Background: an optimization exercise with open tools, aiming at small area, a short achievable clock period and few clock cycles per item. Do not read the settings as production practice. At most, simulation tests tie the RTL to the original design; equivalence was not proved. Not every run is shown, and edits may drop behaviour that the tests do not exercise. No functional check of the RTL was part of run 9.

===== run.sh =====
#!/bin/bash
# synth_recipe.tcl (not shown) runs the flow's synth.tcl, then flattens the netlist and writes it again
# the make line also repeats each setting of config.mk as NAME=value (left out here)
make -C /OpenROAD-flow-scripts/flow DESIGN_CONFIG=/design/flow/config.mk WORK_HOME=/design/flow/orfs CLKGATE_MAP_FILE= SYNTH_SCRIPT=/design/flow/synth_recipe.tcl finish

===== config.mk =====
export PLATFORM = sky130hd
export DESIGN_NAME = aes128_core
export DESIGN_NICKNAME = aes128_core
export VERILOG_FILES = /design/flow/design.v
export SDC_FILE = /design/flow/constraint.sdc
export NUM_CORES = 4
export LEC_CHECK = 0
export ABC_AREA = 1
export CAP_MARGIN = 20
export CORE_MARGIN = 2
export CORE_UTILIZATION = 40
export SLEW_MARGIN = 20

===== constraint.sdc =====
create_clock -name core_clock -period 12.0 [get_ports {clk}]
set_input_delay 2.4000 -clock core_clock [delete_from_list [all_inputs] [get_ports {clk}]]
set_output_delay 2.4000 -clock core_clock [all_outputs]
set_load 0.01 [all_outputs]

===== design.v =====
`timescale 1ns / 1ps
module sbox(
	input  [7:0] data_i,
	output [7:0] data_o
	);
	wire L0, L1, L2, L3, L4, L5, L6, L7, L8, L9, L10, L11, L12, L13, L14, L15, L16, L17, L18, L19, L20, L21, L22, L23, L24, L25, L26, L27, L28, L29, M1, M2, M3, M4, M5, M6, M7, M8, M9, M10, M11, M12, M13, M14, M15, M16, M17, M18, M19, M20, M21, M22, M23, M24, M25, M26, M27, M28, M29, M30, M31, M32, M33, M34, M35, M36, M37, M38, M39, M40, M41, M42, M43, M44, M45, M46, M47, M48, M49, M50, M51, M52, M53, M54, M55, M56, M57, M58, M59, M60, M61, M62, M63, T1, T2, T3, T4, T5, T6, T7, T8, T9, T10, T11, T12, T13, T14, T15, T16, T17, T18, T19, T20, T21, T22, T23, T24, T25, T26, T27;
	wire U0, U1, U2, U3, U4, U5, U6, U7;
	wire S0, S1, S2, S3, S4, S5, S6, S7;
	assign U0 = data_i[7];
	assign U1 = data_i[6];
	assign U2 = data_i[5];
	assign U3 = data_i[4];
	assign U4 = data_i[3];
	assign U5 = data_i[2];
	assign U6 = data_i[1];
	assign U7 = data_i[0];
	assign T1 = U0 ^ U3;
	assign T2 = U0 ^ U5;
	assign T3 = U0 ^ U6;
	assign T4 = U3 ^ U5;
	assign T5 = U4 ^ U6;
	assign T6 = T1 ^ T5;
	assign T7 = U1 ^ U2;
	assign T8 = U7 ^ T6;
	assign T9 = U7 ^ T7;
	assign T10 = T6 ^ T7;
	assign T11 = U1 ^ U5;
	assign T12 = U2 ^ U5;
	assign T13 = T3 ^ T4;
	assign T14 = T6 ^ T11;
	assign T15 = T5 ^ T11;
	assign T16 = T5 ^ T12;
	assign T17 = T9 ^ T16;
	assign T18 = U3 ^ U7;
	assign T19 = T7 ^ T18;
	assign T20 = T1 ^ T19;
	assign T21 = U6 ^ U7;
	assign T22 = T7 ^ T21;
	assign T23 = T2 ^ T22;
	assign T24 = T2 ^ T10;
	assign T25 = T20 ^ T17;
	assign T26 = T3 ^ T16;
	assign T27 = T1 ^ T12;
	assign M1 = T13 & T6;
	assign M2 = T23 & T8;
	assign M3 = T14 ^ M1;
	assign M4 = T19 & U7;
	assign M5 = M4 ^ M1;
	assign M6 = T3 & T16;
	assign M7 = T22 & T9;
	assign M8 = T26 ^ M6;
	assign M9 = T20 & T17;
	assign M10 = M9 ^ M6;
	assign M11 = T1 & T15;
	assign M12 = T4 & T27;
	assign M13 = M12 ^ M11;
	assign M14 = T2 & T10;
	assign M15 = M14 ^ M11;
	assign M16 = M3 ^ M2;
	assign M17 = M5 ^ T24;
	assign M18 = M8 ^ M7;
	assign M19 = M10 ^ M15;
	assign M20 = M16 ^ M13;
	assign M21 = M17 ^ M15;
	assign M22 = M18 ^ M13;
	assign M23 = M19 ^ T25;
	assign M24 = M22 ^ M23;
	assign M25 = M22 & M20;
	assign M26 = M21 ^ M25;
	assign M27 = M20 ^ M21;
	assign M28 = M23 ^ M25;
	assign M29 = M28 & M27;
	assign M30 = M26 & M24;
	assign M31 = M20 & M23;
	assign M32 = M27 & M31;
	assign M33 = M27 ^ M25;
	assign M34 = M21 & M22;
	assign M35 = M24 & M34;
	assign M36 = M24 ^ M25;
	assign M37 = M21 ^ M29;
	assign M38 = M32 ^ M33;
	assign M39 = M23 ^ M30;
	assign M40 = M35 ^ M36;
	assign M41 = M38 ^ M40;
	assign M42 = M37 ^ M39;
	assign M43 = M37 ^ M38;
	assign M44 = M39 ^ M40;
	assign M45 = M42 ^ M41;
	assign M46 = M44 & T6;
	assign M47 = M40 & T8;
	assign M48 = M39 & U7;
	assign M49 = M43 & T16;
	assign M50 = M38 & T9;
	assign M51 = M37 & T17;
	assign M52 = M42 & T15;
	assign M53 = M45 & T27;
	assign M54 = M41 & T10;
	assign M55 = M44 & T13;
	assign M56 = M40 & T23;
	assign M57 = M39 & T19;
	assign M58 = M43 & T3;
	assign M59 = M38 & T22;
	assign M60 = M37 & T20;
	assign M61 = M42 & T1;
	assign M62 = M45 & T4;
	assign M63 = M41 & T2;
	assign L0 = M61 ^ M62;
	assign L1 = M50 ^ M56;
	assign L2 = M46 ^ M48;
	assign L3 = M47 ^ M55;
	assign L4 = M54 ^ M58;
	assign L5 = M49 ^ M61;
	assign L6 = M62 ^ L5;
	assign L7 = M46 ^ L3;
	assign L8 = M51 ^ M59;
	assign L9 = M52 ^ M53;
	assign L10 = M53 ^ L4;
	assign L11 = M60 ^ L2;
	assign L12 = M48 ^ M51;
	assign L13 = M50 ^ L0;
	assign L14 = M52 ^ M61;
	assign L15 = M55 ^ L1;
	assign L16 = M56 ^ L0;
	assign L17 = M57 ^ L1;
	assign L18 = M58 ^ L8;
	assign L19 = M63 ^ L4;
	assign L20 = L0 ^ L1;
	assign L21 = L1 ^ L7;
	assign L22 = L3 ^ L12;
	assign L23 = L18 ^ L2;
	assign L24 = L15 ^ L9;
	assign L25 = L6 ^ L10;
	assign L26 = L7 ^ L9;
	assign L27 = L8 ^ L10;
	assign L28 = L11 ^ L14;
	assign L29 = L11 ^ L17;
	assign S0 = L6 ^ L24;
	assign S1 = ~(L16 ^ L26);
	assign S2 = ~(L19 ^ L28);
	assign S3 = L6 ^ L21;
	assign S4 = L20 ^ L22;
	assign S5 = L25 ^ L29;
	assign S6 = ~(L13 ^ L27);
	assign S7 = ~(L6 ^ L23);
	assign data_o = {S0, S1, S2, S3, S4, S5, S6, S7};
endmodule
`timescale 1ns / 1ps
module aes128_core(
	input          clk,
	input          rst_n,      
	input          start,      
	input          decrypt,    
	input  [127:0] key,        
	input  [127:0] data_in,    
	output         ready,      
	output         done,       
	output [127:0] data_out
	);
	function [7:0] xt;           
		input [7:0] b;
		xt = {b[6:0], 1'b0} ^ (b[7] ? 8'h1b : 8'h00);
	endfunction
	function [7:0] ainv;         
		input [7:0] b;
		integer i;
		for (i = 0; i < 8; i = i + 1)
			ainv[i] = b[(i+2)%8] ^ b[(i+5)%8] ^ b[(i+7)%8];
	endfunction
	function [31:0] mixcol;      
		input [31:0] w;
		reg [7:0] a0, a1, a2, a3, s;
		begin
			a0 = w[7:0]; a1 = w[15:8]; a2 = w[23:16]; a3 = w[31:24];
			s  = a0 ^ a1 ^ a2 ^ a3;
			mixcol = {a3 ^ s ^ xt(a3 ^ a0), a2 ^ s ^ xt(a2 ^ a3),
			          a1 ^ s ^ xt(a1 ^ a2), a0 ^ s ^ xt(a0 ^ a1)};
		end
	endfunction
	function [31:0] precol;      
		input [31:0] w;
		reg [7:0] a0, a1, a2, a3, u, v;
		begin
			a0 = w[7:0]; a1 = w[15:8]; a2 = w[23:16]; a3 = w[31:24];
			u  = xt(xt(a0 ^ a2));
			v  = xt(xt(a1 ^ a3));
			precol = {a3 ^ v, a2 ^ u, a1 ^ v, a0 ^ u};
		end
	endfunction
	reg  [127:0] sa, sb;         
	reg  [127:0] ka, kb;         
	reg  [31:0]  kfb;
	reg  [127:0] out_q;
	reg          busy_a, busy_b, dec_a, dec_b;
	reg  [3:0]   r_a, r_b;       
	reg          rdy_q, done_q;
	reg  [15:0]  dec_av, dec_bv, rdy_v;
	wire last_a = dec_a ? (r_a == 4'd1) : (r_a == 4'd10);
	wire last_b = dec_b ? (r_b == 4'd1) : (r_b == 4'd10);
	wire r_a1 = (r_a == 4'd1), r_a10 = (r_a == 4'd10);
	wire r_b1 = (r_b == 4'd1), r_b10 = (r_b == 4'd10);
	wire [15:0] last_bv;
	assign ready    = rdy_q;
	assign done     = done_q;
	assign data_out = out_q;
	wire accept = start & rdy_q;
	wire [127:0] sbox_o;
	genvar gi;
	generate
		for (gi = 0; gi < 16; gi = gi + 1) begin : g_sb
			sbox u_sb(.data_i(sa[8*gi +: 8]), .data_o(sbox_o[8*gi +: 8]));
		end
	endgenerate
	wire [31:0] w0 = ka[31:0], w1 = ka[63:32], w2 = ka[95:64], w3 = ka[127:96];
	wire [31:0] ks_sb;
	generate
		for (gi = 0; gi < 4; gi = gi + 1) begin : g_ksb
			sbox u_ksb(.data_i(w3[8*gi +: 8]), .data_o(ks_sb[8*gi +: 8]));
		end
	endgenerate
	wire [31:0] kf = {ks_sb[7:0], ks_sb[31:24], ks_sb[23:16], ks_sb[15:8]};
	wire [7:0]  rc = {r_a == 4'd8, r_a == 4'd7, r_a == 4'd6 | r_a == 4'd10,
	                  r_a == 4'd5 | r_a == 4'd9 | r_a == 4'd10, r_a == 4'd4 | r_a == 4'd9,
	                  r_a == 4'd3 | r_a == 4'd10, r_a == 4'd2 | r_a == 4'd9 | r_a == 4'd10,
	                  r_a == 4'd1 | r_a == 4'd9};
	wire [31:0] c0 = w0 ^ {24'h0, rc};
	wire [31:0] c1 = c0 ^ w1;
	wire [31:0] c2 = c1 ^ w2;
	wire [31:0] c3 = c2 ^ w3;
	wire [127:0] kc_d = {w3, w2 ^ w1, w1 ^ w0, c0};
	wire [127:0] kc_e = {c3, c2, c1, c0};
	wire [127:0] kc;
	wire [127:0] v, x, t, m, y, o, rk, st, sa_next, ka_next;
	genvar gr, gc;
	generate
		for (gi = 0; gi < 16; gi = gi + 1) begin : g_byte
			wire db = dec_bv[gi];
			assign last_bv[gi] = db ? r_b1 : r_b10;
			assign kc[8*gi +: 8] = dec_av[gi] ? kc_d[8*gi +: 8] : kc_e[8*gi +: 8];
			assign rk[8*gi +: 8] = kb[8*gi +: 8] ^ ((gi < 4 || !db) ? kfb[8*(gi%4) +: 8] : 8'h00);
			assign v[8*gi +: 8] = db ? (ainv(sb[8*gi +: 8]) ^ 8'h05) : sb[8*gi +: 8];
			assign x[8*gi +: 8] = v[8*gi +: 8] ^ rk[8*gi +: 8];
			assign y[8*gi +: 8] = db ? m[8*gi +: 8] : (m[8*gi +: 8] ^ rk[8*gi +: 8]);
			assign o[8*gi +: 8] = last_bv[gi] ? x[8*gi +: 8] : y[8*gi +: 8];
			assign st[8*gi +: 8] = rdy_v[gi] ? (data_in[8*gi +: 8] ^ key[8*gi +: 8]) : o[8*gi +: 8];
			if (gi >= 12) begin : g_kt
				assign ka_next[8*gi +: 8] = rdy_v[gi]
					? (decrypt ? key[8*gi +: 8] ^ key[8*gi-32 +: 8] : key[8*gi +: 8])
					: (db ? rk[8*gi +: 8] ^ rk[8*gi-32 +: 8] : rk[8*gi +: 8]);
			end else begin : g_kn
				assign ka_next[8*gi +: 8] = rdy_v[gi] ? key[8*gi +: 8] : rk[8*gi +: 8];
			end
		end
		for (gi = 0; gi < 4; gi = gi + 1) begin : g_mix
			wire [31:0] pc = precol(x[32*gi +: 32]);
			for (gr = 0; gr < 4; gr = gr + 1) begin : g_t
				assign t[32*gi+8*gr +: 8] = dec_bv[4*gi+gr] ? pc[8*gr +: 8] : v[32*gi+8*gr +: 8];
			end
			assign m[32*gi +: 32] = mixcol(t[32*gi +: 32]);
		end
		for (gc = 0; gc < 4; gc = gc + 1) begin : g_col
			for (gr = 0; gr < 4; gr = gr + 1) begin : g_row
				wire [7:0] be = st[8*(4*((gc+gr)%4)+gr) +: 8];       
				wire [7:0] bd = st[8*(4*((gc+4-gr)%4)+gr) +: 8];     
				wire ld_dec = rdy_v[4*gc+gr] ? decrypt : dec_bv[4*gc+gr];
				assign sa_next[8*(4*gc+gr) +: 8] = ld_dec ? (ainv(bd) ^ 8'h05) : be;
			end
		end
	endgenerate
	always @(posedge clk) begin
		sa    <= sa_next;
		sb    <= sbox_o;
		ka    <= ka_next;
		kb    <= kc;
		kfb   <= kf;
		out_q <= o;
		dec_b <= dec_a;
		r_b   <= r_a;
		dec_bv <= dec_av;
		dec_av <= rdy_v & {16{decrypt}} | ~rdy_v & dec_bv;
		if (rdy_q) begin
			dec_a <= decrypt;
			r_a   <= decrypt ? 4'd10 : 4'd1;
		end else begin
			dec_a <= dec_b;
			r_a   <= dec_b ? r_b - 4'd1 : r_b + 4'd1;
		end
	end
	always @(posedge clk) begin
		if (!rst_n) begin
			busy_a <= 1'b0;
			busy_b <= 1'b0;
			rdy_q  <= 1'b1;
			rdy_v  <= 16'hffff;
			done_q <= 1'b0;
		end else begin
			busy_a <= accept | (busy_b & ~last_b);
			busy_b <= busy_a;
			rdy_q  <= ~busy_a | last_a;
			rdy_v  <= ~{16{busy_a}} | dec_av & {16{r_a1}} | ~dec_av & {16{r_a10}};
			done_q <= busy_b & last_b;
		end
	end
endmodule

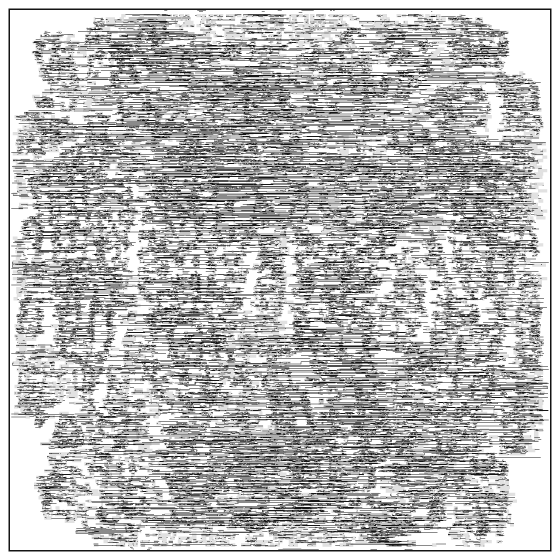
Fig. 1. M1 wires (run 1).
wire length on this layer: 136 mm
nets with wire on the layer: 12845
longest straight run: 192 um
global routing usage on met1: 0.4157
vias after detailed routing: 82910
total wire length: 332.7 mm

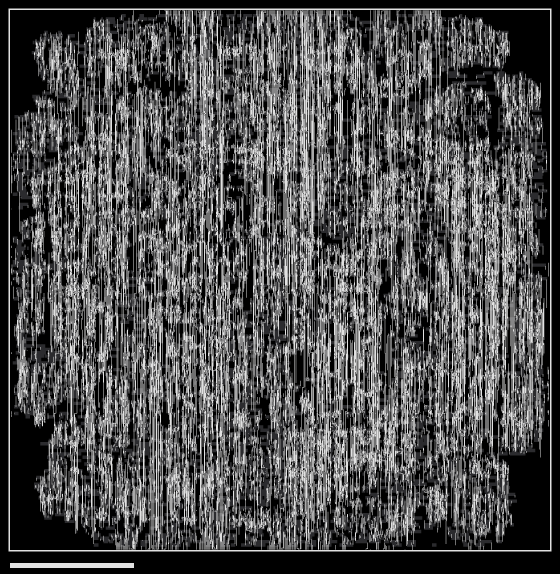
Fig. 2. The metal 2 layer (run 1).
Bar = 100 um.
longest straight run: 151 um
wire length on this layer: 150 mm

==> impl_metrics.json, run 1 <==
{
  "postRouteAntennaNets": 0,
  "drc": 0,
  "detailedRoute.firstIterationViolations": 8094,
  "fin_setup_tns_ns": 0,
  "wire_length_of_the_first_global_routing_pass_mm": 482.4,
  "report.final.slew_viol_count": 0,
  "endpoint_kind": "flip-flop",
  "area_growth_syn_to_layout_pct": 13.34,
  "floorplan.initialDensity": 0.4023,
  "tightestPinTransition_ns": 1.205,
  "cp_num_cells": 23,
  "reg2reg_depth": 23,
  "clock-sinks": 734,
  "run_status": "complete, no violations",
  "postSynth.asyncResetShare": 0,
  "numCtsBuffers": 94,
  "worst-endpoint-required_ns": 12.65,
  "first_pass_iters": 8,
  "drt-vias-per-instance": 5.255,
  "setup_repair_after_global_routing_missed_its_margin": "false",
  "maxCapViolCount": 0,
  "clock_tree_from_tritoncts": "done",
  "number_of_antenna_violations_at_the_first_check_in_global_routing": 13,
  "number_of_hold_buffers_added_after_cts": 0,
  "setup_ws_ns": 6.465,
  "worst_clock_skew_ns": 0.04798,
  "clk_pin_slew_worst_paths_ns": 0.06,
  "place.port_buffers": 389,
  "i_o_pin_total": 390,
  "grt_overflow": 0,
  "chipWidth_um": 435.6,
  "post_route_non_filler_standard_cell_count": 15780,
  "syn_nets": 13200,
  "place.detailed.instances": 15590,
  "crit_arrival_ns": 6.18,
  "fin_crit_ns": 5.535,
  "synth-seq-cells": 734,
  "first_global_vias": 76290,
  "timing.critical_path.max_delay_family": "simple AND/OR/NAND/NOR gates",
  "detailed_place_hpwl_mm": 281.4,
  "fp.dieArea_mm2": 0.1898,
  "worst_min_path_class": "reg -> reg",
  "crit_path_max_incr_delay_ns": 0.73,
  "design.core.area_mm2": 0.1852,
  "timing.final.crit_share": 0.4612,
  "syn_inst": 12900,
  "fmaxAchievable_ghz": 0.1807,
  "detailedPlace.worstSlack_ns": 6.713,
  "clk_root_buffer_cell": "clkbuf_16",
  "h-tree-depth": 3,
  "final.hold.worst_slack_ns": 0.3656,
  "yosys-top-cells-area": "nand2_1, dfxtp_1, xor2_1",
  "critical_path.max_fanout": 41,
  "ys.flop_type": "dfxtp_1",
  "netlist.top_cell.by_area": "nand2_1",
  "yosysUniqueCellTypes": 55,
  "core.rowCount": 158,
  "clk_path_buf_depth": 3,
  "yosys.area.top_type_share": 0.2867,
  "r2r_slack_ns": 6.47,
  "cpMostUsedCell": "nand2_1",
  "drive_above_1_share": 0.03943,
  "synth.avg_cell_area_um2": 5.777,
  "timing.max_slew.rel_slack": 0.1884
}
Testbench counts for the RTL of run 1, summed over its fixed seeds: cycles 5,144, items 512.
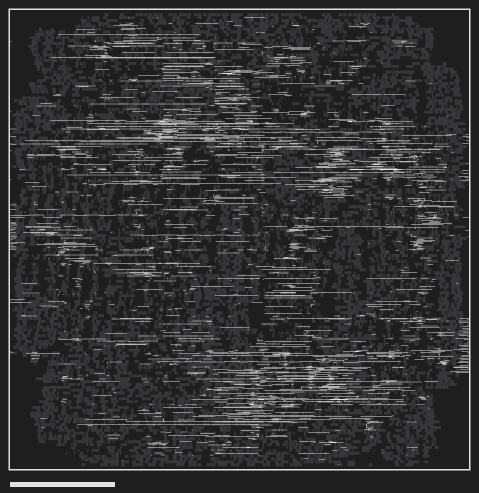
Fig. 3. The metal 3 layer (run 1).
Bar = 100 um.
longest straight run: 199 um
share of all routed wire: 7.1%
wire length on this layer: 23.6 mm
nets with wire on the layer: 1333
GR Layer Usage met3: 0.05033

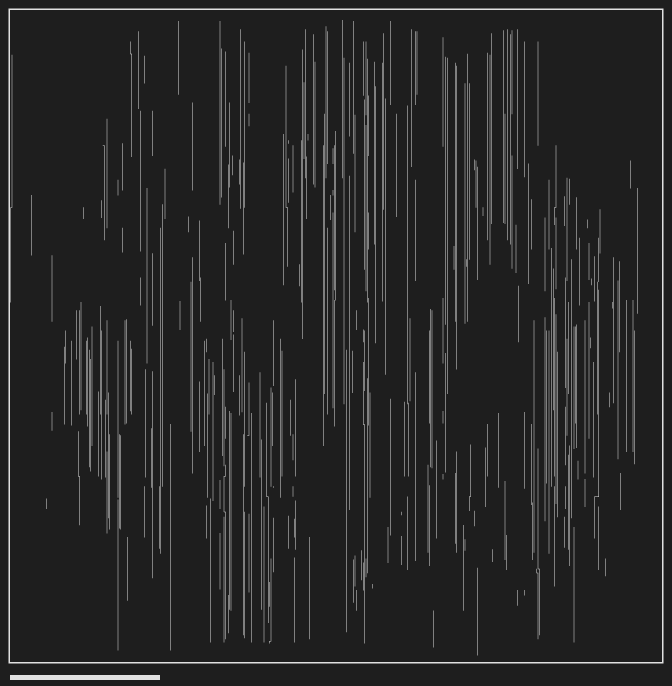
Fig. 4. Met4 routing (run 1).
Bar = 100 um.
wire length on this layer: 22.4 mm
longest straight run: 231 um

[run 1: worst reg2reg max path, cell delays in order (launching register included)]
cell and delay [ns]:
dfxtp_1 0.31, buf_4 0.39, clkinv_1 0.65, nand3_1 0.23, nand2_1 0.19, inv_1 0.12, nand3_1 0.08, nand2_1 0.11
nand2_1 0.09, nand3_1 0.09, nand2_1 0.08, o21ai_0 0.73, nand2_1 0.11, nand2_1 0.18, xor2_1 0.45, nand2_1 0.12
nand3_1 0.12, nand2_1 0.28, o21ai_0 0.68, nand2_1 0.16, nand3_1 0.12, nand2_1 0.06, nand2_1 0.05, nand2_1 0.04
[run 1: state kept, by name, indices dropped and copies added (netlist names), 4 cells and up]
signal,count
dec_bv,16
sb,128
out_q,128
sa,128
dec_av,16
kfb,32
ka,128
r_a,4
rdy_v,16
r_b,4
kb,128
[run 1: logic make-up (layout without fill, tap and decap cells)]
family	count (synthesis)	count (layout)	share of synthesized area
other	0	9	0
flip-flops	734	734	0.1972
buffers and inverters	1529	1919	0.07836
AO/OA/AOI/OAI	672	672	0.05012
AND/OR/NAND/NOR	8153	8153	0.4502
XOR/XNOR	1766	1766	0.2167
adder cells (fa/ha/maj)	44	44	0.007388
[run 1: Yosys cell counts, types with 10 or more instances]
library cell	n
xor2_2	37
nor3_1	33
o21ai_0	383
inv_2	23
buf_1	26
xnor2_1	606
nand2_2	34
nand2b_1	10
o21ai_1	59
nand3b_1	52
ha_1	44
o211ai_1	23
dfxtp_1	734
clkinv_1	20
buf_2	68
a21oi_1	64
nand3_1	1615
xnor2_2	28
nand4_1	20
clkbuf_1	133
o21bai_1	72
or2_2	137
inv_1	1252
xor2_1	1083
nor2_1	504
nand2_1	5691
nor2_2	14
and2_1	16
o22ai_1	39
[run 1: stage by stage]
stage / instance area (um2) / util
after CTS: 84430 / 0.4558
after global routing: 84430 / 0.4558
after global placement: 81000 / 0.4373
final: 84460 / 0.4559
after detailed placement: 81010 / 0.4373
after floorplan: 74520 / -
[run 1: layout by cell type, fill, tap and decap left out, drive strengths merged, types with 5 or more instances in the layout]
| cell type | netlist | layout |
|---|---|---|
| o211ai | 23 | 23 |
| diode | 0 | 9 |
| clkinv | 20 | 46 |
| buf | 95 | 62 |
| xor2 | 1123 | 1123 |
| a21boi | 12 | 12 |
| xnor2 | 636 | 636 |
| clkbuf | 139 | 118 |
| or2 | 148 | 148 |
| o21a | 5 | 5 |
| a21oi | 65 | 65 |
| ha | 44 | 44 |
| nand2 | 5727 | 5727 |
| inv | 1275 | 1280 |
| o21ai | 443 | 443 |
| dfxtp | 734 | 734 |
| clkdlybuf4s50 | 0 | 388 |
| o21bai | 73 | 73 |
| clkinvlp | 0 | 11 |
| nand3 | 1615 | 1615 |
| o22ai | 39 | 39 |
| and2 | 22 | 22 |
| o31ai | 5 | 5 |
| nand4 | 20 | 20 |
| nand3b | 52 | 52 |
| nand2b | 10 | 10 |
| nor3 | 33 | 33 |
| bufinv | 0 | 14 |
| nor2 | 521 | 521 |
| xnor3 | 6 | 6 |
[run 1: worst paths after layout]
check	startpoint	end
setup / recovery	dec_bv[10]$_DFF_P_	sa[104]$_DFF_P_
hold / removal	ka[25]$_DFF_P_	kb[25]$_DFF_P_
setup reg to reg	dec_bv[10]$_DFF_P_	sa[104]$_DFF_P_
hold reg to reg	ka[25]$_DFF_P_	kb[25]$_DFF_P_
[run 1: metal layers]
| layer | track usage | vias to the layer above | part of all wire |
|---|---|---|---|
| met4 | 0.1924 | 4 | 0.067 |
| met5 | 0 | - | 0.000075 |
| met2 | 0.5534 | 3321 | 0.45 |
| met3 | 0.05033 | 704 | 0.071 |
| met1 | 0.4157 | 38180 | 0.41 |
| li1 | - | 40700 | - |
[run 1: layout make-up]
type	instances	area (um2)	area share
flip-flops and latches	734	14690	0.1740
well taps	2480	3103	0.03674
inverters	1295	4861	0.05755
multi-input cells	10640	54000	0.6394
repair buffers	450	4349	0.05150
clock inverters	56	849.6	0.01006
diodes	9	22.52	0.0002667
clock buffers	118	2574	0.03047
--- run 2 (diff from run 1) ---
--- a/config.mk
+++ b/config.mk
@@ -8,5 +8,5 @@
 export ABC_AREA = 1
 export CAP_MARGIN = 20
 export CORE_MARGIN = 2
-export CORE_UTILIZATION = 40
+export CORE_UTILIZATION = 60
 export SLEW_MARGIN = 20
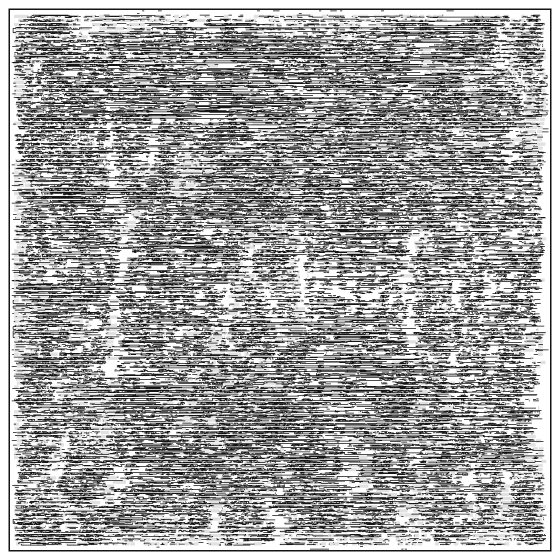
Fig. 5. M1 wires (run 2).
main direction: horizontal
wire length on this layer: 110 mm
share of all routed wire: 36%
longest straight run: 106 um
vias after detailed routing: 85940
global routing usage on met1: 0.5368
total wire length: 305.5 mm

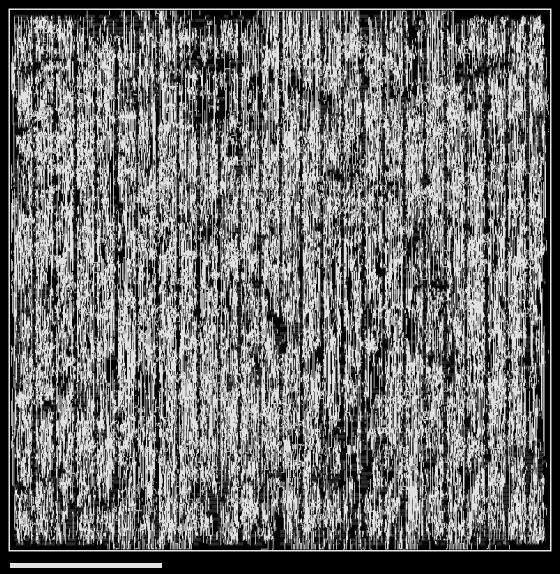
Fig. 6. The metal 2 layer (run 2).
Bar = 100 um.
share of all routed wire: 43%
nets with wire on the layer: 11178
longest straight run: 114 um
main direction: vertical
wire length on this layer: 130 mm

==> impl_metrics.json, run 2 <==
{
  "run_status": "complete, no violations",
  "syn_nets": 13200,
  "timing.max_slew.rel_slack": 0.1666,
  "endpoint_kind": "flip-flop",
  "top_count_cell_post_synth": "nand2_1",
  "setup_repair_after_global_routing_missed_its_margin": "false",
  "final_nets": 13490,
  "syn_inst": 12900,
  "crit_path_max_incr_delay_ns": 0.67,
  "worst_setup_path_start_kind": "flip-flop",
  "r2r_slack_ns": 6.36,
  "h-tree-depth": 3,
  "crit_arrival_ns": 6.29,
  "postRouteAntennaNets": 0,
  "maxCapViolCount": 0,
  "yosysSeqAreaShare": 0.1972,
  "first_pass_iters": 10,
  "area_growth_syn_to_layout_pct": 11.17,
  "reg2reg_depth": 22,
  "chipWidth_um": 356.4,
  "fin_crit_ns": 5.642,
  "timing_hold_violations_final": 0,
  "timing.critical_path.buf_inv": 3,
  "r2r_end": "sa[56]$_DFF_P_",
  "timing.critical_path.slowest_stage_cell": "xor2_1",
  "yosys-top-cells-area": "nand2_1, dfxtp_1, xor2_1",
  "fmaxAchievable_ghz": 0.1772,
  "reg2reg_from": "dec_bv[10]$_DFF_P_",
  "wire_length_of_the_first_global_routing_pass_mm": 451.0,
  "drive_above_1_share": 0.03718,
  "sequential_cell_area_mm2": 0.01469,
  "highest_count_cells_in_the_layout_ignoring_fill_and_taps": "nand2_1, nand3_1, inv_1, xor2_1, dfxtp_1",
  "drt-vias-per-instance": 5.768,
  "postCtsSetupRepairBufs": 0,
  "clk_path_buf_depth": 3,
  "clk_root_buffer_cell": "clkbuf_16",
  "first_global_vias": 79180,
  "i_o_pin_total": 390,
  "avgRoutedWirePerCell_um": 20.50,
  "clock-sinks": 734,
  "area_occupied_by_multi_input_gates_mm2": 0.05400,
  "worst_min_path_class": "reg -> reg",
  "fp.dieH_um": 356.4,
  "number_of_antenna_violations_at_the_first_check_in_global_routing": 11,
  "synth.avg_cell_area_um2": 5.777,
  "yosysUniqueCellTypes": 55,
  "timing.final.crit_share": 0.4702,
  "report.final.slew_viol_count": 0,
  "yosys.area.top_type_share": 0.2867,
  "worst_clock_skew_ns": 0.03104,
  "floorplan.initialDensity": 0.6035,
  "finalSetupViolations": 0,
  "synthesis.yosys.warnings": 1,
  "timing.critical_path.to": "sa[56]$_DFF_P_",
  "netlist.top_cell.by_area": "nand2_1",
  "crit_chain": "buf_4 > clkinv_1 > nand3_1 > nand2_1 > inv_1 > nand3_1 > nand2_1 > nand2_1 > nand3_1 > nand2_1 > o21ai_0 > nand2_1 > nand2_1 > xor2_1 > nand2_1 > nand3_1 > o21ai_0 > a21boi_1 > nand3_1 > nand3_1 > nand3_1 > nand2_1",
  "postSynth.asyncResetShare": 0,
  "place.detailed.instances": 14740,
  "synth_edf_count": 0,
  "critical_path_class": "reg -> reg",
  "grt_start_max_net_pins": 45,
  "tightestPinTransition_ns": 1.237,
  "most_common_library_cell_in_the_layout_ignoring_fill_and_taps": "nand2_1",
  "detailedRoute.firstIterationViolations": 10280,
  "grt_overflow": 0,
  "drc": 0,
  "numCtsBuffers": 84,
  "clk_pin_slew_worst_paths_ns": 0.07,
  "synth-seq-cells": 734,
  "place_area_mm2": 0.07988,
  "stdcell_area_mm2": 0.08284,
  "design.core.area_mm2": 0.1235,
  "clock_tree_from_tritoncts": "done",
  "ys.flop_type": "dfxtp_1",
  "cpMostUsedCell": "nand2_1",
  "cp_num_cells": 22,
  "yosys-top-cells-count": "nand2_1, nand3_1, inv_1",
  "grt_util_all_layers": 0.4605,
  "critical_path.max_fanout": 41,
  "worst-endpoint-required_ns": 12.65,
  "number_of_hold_buffers_added_after_cts": 0,
  "fin_setup_tns_ns": 0,
  "core.rowCount": 129,
  "fp.dieArea_mm2": 0.1270,
  "routabilityCongestion": 1.097,
  "final.fill_count": 11270,
  "timing.critical_path.max_delay_family": "simple AND/OR/NAND/NOR gates",
  "detailed_place_hpwl_mm": 248.9,
  "synth_area_mm2": 0.07452,
  "post_route_non_filler_standard_cell_count": 14900,
  "cts.repair.resized": 0,
  "place.port_buffers": 389,
  "clock_latency_ns": 0.73,
  "setup.worst_path.start": "dec_bv[10]$_DFF_P_"
}
[run 2: cell counts after synthesis]
No cell type changed its count.
[run 2: cell type report]
cell class                      instances  area share
Antenna cell                            2  0.00006042
Multi-Input combinational cell      10640      0.6519
Inverter                             1295     0.05868
Clock buffer                          111     0.02855
Sequential cell                       734      0.1774
Clock inverter                         45    0.007144
Timing Repair Buffer                  440     0.05160
Tap cell                             1637     0.02473
[run 2: worst min path at each step]
stage | start | endpoint | slack (ns) | cells after the start
floorplan | dec_av[10]$_DFF_P_ | dec_bv[10]$_DFF_P_ | 0.33 | 0
global placement | dec_a$_DFF_P_ | dec_b$_DFF_P_ | 0.35 | 0
detailed placement | dec_a$_DFF_P_ | dec_b$_DFF_P_ | 0.36 | 0
CTS | dec_av[2]$_DFF_P_ | dec_bv[2]$_DFF_P_ | 0.35 | 0
global route | dec_av[2]$_DFF_P_ | dec_bv[2]$_DFF_P_ | 0.37 | 0
finish | dec_av[2]$_DFF_P_ | dec_bv[2]$_DFF_P_ | 0.34 | 0
[run 2: kinds of logic after synthesis]
| family | share of synthesized area |
|---|---|
| buffers and inverters | 0.07836 |
| DFF | 0.1972 |
| AOI/OAI and AO/OA | 0.05012 |
| and+or+nand+nor | 0.4502 |
| xor gates and xnor gates | 0.2167 |
| adders and majority gates | 0.007388 |
[run 2: routing by layer]
layer / up-vias / part of all wire / track usage
met2: 5151 / 0.43 / 0.7155
met3: 1356 / 0.12 / 0.1313
met4: 10 / 0.091 / 0.3499
li1: 40610 / - / -
met1: 38810 / 0.36 / 0.5368
met5: - / 0.00021 / 0
[run 2: stage by stage]
stage | worst slack (ns) | hold slack [ns] | util
5_1_grt | 6.097 | 0.3689 | 0.6709
3_3_place_gp | 6.871 | 0.3533 | 0.6469
3_5_place_dp | 6.824 | 0.3598 | 0.6469
6_report | 6.358 | 0.3412 | 0.6709
4_1_cts | 6.785 | 0.3513 | 0.6708
2_1_floorplan | 8.291 | 0.3290 | -
--- run 3 (diff from run 2) ---
--- a/design.v
+++ b/design.v
@@ -229,7 +229,7 @@
 	wire [127:0] kc_d = {w3, w2 ^ w1, w1 ^ w0, c0};
 	wire [127:0] kc_e = {c3, c2, c1, c0};
 	wire [127:0] kc;
-	wire [127:0] v, x, t, m, y, o, rk, st, sa_next, ka_next;
+	wire [127:0] v, x, t, m, y, rk, st, sa_next, ka_next;
 	genvar gr, gc;
 	generate
 		for (gi = 0; gi < 16; gi = gi + 1) begin : g_byte
@@ -239,9 +239,12 @@
 			assign rk[8*gi +: 8] = kb[8*gi +: 8] ^ ((gi < 4 || !db) ? kfb[8*(gi%4) +: 8] : 8'h00);
 			assign v[8*gi +: 8] = db ? (ainv(sb[8*gi +: 8]) ^ 8'h05) : sb[8*gi +: 8];
 			assign x[8*gi +: 8] = v[8*gi +: 8] ^ rk[8*gi +: 8];
-			assign y[8*gi +: 8] = db ? m[8*gi +: 8] : (m[8*gi +: 8] ^ rk[8*gi +: 8]);
-			assign o[8*gi +: 8] = last_bv[gi] ? x[8*gi +: 8] : y[8*gi +: 8];
-			assign st[8*gi +: 8] = rdy_v[gi] ? (data_in[8*gi +: 8] ^ key[8*gi +: 8]) : o[8*gi +: 8];
+			assign y[8*gi +: 8] = m[8*gi +: 8] ^ (db ? 8'h00 : rk[8*gi +: 8]);
+			wire sel_ld = rdy_v[gi];
+			wire sel_x  = ~rdy_v[gi] & last_bv[gi];
+			wire sel_y  = ~rdy_v[gi] & ~last_bv[gi];
+			assign st[8*gi +: 8] = {8{sel_ld}} & (data_in[8*gi +: 8] ^ key[8*gi +: 8])
+			                     | {8{sel_x}} & x[8*gi +: 8] | {8{sel_y}} & y[8*gi +: 8];
 			if (gi >= 12) begin : g_kt
 				assign ka_next[8*gi +: 8] = rdy_v[gi]
 					? (decrypt ? key[8*gi +: 8] ^ key[8*gi-32 +: 8] : key[8*gi +: 8])
@@ -272,7 +275,7 @@
 		ka    <= ka_next;
 		kb    <= kc;
 		kfb   <= kf;
-		out_q <= o;
+		out_q <= x;     
 		dec_b <= dec_a;
 		r_b   <= r_a;
 		dec_bv <= dec_av;
==> flow/run.sh (new file) <==
#!/bin/bash
# Standard layout, with repair_timing asked to leave a setup margin (the
# SDC, clock period and every other setting are unchanged).
set -euo pipefail
export SETUP_SLACK_MARGIN=8
bash standard.sh > standard_make.log 2>&1
==> standard.sh (new file) <==
#!/bin/bash
# synth_recipe.tcl (not shown) runs the flow's synth.tcl, then flattens the netlist and writes it again
# the make line also repeats each setting of config.mk as NAME=value (left out here)
make -C /OpenROAD-flow-scripts/flow DESIGN_CONFIG=/design/flow/config.mk WORK_HOME=/design/flow/orfs CLKGATE_MAP_FILE= SYNTH_SCRIPT=/design/flow/synth_recipe.tcl "${@:-finish}"
--- a/config.mk
+++ b/config.mk
@@ -8,5 +8,5 @@
 export ABC_AREA = 1
 export CAP_MARGIN = 20
 export CORE_MARGIN = 2
-export CORE_UTILIZATION = 60
+export CORE_UTILIZATION = 40
 export SLEW_MARGIN = 20
removed: run.sh
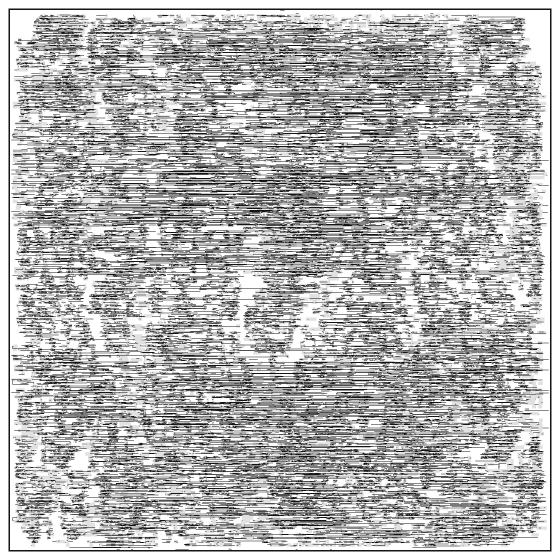
Fig. 7. M1 wires (run 3).
total wire length: 360.0 mm
vias after detailed routing: 86010

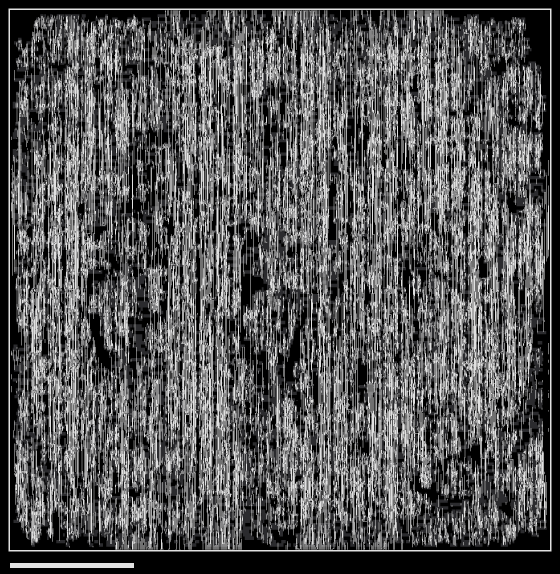
Fig. 8. The metal 2 layer (run 3).
Bar = 100 um.
met2 routing resource usage after global routing: 0.5864

==> impl_metrics.json, run 3 <==
{
  "yosysUniqueCellTypes": 49,
  "endpoint_kind": "flip-flop",
  "final_nets": 14000,
  "synth.avg_cell_area_um2": 5.732,
  "place.port_buffers": 389,
  "area_growth_syn_to_layout_pct": 27.64,
  "clock_tree_from_tritoncts": "done",
  "netlist.top_cell.by_area": "nand2_1",
  "clk_pin_slew_worst_paths_ns": 0.06,
  "grt_util_all_layers": 0.3554,
  "fp.dieH_um": 435.9,
  "setup_repair_after_global_routing_missed_its_margin": "true",
  "most_common_library_cell_in_the_layout_ignoring_fill_and_taps": "nand2_1",
  "ys.flop_type": "dfxtp_1",
  "synth_edf_count": 0,
  "grt_start_max_net_pins": 44,
  "tightestPinTransition_ns": 1.156,
  "maxCapViolCount": 0,
  "wire_length_of_the_first_global_routing_pass_mm": 504.9,
  "fin_crit_ns": 4.078,
  "first_global_vias": 78140,
  "first_pass_iters": 9,
  "number_of_antenna_violations_at_the_first_check_in_global_routing": 14,
  "clk_root_buffer_cell": "clkbuf_16",
  "detailed_place_hpwl_mm": 294.3,
  "worst_clock_skew_ns": 0.04246,
  "final.fill_count": 19210,
  "r2r_end": "sa[14]$_DFF_P_",
  "drc": 0,
  "r2r_slack_ns": 8.07,
  "run_status": "complete, no violations",
  "core.rowCount": 158,
  "yosysSeqAreaShare": 0.1969,
  "worst_min_path_class": "reg -> reg",
  "numCtsBuffers": 93,
  "design.core.area_mm2": 0.1854,
  "crit_arrival_ns": 4.74,
  "critical_path.max_fanout": 4,
  "postRouteAntennaNets": 0,
  "yosys-top-cells-count": "nand2_1, nand3_1, inv_1",
  "reg2reg_from": "r_b[1]$_DFF_P_",
  "fin_setup_tns_ns": 0,
  "syn_nets": 13320,
  "floorplan.initialDensity": 0.4024,
  "detailedRoute.firstIterationViolations": 8006,
  "postSynth.asyncResetShare": 0,
  "i_o_pin_total": 390,
  "reg2reg_depth": 13,
  "fp.dieArea_mm2": 0.1900,
  "grt_overflow": 0,
  "top_count_cell_post_synth": "nand2_1",
  "final.hold.worst_slack_ns": 0.3584,
  "yosys.area.top_type_share": 0.2838,
  "synth-seq-cells": 734,
  "timing.critical_path.to": "sa[58]$_DFF_P_",
  "synth_area_mm2": 0.07462,
  "syn_inst": 13020,
  "highest_count_cells_in_the_layout_ignoring_fill_and_taps": "nand2_1, nand3_1, inv_1, xor2_1, dfxtp_1",
  "fmaxAchievable_ghz": 0.2452,
  "finalSetupViolations": 0,
  "h-tree-depth": 3,
  "routabilityCongestion": 1.043,
  "report.final.slew_viol_count": 0,
  "yosys-top-cells-area": "nand2_1, dfxtp_1, xor2_1",
  "clk_path_buf_depth": 3,
  "timing_hold_violations_final": 0,
  "worst_setup_path_start_kind": "primary input",
  "timing.max_slew.rel_slack": 0.2252,
  "setup.worst_path.start": "key[92]",
  "timing.final.crit_share": 0.3399,
  "worst-endpoint-required_ns": 12.66,
  "chipWidth_um": 435.9,
  "number_of_hold_buffers_added_after_cts": 0,
  "clock_latency_ns": 0.77,
  "avgRoutedWirePerCell_um": 22.14,
  "clock-sinks": 734,
  "synthesis.yosys.warnings": 1,
  "critical_path_class": "in -> reg",
  "drive_above_1_share": 0.1594,
  "drt-vias-per-instance": 5.289
}
Testbench counts for the RTL of run 3, summed over its fixed seeds: cycles 5,144, items 512.
run 3: worst min path at each step:
stage                        from                 end  cells past startpoint
6_report        dec_av[7]$_DFF_P_   dec_bv[7]$_DFF_P_                      0
5_1_grt         dec_av[7]$_DFF_P_   dec_bv[7]$_DFF_P_                      0
4_1_cts         dec_av[7]$_DFF_P_   dec_bv[7]$_DFF_P_                      0
3_5_place_dp    dec_av[7]$_DFF_P_   dec_bv[7]$_DFF_P_                      0
3_3_place_gp    dec_av[2]$_DFF_P_   dec_bv[2]$_DFF_P_                      0
2_1_floorplan  dec_av[10]$_DFF_P_  dec_bv[10]$_DFF_P_                      0
run 3: per-stage QoR:
step,instance area (um2),setup WS [ns],util,instances
after detailed placement,81190,6.659,0.4378,15740
after floorplan,74620,8.286,-,13020
after global placement,81180,6.544,0.4378,15740
after CTS,87980,7.923,0.4745,16000
after global routing,95230,7.914,0.5135,16260
final,95240,7.922,0.5136,16260
run 3: metal layers:
metal,up-vias,GRT usage,share of wire
li1,41650,-,-
met1,40190,0.4366,0.40
met2,3330,0.5864,0.45
met3,832,0.04883,0.069
met4,2,0.2206,0.075
met5,-,0,0.000031
run 3: timing repair:
item | CTS | global route
pin swaps | 70 | 265
setup endpoints to repair | 396 | 288
setup buffers | 82 | 238
gates cloned | 8 | 13
gates resized for setup | 887 | 1216
run 3: worst max-delay path: stages:
cell and delay, ns:
clkdlybuf4s50_1 0.74, xnor2_1 0.26, o22ai_1 0.56, inv_1 0.26, nand2_4 0.14, nand2_1 0.07
nand3_1 0.07, nand3_1 0.11, nand2_1 0.12
run 3: area by class of cell:
class / instances / area (um2) / area share
Timing Repair Buffer: 786 / 7497 / 0.07872
Tap cell: 2480 / 3103 / 0.03258
Inverter: 1510 / 5759 / 0.06047
Antenna cell: 7 / 17.52 / 0.0001839
Timing Repair inverter: 4 / 27.53 / 0.0002890
Multi-Input combinational cell: 10570 / 60370 / 0.6339
Clock buffer: 116 / 2515 / 0.02640
Clock inverter: 55 / 749.5 / 0.007869
Sequential cell: 734 / 15200 / 0.1596
run 3: cell families (layout without fill, tap and decap cells):
kind of cell / count (synthesis) / count (layout) / share of synthesized area
and+or+nand+nor: 8068 / 8068 / 0.4429
buffers and inverters: 1715 / 2471 / 0.08786
xor gates and xnor gates: 1686 / 1686 / 0.2065
AOI/OAI and AO/OA: 771 / 771 / 0.05835
DFF: 734 / 734 / 0.1969
adders and majority gates: 44 / 44 / 0.007378
other: 0 / 7 / 0
--- run 4 (diff from run 3) ---
==> flow/run.sh (replaced) <==
#!/bin/bash
# Standard layout, with repair_timing asked to leave a setup margin and the
# port buffers made with buf_2 cells (the SDC, clock period and every other
# setting are unchanged). make's output goes to standard_make.log; ORFS keeps
# each step's log under orfs/logs.
set -euo pipefail
export SETUP_SLACK_MARGIN=8
export BUFFER_PORTS_ARGS="-buffer_cell sky130_fd_sc_hd__buf_2"
bash standard.sh > standard_make.log 2>&1
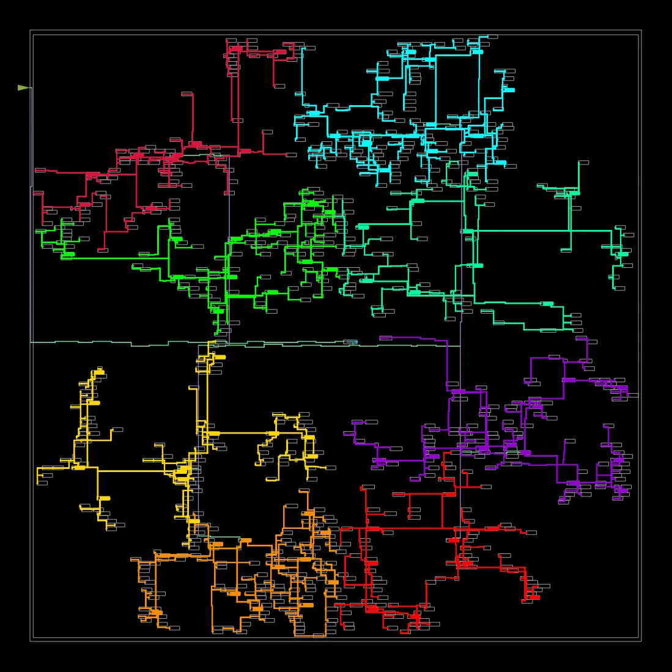
Fig. 9. CTS result over the die (run 4).
sinks on the clock net: 734
H-tree depth: 3
total CTS buffers: 93
cell at the root of the clock tree: clkbuf_16

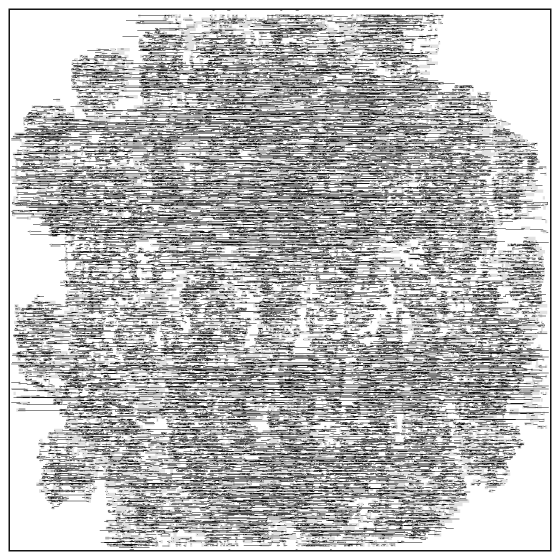
Fig. 10. M1 wires (run 4).
global routing usage on met1: 0.3967
vias after detailed routing: 83760
total wire length: 328.9 mm

==> impl_metrics.json, run 4 <==
{
  "syn_inst": 13020,
  "number_of_hold_buffers_added_after_cts": 0,
  "postRouteAntennaNets": 0,
  "endpoint_kind": "flip-flop",
  "floorplan.initialDensity": 0.4024,
  "stdcell_area_mm2": 0.09108,
  "clock_tree_from_tritoncts": "done",
  "synth-seq-cells": 734,
  "most_common_library_cell_in_the_layout_ignoring_fill_and_taps": "nand2_1",
  "finalSetupViolations": 0,
  "maxCapViolCount": 0,
  "highest_count_cells_in_the_layout_ignoring_fill_and_taps": "nand2_1, nand3_1, inv_1, xor2_1, dfxtp_1",
  "synth.mux.area_fraction": 0,
  "top_count_cell_post_synth": "nand2_1",
  "synthesis.yosys.warnings": 1,
  "worst_hold_startpoint": "dec_av[5]$_DFF_P_",
  "fin_crit_ns": 3.921,
  "sequential_cell_area_mm2": 0.01512,
  "postSynth.asyncResetShare": 0,
  "yosys-top-cells-count": "nand2_1, nand3_1, inv_1",
  "critical_path.max_fanout": 4,
  "fin_setup_tns_ns": 0,
  "avgRoutedWirePerCell_um": 20.35,
  "i_o_pin_total": 390,
  "place_area_mm2": 0.07924,
  "worst_setup_path_start_kind": "flip-flop",
  "r2r_slack_ns": 8.08,
  "worst_hold_path.num_cells": 0,
  "core.rowCount": 158,
  "yosys.area_share.simple": 0.4429,
  "setup.worst_path.start": "ka[115]$_DFF_P_",
  "grt_util_all_layers": 0.3251,
  "final_nets": 13900,
  "critical_path_class": "reg -> reg",
  "area_growth_syn_to_layout_pct": 22.06,
  "first_global_vias": 74500,
  "place.port_buffers": 389,
  "dominant_combinational_cell_family_by_area_after_synthesis": "simple AND/OR/NAND/NOR gates",
  "timing_hold_violations_final": 0,
  "clock_latency_ns": 0.77,
  "reg2reg_from": "ka[115]$_DFF_P_",
  "timing.max_slew.rel_slack": 0.2307,
  "detailedRoute.firstIterationViolations": 7697,
  "netlist.top_cell.by_area": "nand2_1",
  "syn_nets": 13320,
  "wire_length_of_the_first_global_routing_pass_mm": 465.8,
  "synth_edf_count": 0,
  "drc": 0,
  "drt-vias-per-instance": 5.184,
  "area_occupied_by_multi_input_gates_mm2": 0.05909,
  "drive_above_1_share": 0.1607,
  "number_of_antenna_violations_at_the_first_check_in_global_routing": 9,
  "fmaxAchievable_ghz": 0.2550,
  "fp.dieArea_mm2": 0.1900,
  "synth.avg_cell_area_um2": 5.732,
  "ys.flop_type": "dfxtp_1",
  "grt_start_max_net_pins": 47,
  "synth_area_mm2": 0.07462,
  "reg2reg_depth": 20,
  "final.fill_count": 19700,
  "grt_overflow": 0,
  "crit_arrival_ns": 4.55,
  "routabilityCongestion": 1.075,
  "setup_repair_after_global_routing_missed_its_margin": "true",
  "post_synth_xor_area_fraction": 0.2065,
  "worst-endpoint-required_ns": 12.63,
  "hold-path-endpoint": "dec_bv[5]$_DFF_P_",
  "worst_min_path_class": "reg -> reg",
  "tightestPinTransition_ns": 1.150,
  "worst_clock_skew_ns": 0.04760,
  "yosysSeqAreaShare": 0.1969,
  "first_pass_iters": 12,
  "run_status": "complete, no violations",
  "clk_path_buf_depth": 3,
  "synth_compound_area_frac": 0.05835,
  "finalCoreUtilization": 0.4912,
  "timing.final.crit_share": 0.3268,
  "report.final.slew_viol_count": 0,
  "r2r_end": "kfb[8]$_DFF_P_",
  "chipWidth_um": 435.9,
  "design.core.area_mm2": 0.1854,
  "yosysUniqueCellTypes": 49,
  "detailed_place_hpwl_mm": 268.5,
  "synth_fa_ha_area_frac": 0.007378,
  "yosys-top-cells-area": "nand2_1, dfxtp_1, xor2_1",
  "yosys.area.top_type_share": 0.2838,
  "fp.dieH_um": 435.9,
  "clk_pin_slew_worst_paths_ns": 0.06
}
run 4: cell types whose count changed in the layout (fill, tap and decap cells not counted), moves of 39 or more:
cell,delta
buf_2,+388
buf_4,-87
dlygate4sd2_1,-131
clkdlybuf4s50_1,-257
dfxtp_1,+39
nand2_2,-57
nand2_1,+92
run 4: stage by stage:
stage	hold slack [ns]	instances	setup WS, ns
floorplan	0.3290	13020	8.286
global placement	0.3565	15740	7.113
detailed placement	0.3562	15740	7.142
CTS	0.3667	15960	7.943
global route	0.3742	16150	7.849
finish	0.3605	16160	8.079
run 4: metal layers:
metal | GRT usage | vias up | wire [um]
li1 | - | 41460 | -
met1 | 0.3967 | 38160 | 129200
met2 | 0.5256 | 3355 | 146900
met3 | 0.04066 | 787 | 24150
met4 | 0.2393 | 0 | 28630
met5 | 0 | - | 0
run 4: timing repair:
item                                    in CTS  in global routing
resized for setup                          569               1037
setup buffers                               44                180
pin swaps                                   34                224
endpoints found under the setup margin     254                288
gates cloned                                 5                 10
run 4: logic make-up after synthesis:
kind of cell             count (synthesis)
AO/OA/AOI/OAI                          771
XOR/XNOR                              1686
adder cells (fa/ha/maj)                 44
AND/OR/NAND/NOR                       8068
flip-flops                             734
buffers and inverters                 1715
run 4: worst max-delay path, cell delays in order (launching register included):
cell and delay, ns:
dfxtp_2 0.43, xnor2_4 0.15, inv_1 0.08, or2_2 0.29, nand2_2 0.13, xor2_2 0.19
ha_1 0.27, xnor2_1 0.19, xor2_1 0.24, xor2_2 0.22, inv_1 0.12, o21ai_2 0.19
xnor2_2 0.14, inv_1 0.09, nor2_2 0.13, xor2_1 0.22, nand2_1 0.11, nand2_1 0.08
nand2_1 0.05, nand2_1 0.17, xor2_4 0.33
run 4: final cells by class:
class / instances / area share
Timing Repair inverter: 5 / 0.0003846
Clock buffer: 110 / 0.02703
Clock inverter: 58 / 0.008860
Sequential cell: 734 / 0.1661
Antenna cell: 12 / 0.0003297
Multi-Input combinational cell: 10570 / 0.6488
Tap cell: 2480 / 0.03407
Inverter: 1510 / 0.06309
Timing Repair Buffer: 681 / 0.05139
run 4: how the worst max path moves through the flow:
stage / endpoint / slack, ns
6_report: kfb[8]$_DFF_P_ / 8.08
2_1_floorplan: sa[107]$_DFF_P_ / 8.29
3_3_place_gp: sa[111]$_DFF_P_ / 7.11
3_5_place_dp: sa[15]$_DFF_P_ / 7.14
5_1_grt: kfb[26]$_DFF_P_ / 7.85
4_1_cts: sa[111]$_DFF_P_ / 7.94
--- run 5 (diff from run 4) ---
--- a/flow/run.sh
+++ b/flow/run.sh
@@ -4,6 +4,6 @@
 # setting are unchanged). make's output goes to standard_make.log; ORFS keeps
 # each step's log under orfs/logs.
 set -euo pipefail
-export SETUP_SLACK_MARGIN=8
+export SETUP_SLACK_MARGIN=7.85
 export BUFFER_PORTS_ARGS="-buffer_cell sky130_fd_sc_hd__buf_2"
 bash standard.sh > standard_make.log 2>&1
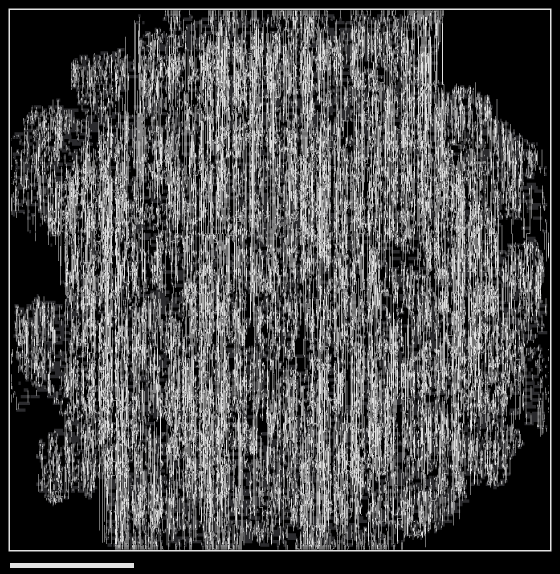
Fig. 11. The metal 2 layer (run 5).
Bar = 100 um.
share of all routed wire: 45%
wire length on this layer: 145 mm
total wire length: 324.9 mm
met2 routing resource usage after global routing: 0.5222
vias after detailed routing: 82970

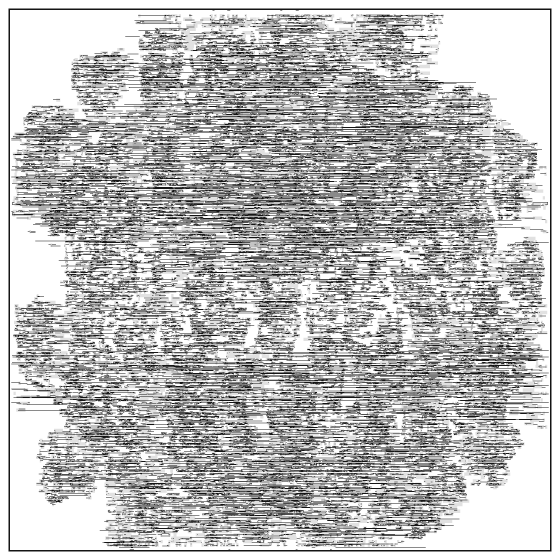
Fig. 12. M1 wires (run 5).
global routing usage on met1: 0.3946

==> impl_metrics.json, run 5 <==
{
  "postSynth.asyncResetShare": 0,
  "syn_nets": 13320,
  "finalCoreUtilization": 0.4746,
  "clock_tree_from_tritoncts": "done",
  "dominant_combinational_cell_family_by_area_after_synthesis": "simple AND/OR/NAND/NOR gates",
  "worst_hold_path.num_cells": 0,
  "fin_crit_ns": 4.119,
  "number_of_antenna_violations_at_the_first_check_in_global_routing": 8,
  "grt_start_max_net_pins": 47,
  "detailed_place_hpwl_mm": 268.5,
  "reg2reg_depth": 21,
  "syn_inst": 13020,
  "synth_edf_count": 0,
  "grt_util_all_layers": 0.3236,
  "fp.dieArea_mm2": 0.1900,
  "yosysUniqueCellTypes": 49,
  "clk_root_buffer_cell": "clkbuf_16",
  "reg2reg_from": "ka[115]$_DFF_P_",
  "area_growth_syn_to_layout_pct": 17.93,
  "yosys-top-cells-count": "nand2_1, nand3_1, inv_1",
  "timing_hold_violations_final": 0,
  "clock_latency_ns": 0.78,
  "drive_above_1_share": 0.1290,
  "highest_count_cells_in_the_layout_ignoring_fill_and_taps": "nand2_1, nand3_1, inv_1, xor2_1, dfxtp_1",
  "yosysSeqAreaShare": 0.1969,
  "clk_pin_slew_worst_paths_ns": 0.06,
  "run_status": "complete, no violations",
  "clk_path_buf_depth": 3,
  "number_of_hold_buffers_added_after_cts": 0,
  "synth.avg_cell_area_um2": 5.732,
  "i_o_pin_total": 390,
  "numCtsBuffers": 93,
  "yosys.area_share.simple": 0.4429,
  "fin_setup_tns_ns": 0,
  "hold-path-endpoint": "dec_bv[5]$_DFF_P_",
  "floorplan.initialDensity": 0.4024,
  "place.port_buffers": 389,
  "drc": 0,
  "r2r_slack_ns": 7.88,
  "first_pass_iters": 8,
  "clock-sinks": 734,
  "ys.flop_type": "dfxtp_1",
  "finalSetupViolations": 0,
  "crit_arrival_ns": 4.65,
  "top_count_cell_post_synth": "nand2_1",
  "most_common_library_cell_in_the_layout_ignoring_fill_and_taps": "nand2_1",
  "endpoint_kind": "flip-flop",
  "final_nets": 13780,
  "sequential_cell_area_mm2": 0.01502,
  "synth_area_mm2": 0.07462,
  "grt_overflow": 0,
  "final.fill_count": 19960,
  "post_synth_xor_area_fraction": 0.2065,
  "fmaxAchievable_ghz": 0.2428,
  "synth-seq-cells": 734,
  "synth.mux.area_fraction": 0,
  "worst_clock_skew_ns": 0.05011,
  "yosys-top-cells-area": "nand2_1, dfxtp_1, xor2_1",
  "worst_setup_path_start_kind": "flip-flop",
  "avgRoutedWirePerCell_um": 20.25,
  "synth_fa_ha_area_frac": 0.007378,
  "timing.final.crit_share": 0.3432,
  "worst_min_path_class": "reg -> reg",
  "drt-vias-per-instance": 5.172,
  "routabilityCongestion": 1.075,
  "h-tree-depth": 3,
  "wire_length_of_the_first_global_routing_pass_mm": 463.5,
  "worst_hold_startpoint": "dec_av[5]$_DFF_P_",
  "synthesis.yosys.warnings": 1,
  "first_global_vias": 74020,
  "r2r_end": "kfb[13]$_DFF_P_",
  "design.core.area_mm2": 0.1854,
  "core.rowCount": 158,
  "postRouteAntennaNets": 0,
  "setup_repair_after_global_routing_missed_its_margin": "true",
  "worst-endpoint-required_ns": 12.53,
  "report.final.slew_viol_count": 0,
  "detailedRoute.firstIterationViolations": 8003,
  "yosys.area.top_type_share": 0.2838,
  "synth_compound_area_frac": 0.05835,
  "maxCapViolCount": 0,
  "critical_path_class": "reg -> reg",
  "chipWidth_um": 435.9,
  "area_occupied_by_multi_input_gates_mm2": 0.05719,
  "critical_path.max_fanout": 4,
  "timing.max_slew.rel_slack": 0.2005,
  "netlist.top_cell.by_area": "nand2_1",
  "fp.dieH_um": 435.9,
  "tightestPinTransition_ns": 1.195
}
-- run 5: timing repair --
action                                  CTS  global route
cloned                                    4             6
hold endpoints to repair                  0             0
endpoints found under the setup margin  204           288
gates resized for setup                 327           788
pin swaps                                13            92
buffers inserted                         22            86
-- run 5: final cells by class --
type / count / share of cell area
antenna: 18 / 0.0005119
clock buffer: 110 / 0.02798
clock inverter: 58 / 0.009171
inverter: 1510 / 0.06509
multi-input combinational: 10570 / 0.6499
sequential: 734 / 0.1706
tap: 2480 / 0.03526
timing repair buffer: 561 / 0.04113
timing repair inverter: 4 / 0.0003128
-- run 5: kinds of logic after synthesis --
| group | count (synthesis) |
|---|---|
| DFF | 734 |
| buffers and inverters | 1715 |
| xor gates and xnor gates | 1686 |
| AOI/OAI and AO/OA | 771 |
| and+or+nand+nor | 8068 |
| adders and majority gates | 44 |
-- run 5: metal layers --
metal,wire length (um),vias up,global-route usage
met4,27240,0,0.2391
met3,24350,773,0.04150
met2,145300,3254,0.5222
met5,0,-,0
li1,-,41280,-
met1,127900,37670,0.3946
-- run 5: metrics by stage --
step / worst slack, ns / instances / hold slack [ns] / instance area (um2)
2_1_floorplan: 8.286 / 13020 / 0.3290 / 74620
3_3_place_gp: 7.113 / 15740 / 0.3565 / 79230
3_5_place_dp: 7.142 / 15740 / 0.3562 / 79240
4_1_cts: 7.810 / 15930 / 0.3667 / 83970
5_1_grt: 7.773 / 16030 / 0.3742 / 87970
6_report: 7.881 / 16040 / 0.3617 / 88000
-- run 5: how the worst max path moves through the flow --
stage | endpoint | slack [ns] | startpoint | cells past startpoint
floorplan | sa[107]$_DFF_P_ | 8.29 | decrypt | 7
global placement | sa[111]$_DFF_P_ | 7.11 | dec_bv[9]$_DFF_P_ | 28
detailed placement | sa[15]$_DFF_P_ | 7.14 | dec_bv[14]$_DFF_P_ | 28
CTS | kfb[31]$_DFF_P_ | 7.81 | ka[101]$_DFF_P_ | 24
global route | kfb[26]$_DFF_P_ | 7.77 | ka[103]$_DFF_P_ | 25
finish | kfb[13]$_DFF_P_ | 7.88 | ka[115]$_DFF_P_ | 21
-- run 5: critical path, cell delays in order (launching register included) --
cell	delay [ns]
dfxtp_2	0.36
xnor2_2	0.25
inv_1	0.09
or2_2	0.29
nand2_2	0.13
xor2_2	0.19
ha_1	0.26
xnor2_1	0.19
xor2_1	0.24
xor2_2	0.25
buf_4	0.17
nand2_1	0.08
nand2_1	0.07
nand2_1	0.10
nor2_2	0.25
xnor2_2	0.17
inv_1	0.08
nand2_1	0.08
nand2_1	0.13
xor2_1	0.19
nand2_1	0.06
nand2_1	0.26
--- run 6 (diff from run 5) ---
--- a/config.mk
+++ b/config.mk
@@ -9,4 +9,5 @@
 export CAP_MARGIN = 20
 export CORE_MARGIN = 2
 export CORE_UTILIZATION = 40
+export CTS_BUF_LIST = sky130_fd_sc_hd__clkbuf_8
 export SLEW_MARGIN = 20
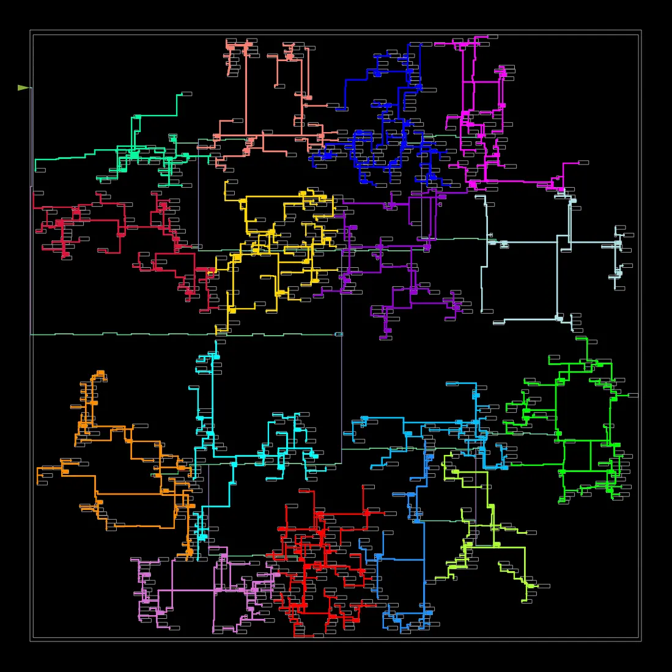
Fig. 13. CTS result over the die (run 6).
cell at the root of the clock tree: clkbuf_8
H-tree depth: 4
number of flip-flops and latches: 734

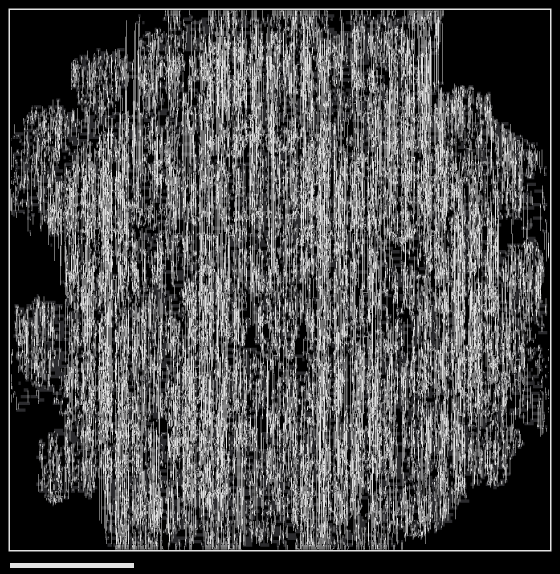
Fig. 14. The metal 2 layer (run 6).
Bar = 100 um.
met2 routing resource usage after global routing: 0.5245
vias after detailed routing: 83430
total wire length: 326.0 mm

==> impl_metrics.json, run 6 <==
{
  "synth_edf_count": 0,
  "worst-endpoint-required_ns": 12.74,
  "timing_hold_violations_final": 0,
  "crit_arrival_ns": 4.86,
  "synth-seq-cells": 734,
  "grt_overflow": 0,
  "yosysUniqueCellTypes": 49,
  "yosys.area.top_type_share": 0.2838,
  "core.rowCount": 158,
  "clk_pin_slew_worst_paths_ns": 0.06,
  "number_of_antenna_violations_at_the_first_check_in_global_routing": 10,
  "clock_tree_from_tritoncts": "done",
  "area_growth_syn_to_layout_pct": 18.24,
  "netlist.top_cell.by_area": "nand2_1",
  "clock-sinks": 734,
  "ys.flop_type": "dfxtp_1",
  "worst_clock_skew_ns": 0.08509,
  "chipWidth_um": 435.9,
  "setup_ws_ns": 7.875,
  "floorplan.initialDensity": 0.4024,
  "design.core.area_mm2": 0.1854,
  "syn_nets": 13320,
  "routabilityCongestion": 1.075,
  "endpoint_kind": "flip-flop",
  "avgRoutedWirePerCell_um": 20.19,
  "yosys-top-cells-area": "nand2_1, dfxtp_1, xor2_1",
  "report.final.slew_viol_count": 0,
  "detailed_place_hpwl_mm": 268.5,
  "grt_start_max_net_pins": 47,
  "clock_latency_ns": 0.99,
  "synth_compound_area_frac": 0.05835,
  "timing.max_slew.rel_slack": 0.1402,
  "fp.dieH_um": 435.9,
  "maxCapViolCount": 0,
  "highest_count_cells_in_the_layout_ignoring_fill_and_taps": "nand2_1, nand3_1, inv_1, xor2_1, dfxtp_1",
  "worst_setup_path_start_kind": "flip-flop",
  "drc": 0,
  "timing.final.crit_share": 0.3437,
  "number_of_hold_buffers_added_after_cts": 0,
  "synth.mux.area_fraction": 0,
  "detailedPlace.worstSlack_ns": 7.142,
  "clk_path_buf_depth": 3,
  "yosys.area_share.simple": 0.4429,
  "i_o_pin_total": 390,
  "sequential_cell_area_mm2": 0.01502,
  "finalCoreUtilization": 0.4758,
  "dominant_combinational_cell_family_by_area_after_synthesis": "simple AND/OR/NAND/NOR gates",
  "drt-vias-per-instance": 5.168,
  "critical_path.max_fanout": 4,
  "tightestPinTransition_ns": 1.285,
  "final_nets": 13840,
  "yosysSeqAreaShare": 0.1969,
  "syn_inst": 13020,
  "postSynth.asyncResetShare": 0,
  "fmaxAchievable_ghz": 0.2424,
  "postRouteAntennaNets": 0,
  "area_occupied_by_multi_input_gates_mm2": 0.05732,
  "top_count_cell_post_synth": "nand2_1",
  "post_synth_xor_area_fraction": 0.2065,
  "fp.dieArea_mm2": 0.1900,
  "most_common_library_cell_in_the_layout_ignoring_fill_and_taps": "nand2_1",
  "wire_length_of_the_first_global_routing_pass_mm": 464.7,
  "synth_area_mm2": 0.07462,
  "stdcell_area_mm2": 0.08823,
  "numCtsBuffers": 143,
  "run_status": "complete, no violations",
  "final.fill_count": 20060,
  "fin_crit_ns": 4.125,
  "worst_min_path_class": "reg -> reg",
  "synth_fa_ha_area_frac": 0.007378,
  "fin_setup_tns_ns": 0,
  "first_pass_iters": 7,
  "place_area_mm2": 0.07924,
  "grt_util_all_layers": 0.3251,
  "yosys-top-cells-count": "nand2_1, nand3_1, inv_1",
  "detailedRoute.firstIterationViolations": 7781,
  "critical_path_class": "reg -> reg",
  "setup_repair_after_global_routing_missed_its_margin": "true",
  "finalSetupViolations": 0,
  "first_global_vias": 74250,
  "place.port_buffers": 389,
  "synth.avg_cell_area_um2": 5.732,
  "synthesis.yosys.warnings": 1,
  "drive_above_1_share": 0.1356
}
==> run 6: changes by cell type in the layout (fill, tap and decap cells not counted), moves of 6 or more <==
| cell | before | now |
|---|---|---|
| inv_6 | 12 | 3 |
| clkbuf_8 | 5 | 171 |
| nand2_1 | 5336 | 5322 |
| clkbuf_1 | 11 | 0 |
| buf_4 | 140 | 154 |
| inv_1 | 1445 | 1472 |
| clkbuf_16 | 100 | 6 |
| clkinv_2 | 16 | 22 |
| nand2_2 | 302 | 311 |
==> run 6: repair_timing <==
item	CTS	global route
pin swaps	13	104
gates resized for setup	350	792
setup endpoints to repair	204	288
cloned	4	6
setup buffers	21	101
==> run 6: cell families after synthesis <==
group,Yosys count
xor+xnor,1686
fa+ha+maj,44
buf+inv,1715
compound gates,771
flops,734
simple gates,8068
==> run 6: routing by layer <==
layer / GRT usage / vias up / routed length, um
met5: 0 / - / 0
met1: 0.3967 / 37870 / 128900
met4: 0.2347 / 0 / 28520
met3: 0.04464 / 850 / 24300
li1: - / 41410 / -
met2: 0.5245 / 3310 / 144300
==> run 6: path summary, 6_finish.rpt <==
path / start / end / slack [ns] / depth (start not counted)
worst max-delay path: ka[115]$_DFF_P_ / kfb[13]$_DFF_P_ / 7.88 / 21
worst min-delay path: dec_av[5]$_DFF_P_ / dec_bv[5]$_DFF_P_ / 0.36 / 0
worst max register to register: ka[115]$_DFF_P_ / kfb[13]$_DFF_P_ / 7.88 / 21
worst min register to register: dec_av[5]$_DFF_P_ / dec_bv[5]$_DFF_P_ / 0.36 / 0
==> run 6: cell type report <==
cell class,instances,share of cell area
Antenna cell,15,0.0004254
Clock buffer,170,0.02652
Clock inverter,86,0.01045
Inverter,1510,0.06496
Multi-Input combinational cell,10570,0.6496
Sequential cell,734,0.1702
Tap cell,2480,0.03517
Timing Repair Buffer,575,0.04233
Timing Repair inverter,4,0.0003120
==> run 6: critical path: stages, from the launching register on <==
cell and delay (ns):
dfxtp_2 0.36, xnor2_2 0.24, inv_1 0.10, or2_2 0.29, nand2_2 0.13, xor2_2 0.18, ha_1 0.26, xnor2_1 0.19
xor2_1 0.24, xor2_2 0.26, buf_4 0.17, nand2_1 0.08, nand2_1 0.07, nand2_1 0.10, nor2_2 0.26, xnor2_2 0.17
inv_1 0.08, nand2_1 0.08, nand2_1 0.12, xor2_1 0.19, nand2_1 0.06, nand2_1 0.26
==> run 6: through the flow <==
stage / hold slack (ns) / std cells
after global routing: 0.3742 / 16140
after floorplan: 0.3290 / 13020
after detailed placement: 0.3562 / 15740
after global placement: 0.3565 / 15740
after CTS: 0.3666 / 16020
final: 0.3616 / 16140
--- run 7 (diff from run 6) ---
--- a/design.v
+++ b/design.v
@@ -193,7 +193,9 @@
 	reg          busy_a, busy_b, dec_a, dec_b;
 	reg  [3:0]   r_a, r_b;       
 	reg          rdy_q, done_q;
-	reg  [15:0]  dec_av, dec_bv, rdy_v;
+	wire [15:0]  dec_av = {16{dec_a}};
+	wire [15:0]  dec_bv = {16{dec_b}};
+	wire [15:0]  rdy_v  = {16{rdy_q}};
 	wire last_a = dec_a ? (r_a == 4'd1) : (r_a == 4'd10);
 	wire last_b = dec_b ? (r_b == 4'd1) : (r_b == 4'd10);
 	wire r_a1 = (r_a == 4'd1), r_a10 = (r_a == 4'd10);
@@ -278,8 +280,6 @@
 		out_q <= x;     
 		dec_b <= dec_a;
 		r_b   <= r_a;
-		dec_bv <= dec_av;
-		dec_av <= rdy_v & {16{decrypt}} | ~rdy_v & dec_bv;
 		if (rdy_q) begin
 			dec_a <= decrypt;
 			r_a   <= decrypt ? 4'd10 : 4'd1;
@@ -293,13 +293,11 @@
 			busy_a <= 1'b0;
 			busy_b <= 1'b0;
 			rdy_q  <= 1'b1;
-			rdy_v  <= 16'hffff;
 			done_q <= 1'b0;
 		end else begin
 			busy_a <= accept | (busy_b & ~last_b);
 			busy_b <= busy_a;
 			rdy_q  <= ~busy_a | last_a;
-			rdy_v  <= ~{16{busy_a}} | dec_av & {16{r_a1}} | ~dec_av & {16{r_a10}};
 			done_q <= busy_b & last_b;
 		end
 	end
--- a/config.mk
+++ b/config.mk
@@ -9,5 +9,4 @@
 export CAP_MARGIN = 20
 export CORE_MARGIN = 2
 export CORE_UTILIZATION = 40
-export CTS_BUF_LIST = sky130_fd_sc_hd__clkbuf_8
 export SLEW_MARGIN = 20
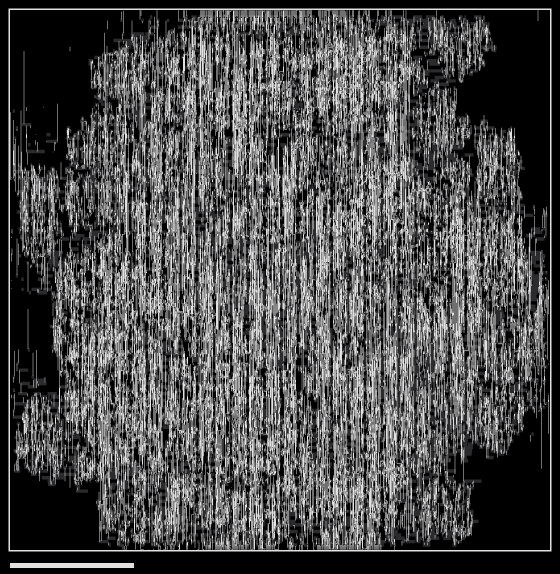
Fig. 15. The metal 2 layer (run 7).
Bar = 100 um.
met2 routing resource usage after global routing: 0.5076
vias after detailed routing: 86960

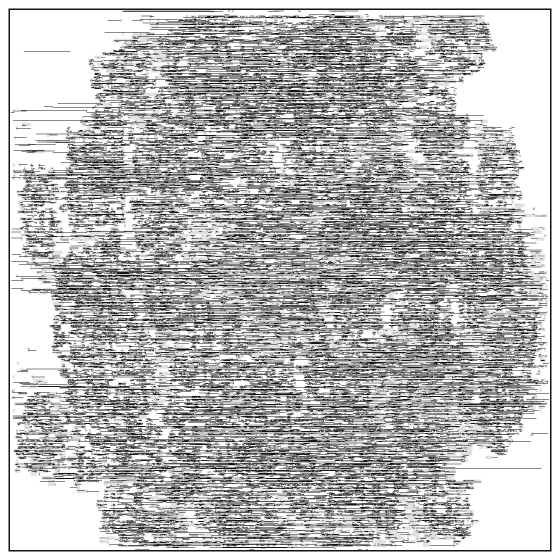
Fig. 16. M1 wires (run 7).
global routing usage on met1: 0.4307
total wire length: 341.4 mm

==> impl_metrics.json, run 7 <==
{
  "synth_area_mm2": 0.07492,
  "run_status": "complete, no violations",
  "crit_path_max_incr_delay_ns": 0.37,
  "synth_edf_count": 0,
  "postSynth.asyncResetShare": 0,
  "fin_setup_tns_ns": 0,
  "h-tree-depth": 3,
  "fmaxAchievable_ghz": 0.2475,
  "worst_clock_skew_ns": 0.08229,
  "sequential_cell_area_mm2": 0.01390,
  "detailed_place_hpwl_mm": 271.1,
  "clock_latency_ns": 0.78,
  "timing.critical_path.max_delay_family": "simple AND/OR/NAND/NOR gates",
  "area_occupied_by_multi_input_gates_mm2": 0.05892,
  "yosys-top-cells-count": "nand2_1, nand3_1, inv_1",
  "floorplan.initialDensity": 0.4032,
  "grt_overflow": 0,
  "fp.dieArea_mm2": 0.1908,
  "avgRoutedWirePerCell_um": 20.49,
  "timing.max_slew.rel_slack": 0.2257,
  "timing.critical_path.slowest_stage_cell": "dfxtp_4",
  "worst-endpoint-required_ns": 12.65,
  "design.core.area_mm2": 0.1858,
  "number_of_antenna_violations_at_the_first_check_in_global_routing": 25,
  "drt-vias-per-instance": 5.220,
  "ys.flop_type": "dfxtp_1",
  "top_count_cell_post_synth": "nand2_1",
  "post_route_non_filler_standard_cell_count": 16660,
  "finalSetupViolations": 0,
  "critical_path_class": "reg -> reg",
  "detailedRoute.firstIterationViolations": 8628,
  "yosysSeqAreaShare": 0.1833,
  "setup_repair_after_global_routing_missed_its_margin": "true",
  "grt_util_all_layers": 0.3347,
  "worst_min_path_class": "reg -> reg",
  "routabilityCongestion": 1.059,
  "area_growth_syn_to_layout_pct": 19.51,
  "i_o_pin_total": 390,
  "drive_above_1_share": 0.1292,
  "tightestPinTransition_ns": 1.153,
  "clk_path_buf_depth": 3,
  "maxCapViolCount": 0,
  "wire_length_of_the_first_global_routing_pass_mm": 481.7,
  "postRouteAntennaNets": 0,
  "yosys.area.top_type_share": 0.3166,
  "first_global_vias": 75350,
  "fp.dieH_um": 436.8,
  "clock_tree_from_tritoncts": "done",
  "netlist.top_cell.by_area": "nand2_1",
  "yosys-top-cells-area": "nand2_1, dfxtp_1, nand3_1",
  "timing.final.crit_share": 0.3367,
  "fin_crit_ns": 4.041,
  "yosysUniqueCellTypes": 53,
  "timing.critical_path.buf_inv": 6,
  "most_common_library_cell_in_the_layout_ignoring_fill_and_taps": "nand2_1",
  "syn_inst": 13620,
  "clk_pin_slew_worst_paths_ns": 0.06,
  "place.port_buffers": 389,
  "number_of_hold_buffers_added_after_cts": 0,
  "clk_root_buffer_cell": "clkbuf_16",
  "syn_nets": 13920,
  "synthesis.yosys.warnings": 1,
  "critical_path.max_fanout": 8,
  "synth-seq-cells": 686,
  "timing_hold_violations_final": 0,
  "final.fill_count": 19920,
  "worst_setup_path_start_kind": "flip-flop",
  "chipWidth_um": 436.8,
  "synth.avg_cell_area_um2": 5.502,
  "drc": 0,
  "core.rowCount": 158,
  "numCtsBuffers": 89,
  "crit_arrival_ns": 4.69,
  "cpMostUsedCell": "nand2_1",
  "highest_count_cells_in_the_layout_ignoring_fill_and_taps": "nand2_1, nand3_1, inv_1, xor2_1, dfxtp_1",
  "first_pass_iters": 8,
  "endpoint_kind": "flip-flop",
  "place.detailed.instances": 16320,
  "grt_start_max_net_pins": 121,
  "report.final.slew_viol_count": 0,
  "clock-sinks": 686,
  "final_nets": 14400
}
Testbench counts for the RTL of run 7, summed over its fixed seeds: cycles 5,144, items 512.
## run 7: cell count changes in the layout (fill, tap and decap cells not counted), moves of 27 or more
cell,previous run,this run
nand2_1,5322,6015
nand3_1,1557,1825
xor2_1,821,643
clkbuf_8,171,15
clkbuf_16,6,100
o21bai_1,65,4
o21ai_0,347,296
xor2_4,25,69
dfxtp_4,56,18
nor3_1,33,1
o21ai_1,67,40
## run 7: layout make-up
class                           instances  area share
Multi-Input combinational cell      11160      0.6581
Sequential cell                       686      0.1553
Inverter                             1549     0.06548
Timing Repair Buffer                  604     0.05049
Tap cell                             2480     0.03466
Clock buffer                          110     0.02732
Clock inverter                         55    0.007518
Timing Repair inverter                  4   0.0008524
Antenna cell                           12   0.0003354
## run 7: cell families (layout without fill, tap and decap cells)
logic type / count (synthesis) / count (layout) / share of synthesized area
adder cells (fa/ha/maj): 44 / 44 / 0.007348
flip-flops: 686 / 686 / 0.1833
buffers and inverters: 1771 / 2322 / 0.09108
other: 0 / 12 / 0
AND/OR/NAND/NOR: 9059 / 9059 / 0.4982
AO/OA/AOI/OAI: 571 / 571 / 0.04177
XOR/XNOR: 1486 / 1486 / 0.1783
## run 7: path summary, 6_finish.rpt
check                               startpoint              end  slack, ns  depth (start not counted)
worst max-delay path             dec_b$_DFF_P_  sa[104]$_DFF_P_       7.96                         28
worst min register to register  ka[23]$_DFF_P_   kb[23]$_DFF_P_       0.36                          0
worst min-delay path            ka[23]$_DFF_P_   kb[23]$_DFF_P_       0.36                          0
worst max register to register   dec_b$_DFF_P_  sa[104]$_DFF_P_       7.96                         28
## run 7: what timing repair did
action                     in CTS  in global routing
setup endpoints to repair     151                286
resized for setup             233                844
pin swaps                      10                114
buffers inserted               27                109
cloned                         14                 13
## run 7: per-layer routing
metal / up-vias / share of wire / track usage / wire (um)
li1: 43110 / - / - / -
met1: 39410 / 0.41 / 0.4307 / 138600
met2: 3655 / 0.42 / 0.5076 / 142900
met3: 777 / 0.084 / 0.04559 / 28660
met4: 6 / 0.091 / 0.2519 / 31120
met5: - / 0.00011 / 0 / 38
## run 7: metrics by stage
| step | util | setup WS (ns) | area [um2] | hold slack (ns) |
|---|---|---|---|---|
| after CTS | 0.4556 | 7.794 | 84660 | 0.3608 |
| after global placement | 0.4277 | 6.115 | 79480 | 0.3544 |
| after detailed placement | 0.4279 | 6.145 | 79510 | 0.3564 |
| final | 0.4818 | 7.959 | 89540 | 0.3614 |
| after floorplan | - | 8.404 | 74920 | 0.3499 |
| after global routing | 0.4817 | 7.766 | 89520 | 0.3686 |
## run 7: worst reg2reg max path, delay by kind of cell (launching register included)
family	cells	cell delay, ns
simple gates	18	1.93
buf+inv	6	0.91
xor+xnor	2	0.47
flops	1	0.37
compound gates	2	0.26
--- run 8 (diff from run 7) ---
--- a/design.v
+++ b/design.v
@@ -193,9 +193,10 @@
 	reg          busy_a, busy_b, dec_a, dec_b;
 	reg  [3:0]   r_a, r_b;       
 	reg          rdy_q, done_q;
-	wire [15:0]  dec_av = {16{dec_a}};
-	wire [15:0]  dec_bv = {16{dec_b}};
-	wire [15:0]  rdy_v  = {16{rdy_q}};
+	reg  [3:0]   dec_ac, dec_bc, rdy_c;
+	wire [15:0]  dec_av = {{4{dec_ac[3]}}, {4{dec_ac[2]}}, {4{dec_ac[1]}}, {4{dec_ac[0]}}};
+	wire [15:0]  dec_bv = {{4{dec_bc[3]}}, {4{dec_bc[2]}}, {4{dec_bc[1]}}, {4{dec_bc[0]}}};
+	wire [15:0]  rdy_v  = {{4{rdy_c[3]}}, {4{rdy_c[2]}}, {4{rdy_c[1]}}, {4{rdy_c[0]}}};
 	wire last_a = dec_a ? (r_a == 4'd1) : (r_a == 4'd10);
 	wire last_b = dec_b ? (r_b == 4'd1) : (r_b == 4'd10);
 	wire r_a1 = (r_a == 4'd1), r_a10 = (r_a == 4'd10);
@@ -280,6 +281,8 @@
 		out_q <= x;     
 		dec_b <= dec_a;
 		r_b   <= r_a;
+		dec_bc <= dec_ac;
+		dec_ac <= rdy_c & {4{decrypt}} | ~rdy_c & dec_bc;
 		if (rdy_q) begin
 			dec_a <= decrypt;
 			r_a   <= decrypt ? 4'd10 : 4'd1;
@@ -293,11 +296,13 @@
 			busy_a <= 1'b0;
 			busy_b <= 1'b0;
 			rdy_q  <= 1'b1;
+			rdy_c  <= 4'hf;
 			done_q <= 1'b0;
 		end else begin
 			busy_a <= accept | (busy_b & ~last_b);
 			busy_b <= busy_a;
 			rdy_q  <= ~busy_a | last_a;
+			rdy_c  <= ~{4{busy_a}} | dec_ac & {4{r_a1}} | ~dec_ac & {4{r_a10}};
 			done_q <= busy_b & last_b;
 		end
 	end
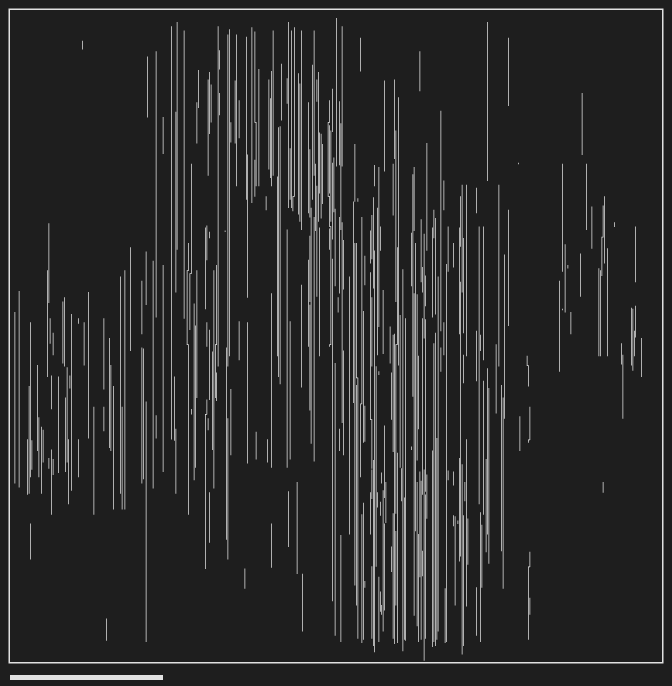
Fig. 17. Met4 routing (run 8).
Bar = 100 um.
longest straight run: 269 um
share of all routed wire: 7.1%
nets with wire on the layer: 266
total wire length: 333.6 mm
vias after detailed routing: 80070

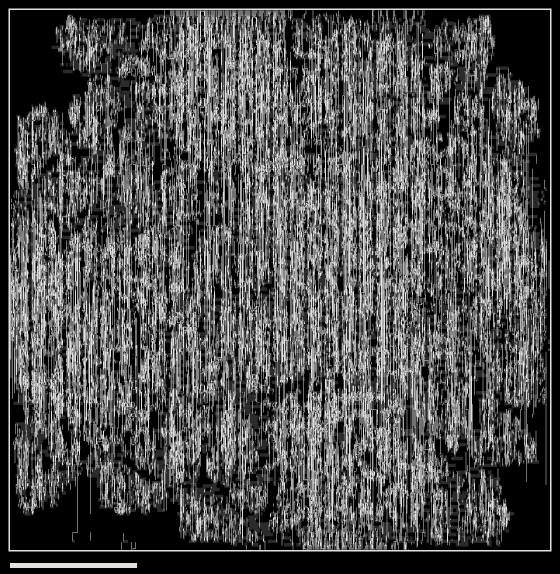
Fig. 18. The metal 2 layer (run 8).
Bar = 100 um.
share of all routed wire: 43%
longest straight run: 187 um
wire length on this layer: 143 mm
nets with wire on the layer: 10501

==> impl_metrics.json, run 8 <==
{
  "postRouteAntennaNets": 0,
  "maxCapViolCount": 0,
  "synth_compound_area_frac": 0.06395,
  "yosysUniqueCellTypes": 53,
  "syn_inst": 12040,
  "crit_arrival_ns": 4.67,
  "drive_above_1_share": 0.1580,
  "yosys-top-cells-area": "nand2_1, dfxtp_1, xor2_1",
  "clock_latency_ns": 0.75,
  "synth-seq-cells": 698,
  "endpoint_kind": "flip-flop",
  "routabilityCongestion": 1.066,
  "crit_chain": "buf_2 > xnor2_1 > o22ai_1 > inv_1 > nand2_4 > nand2_1 > nand3_1 > nand3_1 > o21ai_0",
  "most_common_library_cell_in_the_layout_ignoring_fill_and_taps": "nand2_1",
  "number_of_hold_buffers_added_after_cts": 0,
  "synth_fa_ha_area_frac": 0.007758,
  "fmaxAchievable_ghz": 0.2434,
  "avgRoutedWirePerCell_um": 22.29,
  "report.final.slew_viol_count": 0,
  "timing.critical_path.slowest_stage_cell": "xnor2_1",
  "worst_setup_path_start_kind": "primary input",
  "tightestPinTransition_ns": 1.203,
  "timing.max_slew.rel_slack": 0.1924,
  "detailedRoute.firstIterationViolations": 8473,
  "worst_min_path_class": "reg -> reg",
  "grt_start_max_net_pins": 70,
  "postSynth.asyncResetShare": 0,
  "synth_area_mm2": 0.07096,
  "final_nets": 12840,
  "numCtsBuffers": 91,
  "yosysSeqAreaShare": 0.1969,
  "synthesis.yosys.warnings": 1,
  "post_synth_xor_area_fraction": 0.2380,
  "ys.flop_type": "dfxtp_1",
  "critical_path_class": "in -> reg",
  "h-tree-depth": 3,
  "drc": 0,
  "yosys.area.top_type_share": 0.2609,
  "place_area_mm2": 0.07528,
  "clock-sinks": 698,
  "place.port_buffers": 389,
  "first_global_vias": 71840,
  "worst-endpoint-required_ns": 12.56,
  "synth.avg_cell_area_um2": 5.892,
  "clk_root_buffer_cell": "clkbuf_16",
  "synth_edf_count": 0,
  "clk_path_buf_depth": 3,
  "critical_path.max_fanout": 5,
  "grt_util_all_layers": 0.3485,
  "i_o_pin_total": 390,
  "detailed_place_hpwl_mm": 267.3,
  "finalSetupViolations": 0,
  "yosys.area_share.simple": 0.4076,
  "cpMostUsedCell": "nand3_1",
  "post_route_non_filler_standard_cell_count": 14960,
  "wire_length_of_the_first_global_routing_pass_mm": 469.4,
  "first_pass_iters": 7,
  "dominant_combinational_cell_family_by_area_after_synthesis": "simple AND/OR/NAND/NOR gates",
  "grt_overflow": 0,
  "highest_count_cells_in_the_layout_ignoring_fill_and_taps": "nand2_1, inv_1, nand3_1, xor2_1, dfxtp_1",
  "synth.mux.area_fraction": 0,
  "fp.dieH_um": 425.2,
  "drt-vias-per-instance": 5.351,
  "setup_repair_after_global_routing_missed_its_margin": "true",
  "run_status": "complete, no violations",
  "chipWidth_um": 425.2,
  "worst_clock_skew_ns": 0.04816,
  "top_count_cell_post_synth": "nand2_1",
  "place.detailed.instances": 14580,
  "stdcell_area_mm2": 0.08627,
  "number_of_antenna_violations_at_the_first_check_in_global_routing": 26,
  "floorplan.initialDensity": 0.4029,
  "fin_setup_tns_ns": 0,
  "clk_pin_slew_worst_paths_ns": 0.06,
  "syn_nets": 12350,
  "timing_hold_violations_final": 0,
  "design.core.area_mm2": 0.1761,
  "fin_crit_ns": 4.109,
  "crit_path_max_incr_delay_ns": 0.94,
  "timing.final.crit_share": 0.3424,
  "core.rowCount": 154,
  "fp.dieArea_mm2": 0.1808,
  "netlist.top_cell.by_area": "nand2_1",
  "yosys-top-cells-count": "nand2_1, inv_1, nand3_1"
}
Testbench counts for the RTL of run 8, summed over its fixed seeds: cycles 5,144, items 512.
[run 8: worst register-to-register path: cells and delay by family (launching register included)]
| kind | cells | cell delay [ns] |
|---|---|---|
| AND/OR/NAND/NOR | 23 | 2.58 |
| AO/OA/AOI/OAI | 1 | 0.11 |
| buffers and inverters | 6 | 0.81 |
| flip-flops | 1 | 0.49 |
[run 8: repair_timing]
action | in CTS | in global routing
buffers inserted | 25 | 154
setup endpoints to repair | 193 | 288
pin swaps | 9 | 185
gates cloned | 14 | 9
resized for setup | 353 | 980
[run 8: through the flow]
stage               worst slack [ns]  hold slack [ns]  utilization
floorplan                      8.302           0.3290            -
global placement               6.466           0.3622       0.4273
detailed placement             6.458           0.3631       0.4274
CTS                            7.778           0.3745       0.4584
global route                   7.757           0.3901       0.4897
finish                         7.891           0.3723       0.4899
[run 8: cells by family after synthesis]
logic type,after synthesis
simple gates,7062
xor+xnor,1851
buf+inv,1587
compound gates,802
flops,698
fa+ha+maj,44
[run 8: area by class of cell]
type | count | area [um2] | share of cell area
diodes | 11 | 27.53 | 0.0003191
clock buffers | 114 | 2504 | 0.02902
clock inverters | 52 | 874.6 | 0.01014
inverters | 1353 | 5151 | 0.05971
multi-input cells | 9759 | 55910 | 0.6481
flip-flops and latches | 698 | 14290 | 0.1657
well taps | 2340 | 2928 | 0.03394
repair buffers | 632 | 4539 | 0.05262
repair inverters | 4 | 37.54 | 0.0004351
[run 8: worst paths after layout]
path                     to  slack (ns)               from  cells past startpoint
max          sa[92]$_DFF_P_        7.89           key[123]                      9
max reg2reg  sa[77]$_DFF_P_        7.91  dec_bc[1]$_DFF_P_                     30
min           dec_b$_DFF_P_        0.37      dec_a$_DFF_P_                      0
min reg2reg   dec_b$_DFF_P_        0.37      dec_a$_DFF_P_                      0
[run 8: routing by layer]
metal  global-route usage  part of all wire
met1               0.4566              0.41
met2               0.5392              0.43
met3              0.05438             0.089
met4               0.2064             0.071
met5                    0           0.00031
## Run 9: large edit since run 8, in outline
design.v: 309 -> 832 lines; modules unchanged: 0
  sbox: edited, 145 -> 126 lines
  isbox: new, 140 lines
  aes_gm2: new, 6 lines
  aes_gm3: new, 8 lines
  mixw: new, 38 lines
  gm2: new, 6 lines
  gm4: new, 10 lines
  gm8: new, 10 lines
  gm09: new, 8 lines
  gm11: new, 10 lines
  gm13: new, 10 lines
  gm14: new, 12 lines
  imixw: new, 54 lines
  aes_key_first_col: new, 33 lines
  ks: new, 29 lines
  aes_inv_key_first_col: new, 33 lines
  iks: new, 30 lines
  aes: new, 101 lines
  iaes: new, 111 lines
  aes128_core: edited, 162 -> 50 lines
==> module iaes as of run 9 <==
module iaes(
	input clk,
	input nreset,
	input          data_v_i,  
	input  [127:0] data_i,	  
	input  [127:0] key_i,     
	output         res_v_o,   
	output [127:0] res_o      
	);
	reg  [127:0] data_q;
	wire [127:0] data_next;
	reg  [3:0] fsm_q;
	wire [3:0] fsm_next;
	wire       fsm_en;
	wire       finished_v;
	wire       last_iter_v;
	wire       unused_fsm_sum_msb;
	wire [127:0] inv_sbox_bytes;
	wire [31:0]  debug_inv_sbox[3:0];
	wire [31:0]  data_q_row[3:0];
	wire [127:0] inv_shift_row;
	wire [31:0]  inv_shift_row_row[3:0];
	wire [127:0] inv_mix_columns;
	wire [31:0]  debug_inv_mix_columns[3:0];
	wire [127:0] round_key_next;
	wire [127:0] round_key;
	reg  [127:0] key_q;
	wire [127:0] key_next;
	wire [127:0] key_current;
	reg  [7:0]   key_rcon_q;
	wire [7:0]   key_rcon_next;
	wire [7:0]   key_rcon_current;
	assign fsm_en = |(fsm_q) | data_v_i;
	assign finished_v = fsm_q[3] & fsm_q[1] & fsm_q[0];
	assign {unused_fsm_sum_msb,fsm_next} = finished_v ? 5'b00000 : fsm_q + 4'b0001 ;
	assign last_iter_v = fsm_q[3] & fsm_q[1]; 
	always@(posedge clk) 
	begin : fsm_dff
		if (!nreset) 
			fsm_q <= 4'b0000;
		else
		if ( fsm_en ) 
			fsm_q <= fsm_next;
	end 
	always @(posedge clk)
		begin : data_dff
		 data_q <= data_next;
	end 
	genvar sr_r;
	generate 
		for (sr_r=0; sr_r<4; sr_r=sr_r+1) begin : loop_gen_sr_r
			assign data_q_row[sr_r] = { data_q[3*32+8*sr_r+7:3*32+8*sr_r], 
						    data_q[2*32+8*sr_r+7:2*32+8*sr_r], 
						    data_q[32+8*sr_r+7:32+8*sr_r],     
						    data_q[8*sr_r+7:8*sr_r] };         
			assign debug_inv_sbox[sr_r] = { inv_sbox_bytes[3*32+8*sr_r+7:3*32+8*sr_r], 
							inv_sbox_bytes[2*32+8*sr_r+7:2*32+8*sr_r], 
							inv_sbox_bytes[32+8*sr_r+7:32+8*sr_r],     
							inv_sbox_bytes[8*sr_r+7:8*sr_r] };         
			assign debug_inv_mix_columns[sr_r] = { inv_mix_columns[3*32+8*sr_r+7:3*32+8*sr_r], 
							       inv_mix_columns[2*32+8*sr_r+7:2*32+8*sr_r], 
							       inv_mix_columns[32+8*sr_r+7:32+8*sr_r],     
							       inv_mix_columns[8*sr_r+7:8*sr_r] };         
			assign { inv_shift_row[3*32+8*sr_r+7:3*32+8*sr_r],
				 inv_shift_row[2*32+8*sr_r+7:2*32+8*sr_r],
				 inv_shift_row[1*32+8*sr_r+7:1*32+8*sr_r],
				 inv_shift_row[0*32+8*sr_r+7:0*32+8*sr_r] } = inv_shift_row_row[sr_r];
		end
	endgenerate
	assign inv_shift_row_row[0]  =  data_q_row[0];  
	assign inv_shift_row_row[1]  = { data_q_row[1][24:16],   data_q_row[1][15:8], data_q_row[1][7:0], data_q_row[1][31:24]  };  
	assign inv_shift_row_row[2]  =  { data_q_row[2][15:8],  data_q_row[2][7:0],   data_q_row[2][31:24], data_q_row[2][23:16] };  
	assign inv_shift_row_row[3]  =  { data_q_row[3][7:0], data_q_row[3][31:24],  data_q_row[3][23:16],   data_q_row[3][15:8] };  
	genvar sb_i;
	generate 
		for (sb_i=0; sb_i<16; sb_i=sb_i+1) begin : loop_gen_sb_i				
			isbox m_isbox(
				.data_i( inv_shift_row[(sb_i*8)+7:(sb_i*8)]),
				.data_o( inv_sbox_bytes[(sb_i*8)+7:(sb_i*8)])
			);
		end
	endgenerate
	genvar mc_c;  
	generate 
		for (mc_c=0; mc_c<4; mc_c=mc_c+1) begin : loop_gen_mc_c
			imixw m_imixw ( 
				.w_i(    round_key[      mc_c*32+31:mc_c*32] ), 
				.mixw_o( inv_mix_columns[mc_c*32+31:mc_c*32])
			);
	end
	endgenerate
	assign round_key_next = data_v_i ? data_i : inv_sbox_bytes ;
	assign round_key = round_key_next ^ key_current;
	assign data_next = ( last_iter_v | data_v_i ) ? round_key : inv_mix_columns;
	assign key_current      = data_v_i ? key_i        : key_q;
	assign key_rcon_current = data_v_i ? 8'b0011_0110 : key_rcon_q;  
	iks m_iks(
		 .key_i     (key_current),
		 .key_rcon_i(key_rcon_current),
		 .key_next_o(key_next),
		 .key_rcon_o(key_rcon_next)
    );
	 always @(posedge clk) begin
		 if ( fsm_en ) begin : key_dff
			key_q      <= key_next;
			key_rcon_q <= key_rcon_next;
		 end
	 end
	assign res_v_o = finished_v;  
	assign res_o   = data_q;
endmodule
==> module gm14 as of run 9 <==
module gm14(
	input  [7:0] op_i,
	output [7:0] gm14_o
	);
	wire [7:0] gm2;
	wire [7:0] gm4;
	wire [7:0] gm8;
	gm8 m_gm8(.op_i(op_i), .gm8_o(gm8));
	gm4 m_gm4(.op_i(op_i), .gm4_o(gm4));
	gm2 m_gm2(.op_i(op_i), .gm2_o(gm2));
	assign gm14_o = gm8 ^ gm4 ^ gm2;
endmodule  
==> module iks as of run 9 <==
module iks(
	input  wire [127:0] key_i,
	input  wire [7:0]   key_rcon_i,
	output wire [127:0] key_next_o,
	output wire [7:0]   key_rcon_o
	);
	wire [31:0] key_col[3:0];
	wire [31:0] key_col_xor[3:0];
	wire [31:0] key_col_w3;
	wire [31:0] key_col_next[3:0];
	wire [7:0]  key_rcon_next;
	genvar i;  
	generate
		for(i=0; i<4; i=i+1) begin : loop_gen_key_col
			assign key_col[i] = key_i[(i*32)+31:(i*32)];
			assign key_next_o[(i*32)+31:(i*32)] = key_col_xor[i];
		end
	endgenerate
	assign key_col_xor[3] = key_col[2] ^ key_col[3];
	assign key_col_xor[2] = key_col[1] ^ key_col[2];
	assign key_col_xor[1] = key_col[0] ^ key_col[1];
	aes_inv_key_first_col aes_inv_key_w3(
		.key_w3_i(      key_col_xor[3]),
		.key_rcon_i(    key_rcon_i),
		.key_w3_next_o( key_col_w3),
		.key_rcon_o(    key_rcon_next)
	);
	assign key_col_xor[0] = key_col[0] ^ key_col_w3; 
	assign key_rcon_o = key_rcon_next;
endmodule  
==> module gm8 as of run 9 <==
module gm8(
	input  [7:0] op_i,
	output [7:0] gm8_o
	);
	wire [7:0] gm2;
	wire [7:0] gm4;
	gm4 m_gm4(.op_i(op_i), .gm4_o(gm4));
	gm2 m_gm2(.op_i(gm4),  .gm2_o(gm2));
	assign gm8_o = gm2;
endmodule
==> module aes_gm2 as of run 9 <==
module aes_gm2(
	input  [7:0] op_i,
	output [7:0] gm2_o
	);
 assign gm2_o = {op_i[6 : 0], 1'b0} ^ (8'h1b & {8{op_i[7]}});
endmodule  
==> module gm13 as of run 9 <==
module gm13(
	input  [7:0] op_i,
	output [7:0] gm13_o
	);
	wire [7:0] gm4;
	wire [7:0] gm8;
	gm8 m_gm8(.op_i(op_i), .gm8_o(gm8));
	gm4 m_gm4(.op_i(op_i), .gm4_o(gm4));
	assign gm13_o = gm8 ^ gm4 ^ op_i;
endmodule
==> run.sh (new file) <==
#!/bin/bash
# synth_recipe.tcl (not shown) runs the flow's synth.tcl, then flattens the netlist and writes it again
# the make line also repeats each setting of config.mk as NAME=value (left out here)
make -C /OpenROAD-flow-scripts/flow DESIGN_CONFIG=/design/flow/config.mk WORK_HOME=/design/flow/orfs CLKGATE_MAP_FILE= SYNTH_SCRIPT=/design/flow/synth_recipe.tcl finish
--- a/config.mk
+++ b/config.mk
@@ -6,5 +6,4 @@
 export NUM_CORES = 4
 export LEC_CHECK = 0
-export ABC_AREA = 1
 export CAP_MARGIN = 20
 export CORE_MARGIN = 2
removed: flow/run.sh
removed: standard.sh
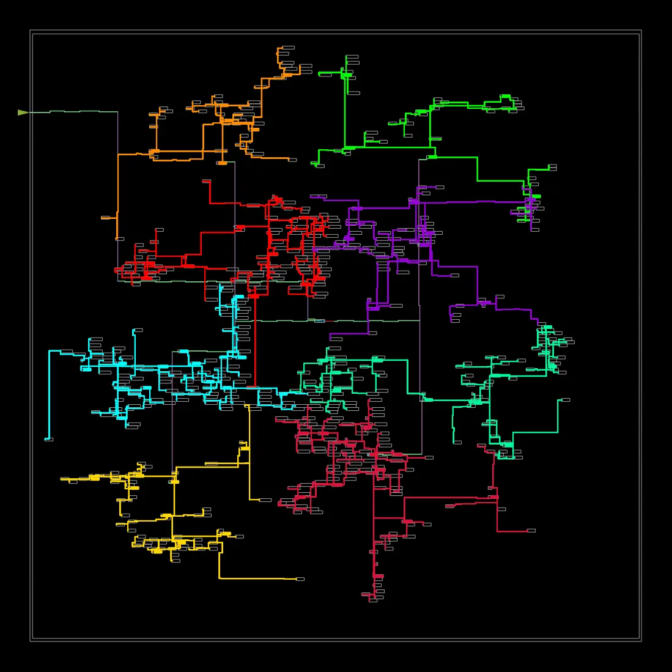
Fig. 19. CTS result over the die (run 9).
cell at the root of the clock tree: clkbuf_16
total CTS buffers: 76

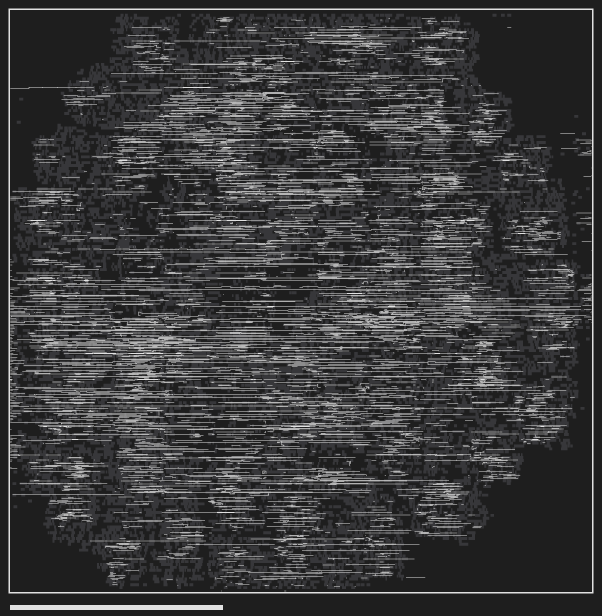
Fig. 20. The metal 3 layer (run 9).
Bar = 200 um.
share of all routed wire: 11%
longest straight run: 353 um
nets with wire on the layer: 2550
main direction: horizontal

==> impl_metrics.json, run 9 <==
{
  "ys.flop_type": "edfxtp_1",
  "met2_length_mm": 238.2,
  "setup_repair_after_global_routing_missed_its_margin": "false",
  "maxCapViolCount": 0,
  "timing.final.crit_share": 0.8697,
  "fmaxAchievable_ghz": 0.09582,
  "critical_path_class": "in -> reg",
  "postSynth.asyncResetShare": 0,
  "finalSetupViolations": 0,
  "postRouteAntennaNets": 0,
  "syn_nets": 15470,
  "avgRoutedWirePerCell_um": 30.85,
  "postCtsSetupRepairBufs": 0,
  "drt-vias-per-instance": 6.365,
  "timing_hold_violations_final": 0,
  "number_of_antenna_violations_at_the_first_check_in_global_routing": 55,
  "drc": 0,
  "number_of_hold_buffers_added_after_cts": 0,
  "finalCoreUtilization": 0.4406,
  "yosys-top-cells-count": "xnor2_1, xor2_1, nand2_1",
  "yosysSeqAreaShare": 0.1142,
  "fp.dieH_um": 547.6,
  "grt_overflow": 0,
  "timing.max_slew.rel_slack": 0.03225,
  "met3RoutedLength_mm": 65.91,
  "setup_ws_ns": 1.563,
  "clock_latency_ns": 0.75,
  "top_count_cell_post_synth": "xnor2_1",
  "yosysUniqueCellTypes": 137,
  "detailedPlace.worstSlack_ns": 1.002,
  "endpoint_kind": "flip-flop",
  "most_common_library_cell_in_the_layout_ignoring_fill_and_taps": "xnor2_1",
  "grt_start_max_net_pins": 130,
  "dr.max_layer_used": "met5",
  "first_global_vias": 107300,
  "netlist.top_cell.by_area": "xnor2_1",
  "synth.avg_cell_area_um2": 7.840,
  "h-tree-depth": 3,
  "clock_tree_from_tritoncts": "done",
  "design.core.area_mm2": 0.2941,
  "wire_length_of_the_first_global_routing_pass_mm": 817.6,
  "floorplan.initialDensity": 0.4019,
  "highest_count_cells_in_the_layout_ignoring_fill_and_taps": "xnor2_1, xor2_1, nand2_1, nor2_1, o21ai_0",
  "area_growth_syn_to_layout_pct": 9.634,
  "core.rowCount": 199,
  "synth-seq-cells": 538,
  "clk_pin_slew_worst_paths_ns": 0.07,
  "drive_above_1_share": 0.07484,
  "cts.repair.resized": 0,
  "crit_arrival_ns": 10.93,
  "yosys-top-cells-area": "xnor2_1, xor2_1, edfxtp_1",
  "place.port_buffers": 389,
  "i_o_pin_total": 390,
  "detailedRoute.firstIterationViolations": 18120,
  "yosys.area.top_type_share": 0.2033,
  "final_nets": 15430,
  "clock-sinks": 538,
  "syn_inst": 15080,
  "fp.dieArea_mm2": 0.2998,
  "synthesis.yosys.warnings": 5,
  "run_status": "complete, no violations",
  "routabilityCongestion": 1.083,
  "clk_path_buf_depth": 3,
  "worst-endpoint-required_ns": 12.50,
  "worst_setup_path_start_kind": "primary input",
  "critical_path.max_fanout": 24,
  "first_pass_iters": 8,
  "worst_clock_skew_ns": 0.05906,
  "tightestPinTransition_ns": 1.452,
  "routedLengthMet1_mm": 234.4,
  "synth_area_mm2": 0.1182,
  "totalWireLength_mm": 587.8,
  "synth_edf_count": 272,
  "fin_crit_ns": 10.44,
  "worst_min_path_class": "reg -> reg",
  "report.final.slew_viol_count": 0,
  "vias": 121300,
  "grt_util_all_layers": 0.3730,
  "detailed_place_hpwl_mm": 476.0,
  "chipWidth_um": 547.6,
  "fin_setup_tns_ns": 0
}
[run 9: cell count changes after synthesis, moves of 607 or more]
cell and delta:
nand2_1 -3740, xnor2_1 +2104, inv_1 -1071, nand3_1 -946, a21oi_1 +899, nor2_1 +635
o21ai_0 +607
[run 9: stage by stage]
step	instance area (um2)	hold WS, ns	instances
after detailed placement	126800	0.5192	18880
final	129600	0.5284	19050
after floorplan	118200	0.4864	15080
after global placement	126800	0.5281	18880
after CTS	129400	0.5268	19020
after global routing	129500	0.5370	19030
[run 9: cells by family (layout without fill, tap and decap cells)]
family                   count (synthesis)  count (layout)  share of synthesized area
multiplexers                           539             539                    0.04828
AND/OR/NAND/NOR                       4011            4011                     0.1588
adder cells (fa/ha/maj)                140             140                    0.01465
AO/OA/AOI/OAI                         4074            4074                     0.2252
buffers and inverters                 1225            1249                    0.04187
flip-flops                             538             538                     0.1142
XOR/XNOR                              4548            4548                     0.3970
other                                    0              36                          0
[run 9: area by class of cell]
type / instances / area (um2)
Fill cell: 29600 / 164500
Multi-Input combinational cell: 13310 / 100200
Sequential cell: 538 / 13500
Timing Repair Buffer: 840 / 7327
Tap cell: 3919 / 4903
Clock buffer: 94 / 2073
Inverter: 269 / 1010
Clock inverter: 46 / 494.2
Antenna cell: 36 / 90.09
[run 9: critical path, stage by stage]
cell and delay [ns]:
clkdlybuf4s50_1 0.51, or3b_4 0.60, buf_4 0.43, mux2i_1 0.31
xnor3_2 0.38, xnor2_1 0.41, xnor2_1 0.17, ha_1 0.45
xnor2_1 0.61, inv_1 0.31, ha_1 0.36, xor2_1 0.17
xnor2_1 0.27, xnor3_1 0.59, nand2_1 0.29, o22ai_1 0.22
a2111oi_4 0.65, xor2_2 0.29, xor2_2 0.28, xor2_2 0.14
xnor2_1 0.47, xnor2_2 0.22, xor2_1 0.25, xnor2_1 0.10
[run 9: final timing paths]
kind	from	end	slack [ns]	cells past startpoint
worst max-delay path	start	m_enc.key_q[100]$_DFFE_PP_	1.56	24
worst max register to register	m_enc.data_q[87]$_DFF_P_	m_enc.data_q[23]$_DFF_P_	2.04	24
worst min register to register	m_enc.fsm_q[2]$_SDFFE_PN0P_	m_enc.fsm_q[3]$_SDFFE_PN0P_	0.53	2
worst min-delay path	m_enc.fsm_q[2]$_SDFFE_PN0P_	m_enc.fsm_q[3]$_SDFFE_PN0P_	0.53	2
[run 9: layer usage]
layer / vias to the layer above / global-route usage
li1: 54090 / -
met1: 58330 / 0.4980
met2: 7621 / 0.5319
met3: 1208 / 0.07786
met4: 24 / 0.2648
met5: - / 0

==> gallery <==
The metal 3 layer.
Bar = 100 um.
(a)
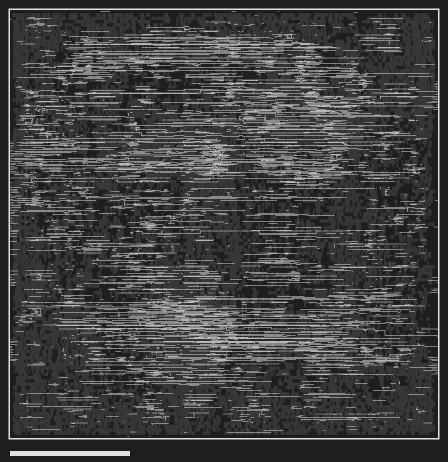
(b)
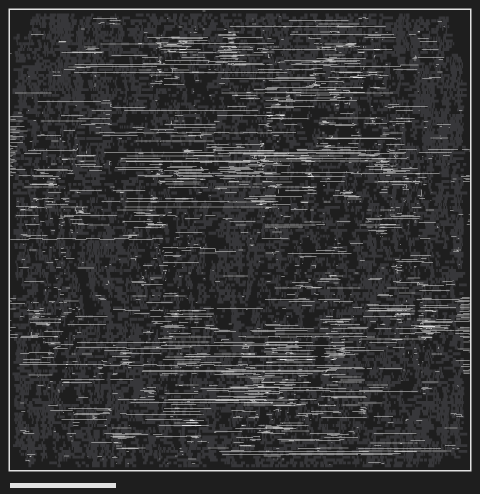
(c)
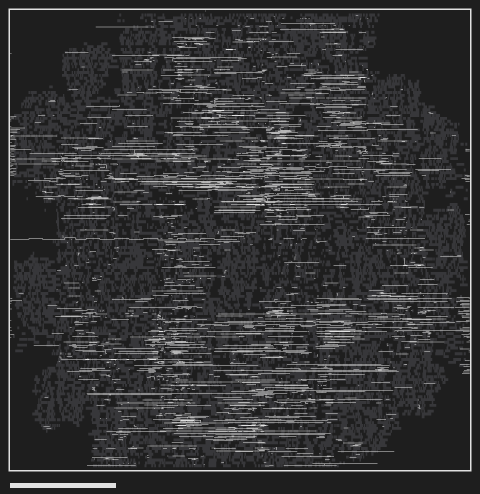
(d)
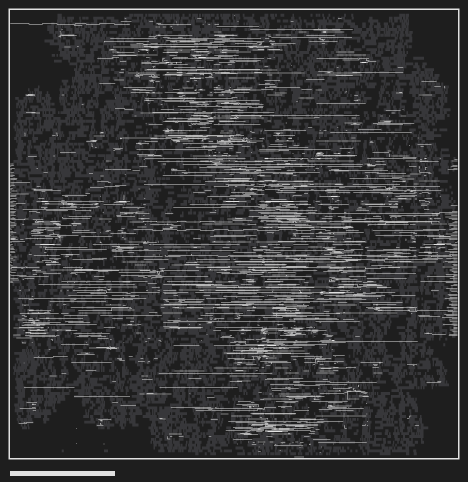
(e)
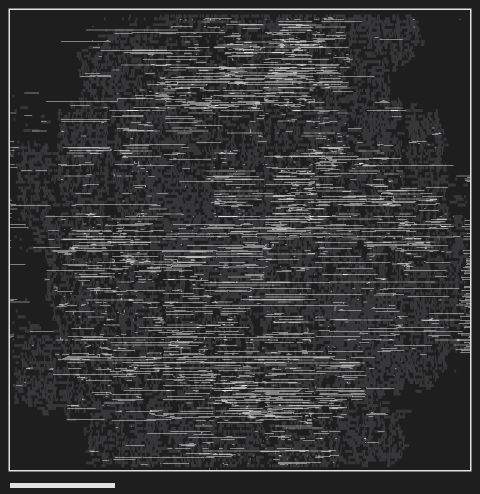
The one with the smallest die is (a).
| from | picture |
|---|---|
| run 6 | (c) |
| run 2 | (a) |
| run 3 | (b) |
| run 7 | (e) |
| run 8 | (d) |


==> gallery <==
Met4 routing.
Bar = 100 um.
panel A
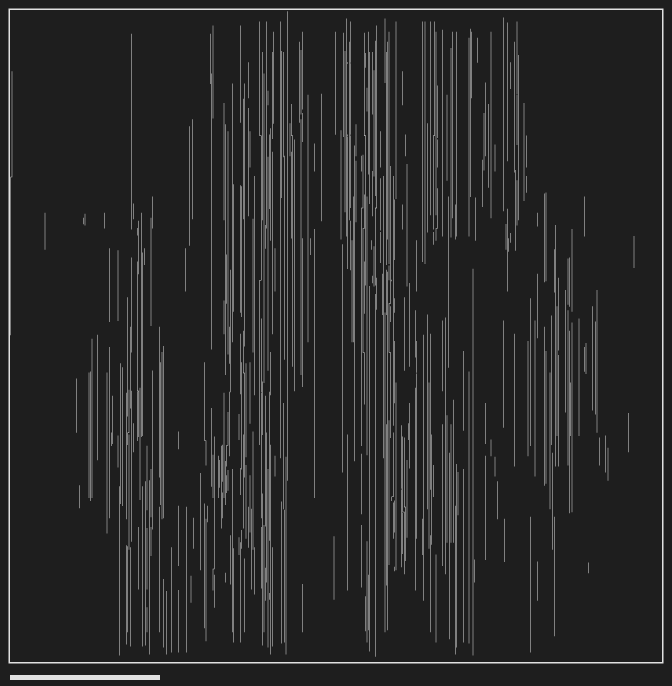
panel B
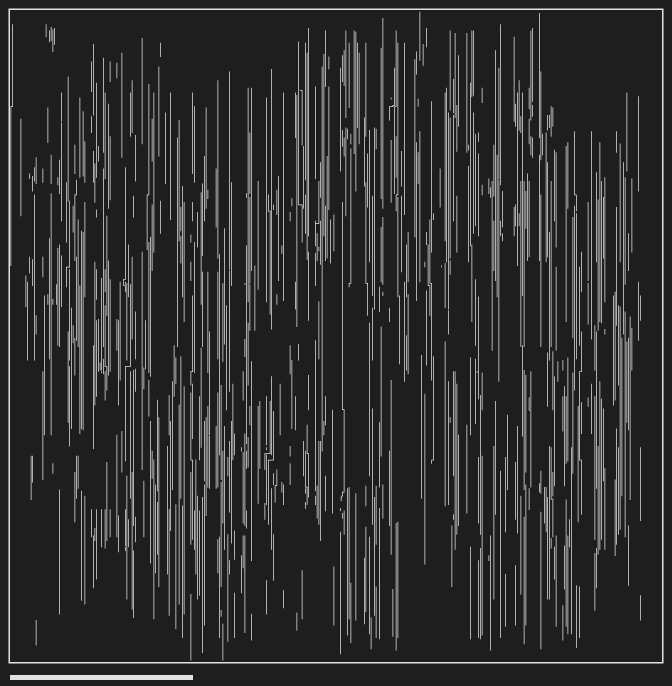
Of these, largest die: panel A
- run 6 = panel A
- run 2 = panel B

what the ideal ports hide:
The flow's constraints put no driver on any port. The routed layouts listed below were extracted and timed again, unchanged, in two steps.
Step 1 (the two cells are an assumption about what drives the block):
set clk [get_ports {clk}]
set_driving_cell -lib_cell sky130_fd_sc_hd__clkbuf_16 $clk
set_driving_cell -lib_cell sky130_fd_sc_hd__buf_2 [delete_from_list [all_inputs] $clk]
Step 2 times the ports against the registers' clock, not the clock port: input delays grow and output delays shrink by t, the midpoint of the rising clock arrivals with the driver on.
a / b / c = no drivers / after step 1 / after step 2; a / b = the first two.
run	t (ns)	slack for setup (ns)	latest minus earliest clock arrival (ns)	slew at the worst register clock pin (ns)
run 1	0.839	6.465 / 6.465 / 6.465	0.048 / 0.049	0.07 / 0.07
run 2	0.795	6.358 / 6.358 / 6.358	0.032 / 0.032	0.07 / 0.07
run 3	0.837	7.922 / 7.981 / 7.144	0.044 / 0.044	0.07 / 0.07
run 4	0.831	8.079 / 8.066 / 7.436	0.048 / 0.049	0.07 / 0.07
run 5	0.834	7.881 / 7.881 / 7.421	0.050 / 0.050	0.07 / 0.07
run 6	1.030	7.875 / 7.854 / 7.411	0.087 / 0.087	0.09 / 0.09
run 7	0.836	7.959 / 7.952 / 7.307	0.083 / 0.082	0.07 / 0.07
run 8	0.819	7.891 / 7.895 / 7.076	0.056 / 0.055	0.08 / 0.08
run 9	0.822	1.563 / 1.549 / 0.727	0.064 / 0.064	0.07 / 0.07
After both steps setup and hold are still met in every run listed. For run 9, which loses most, drivers alone change the setup slack by -0.014 ns; drivers and shift together by -0.836 ns.
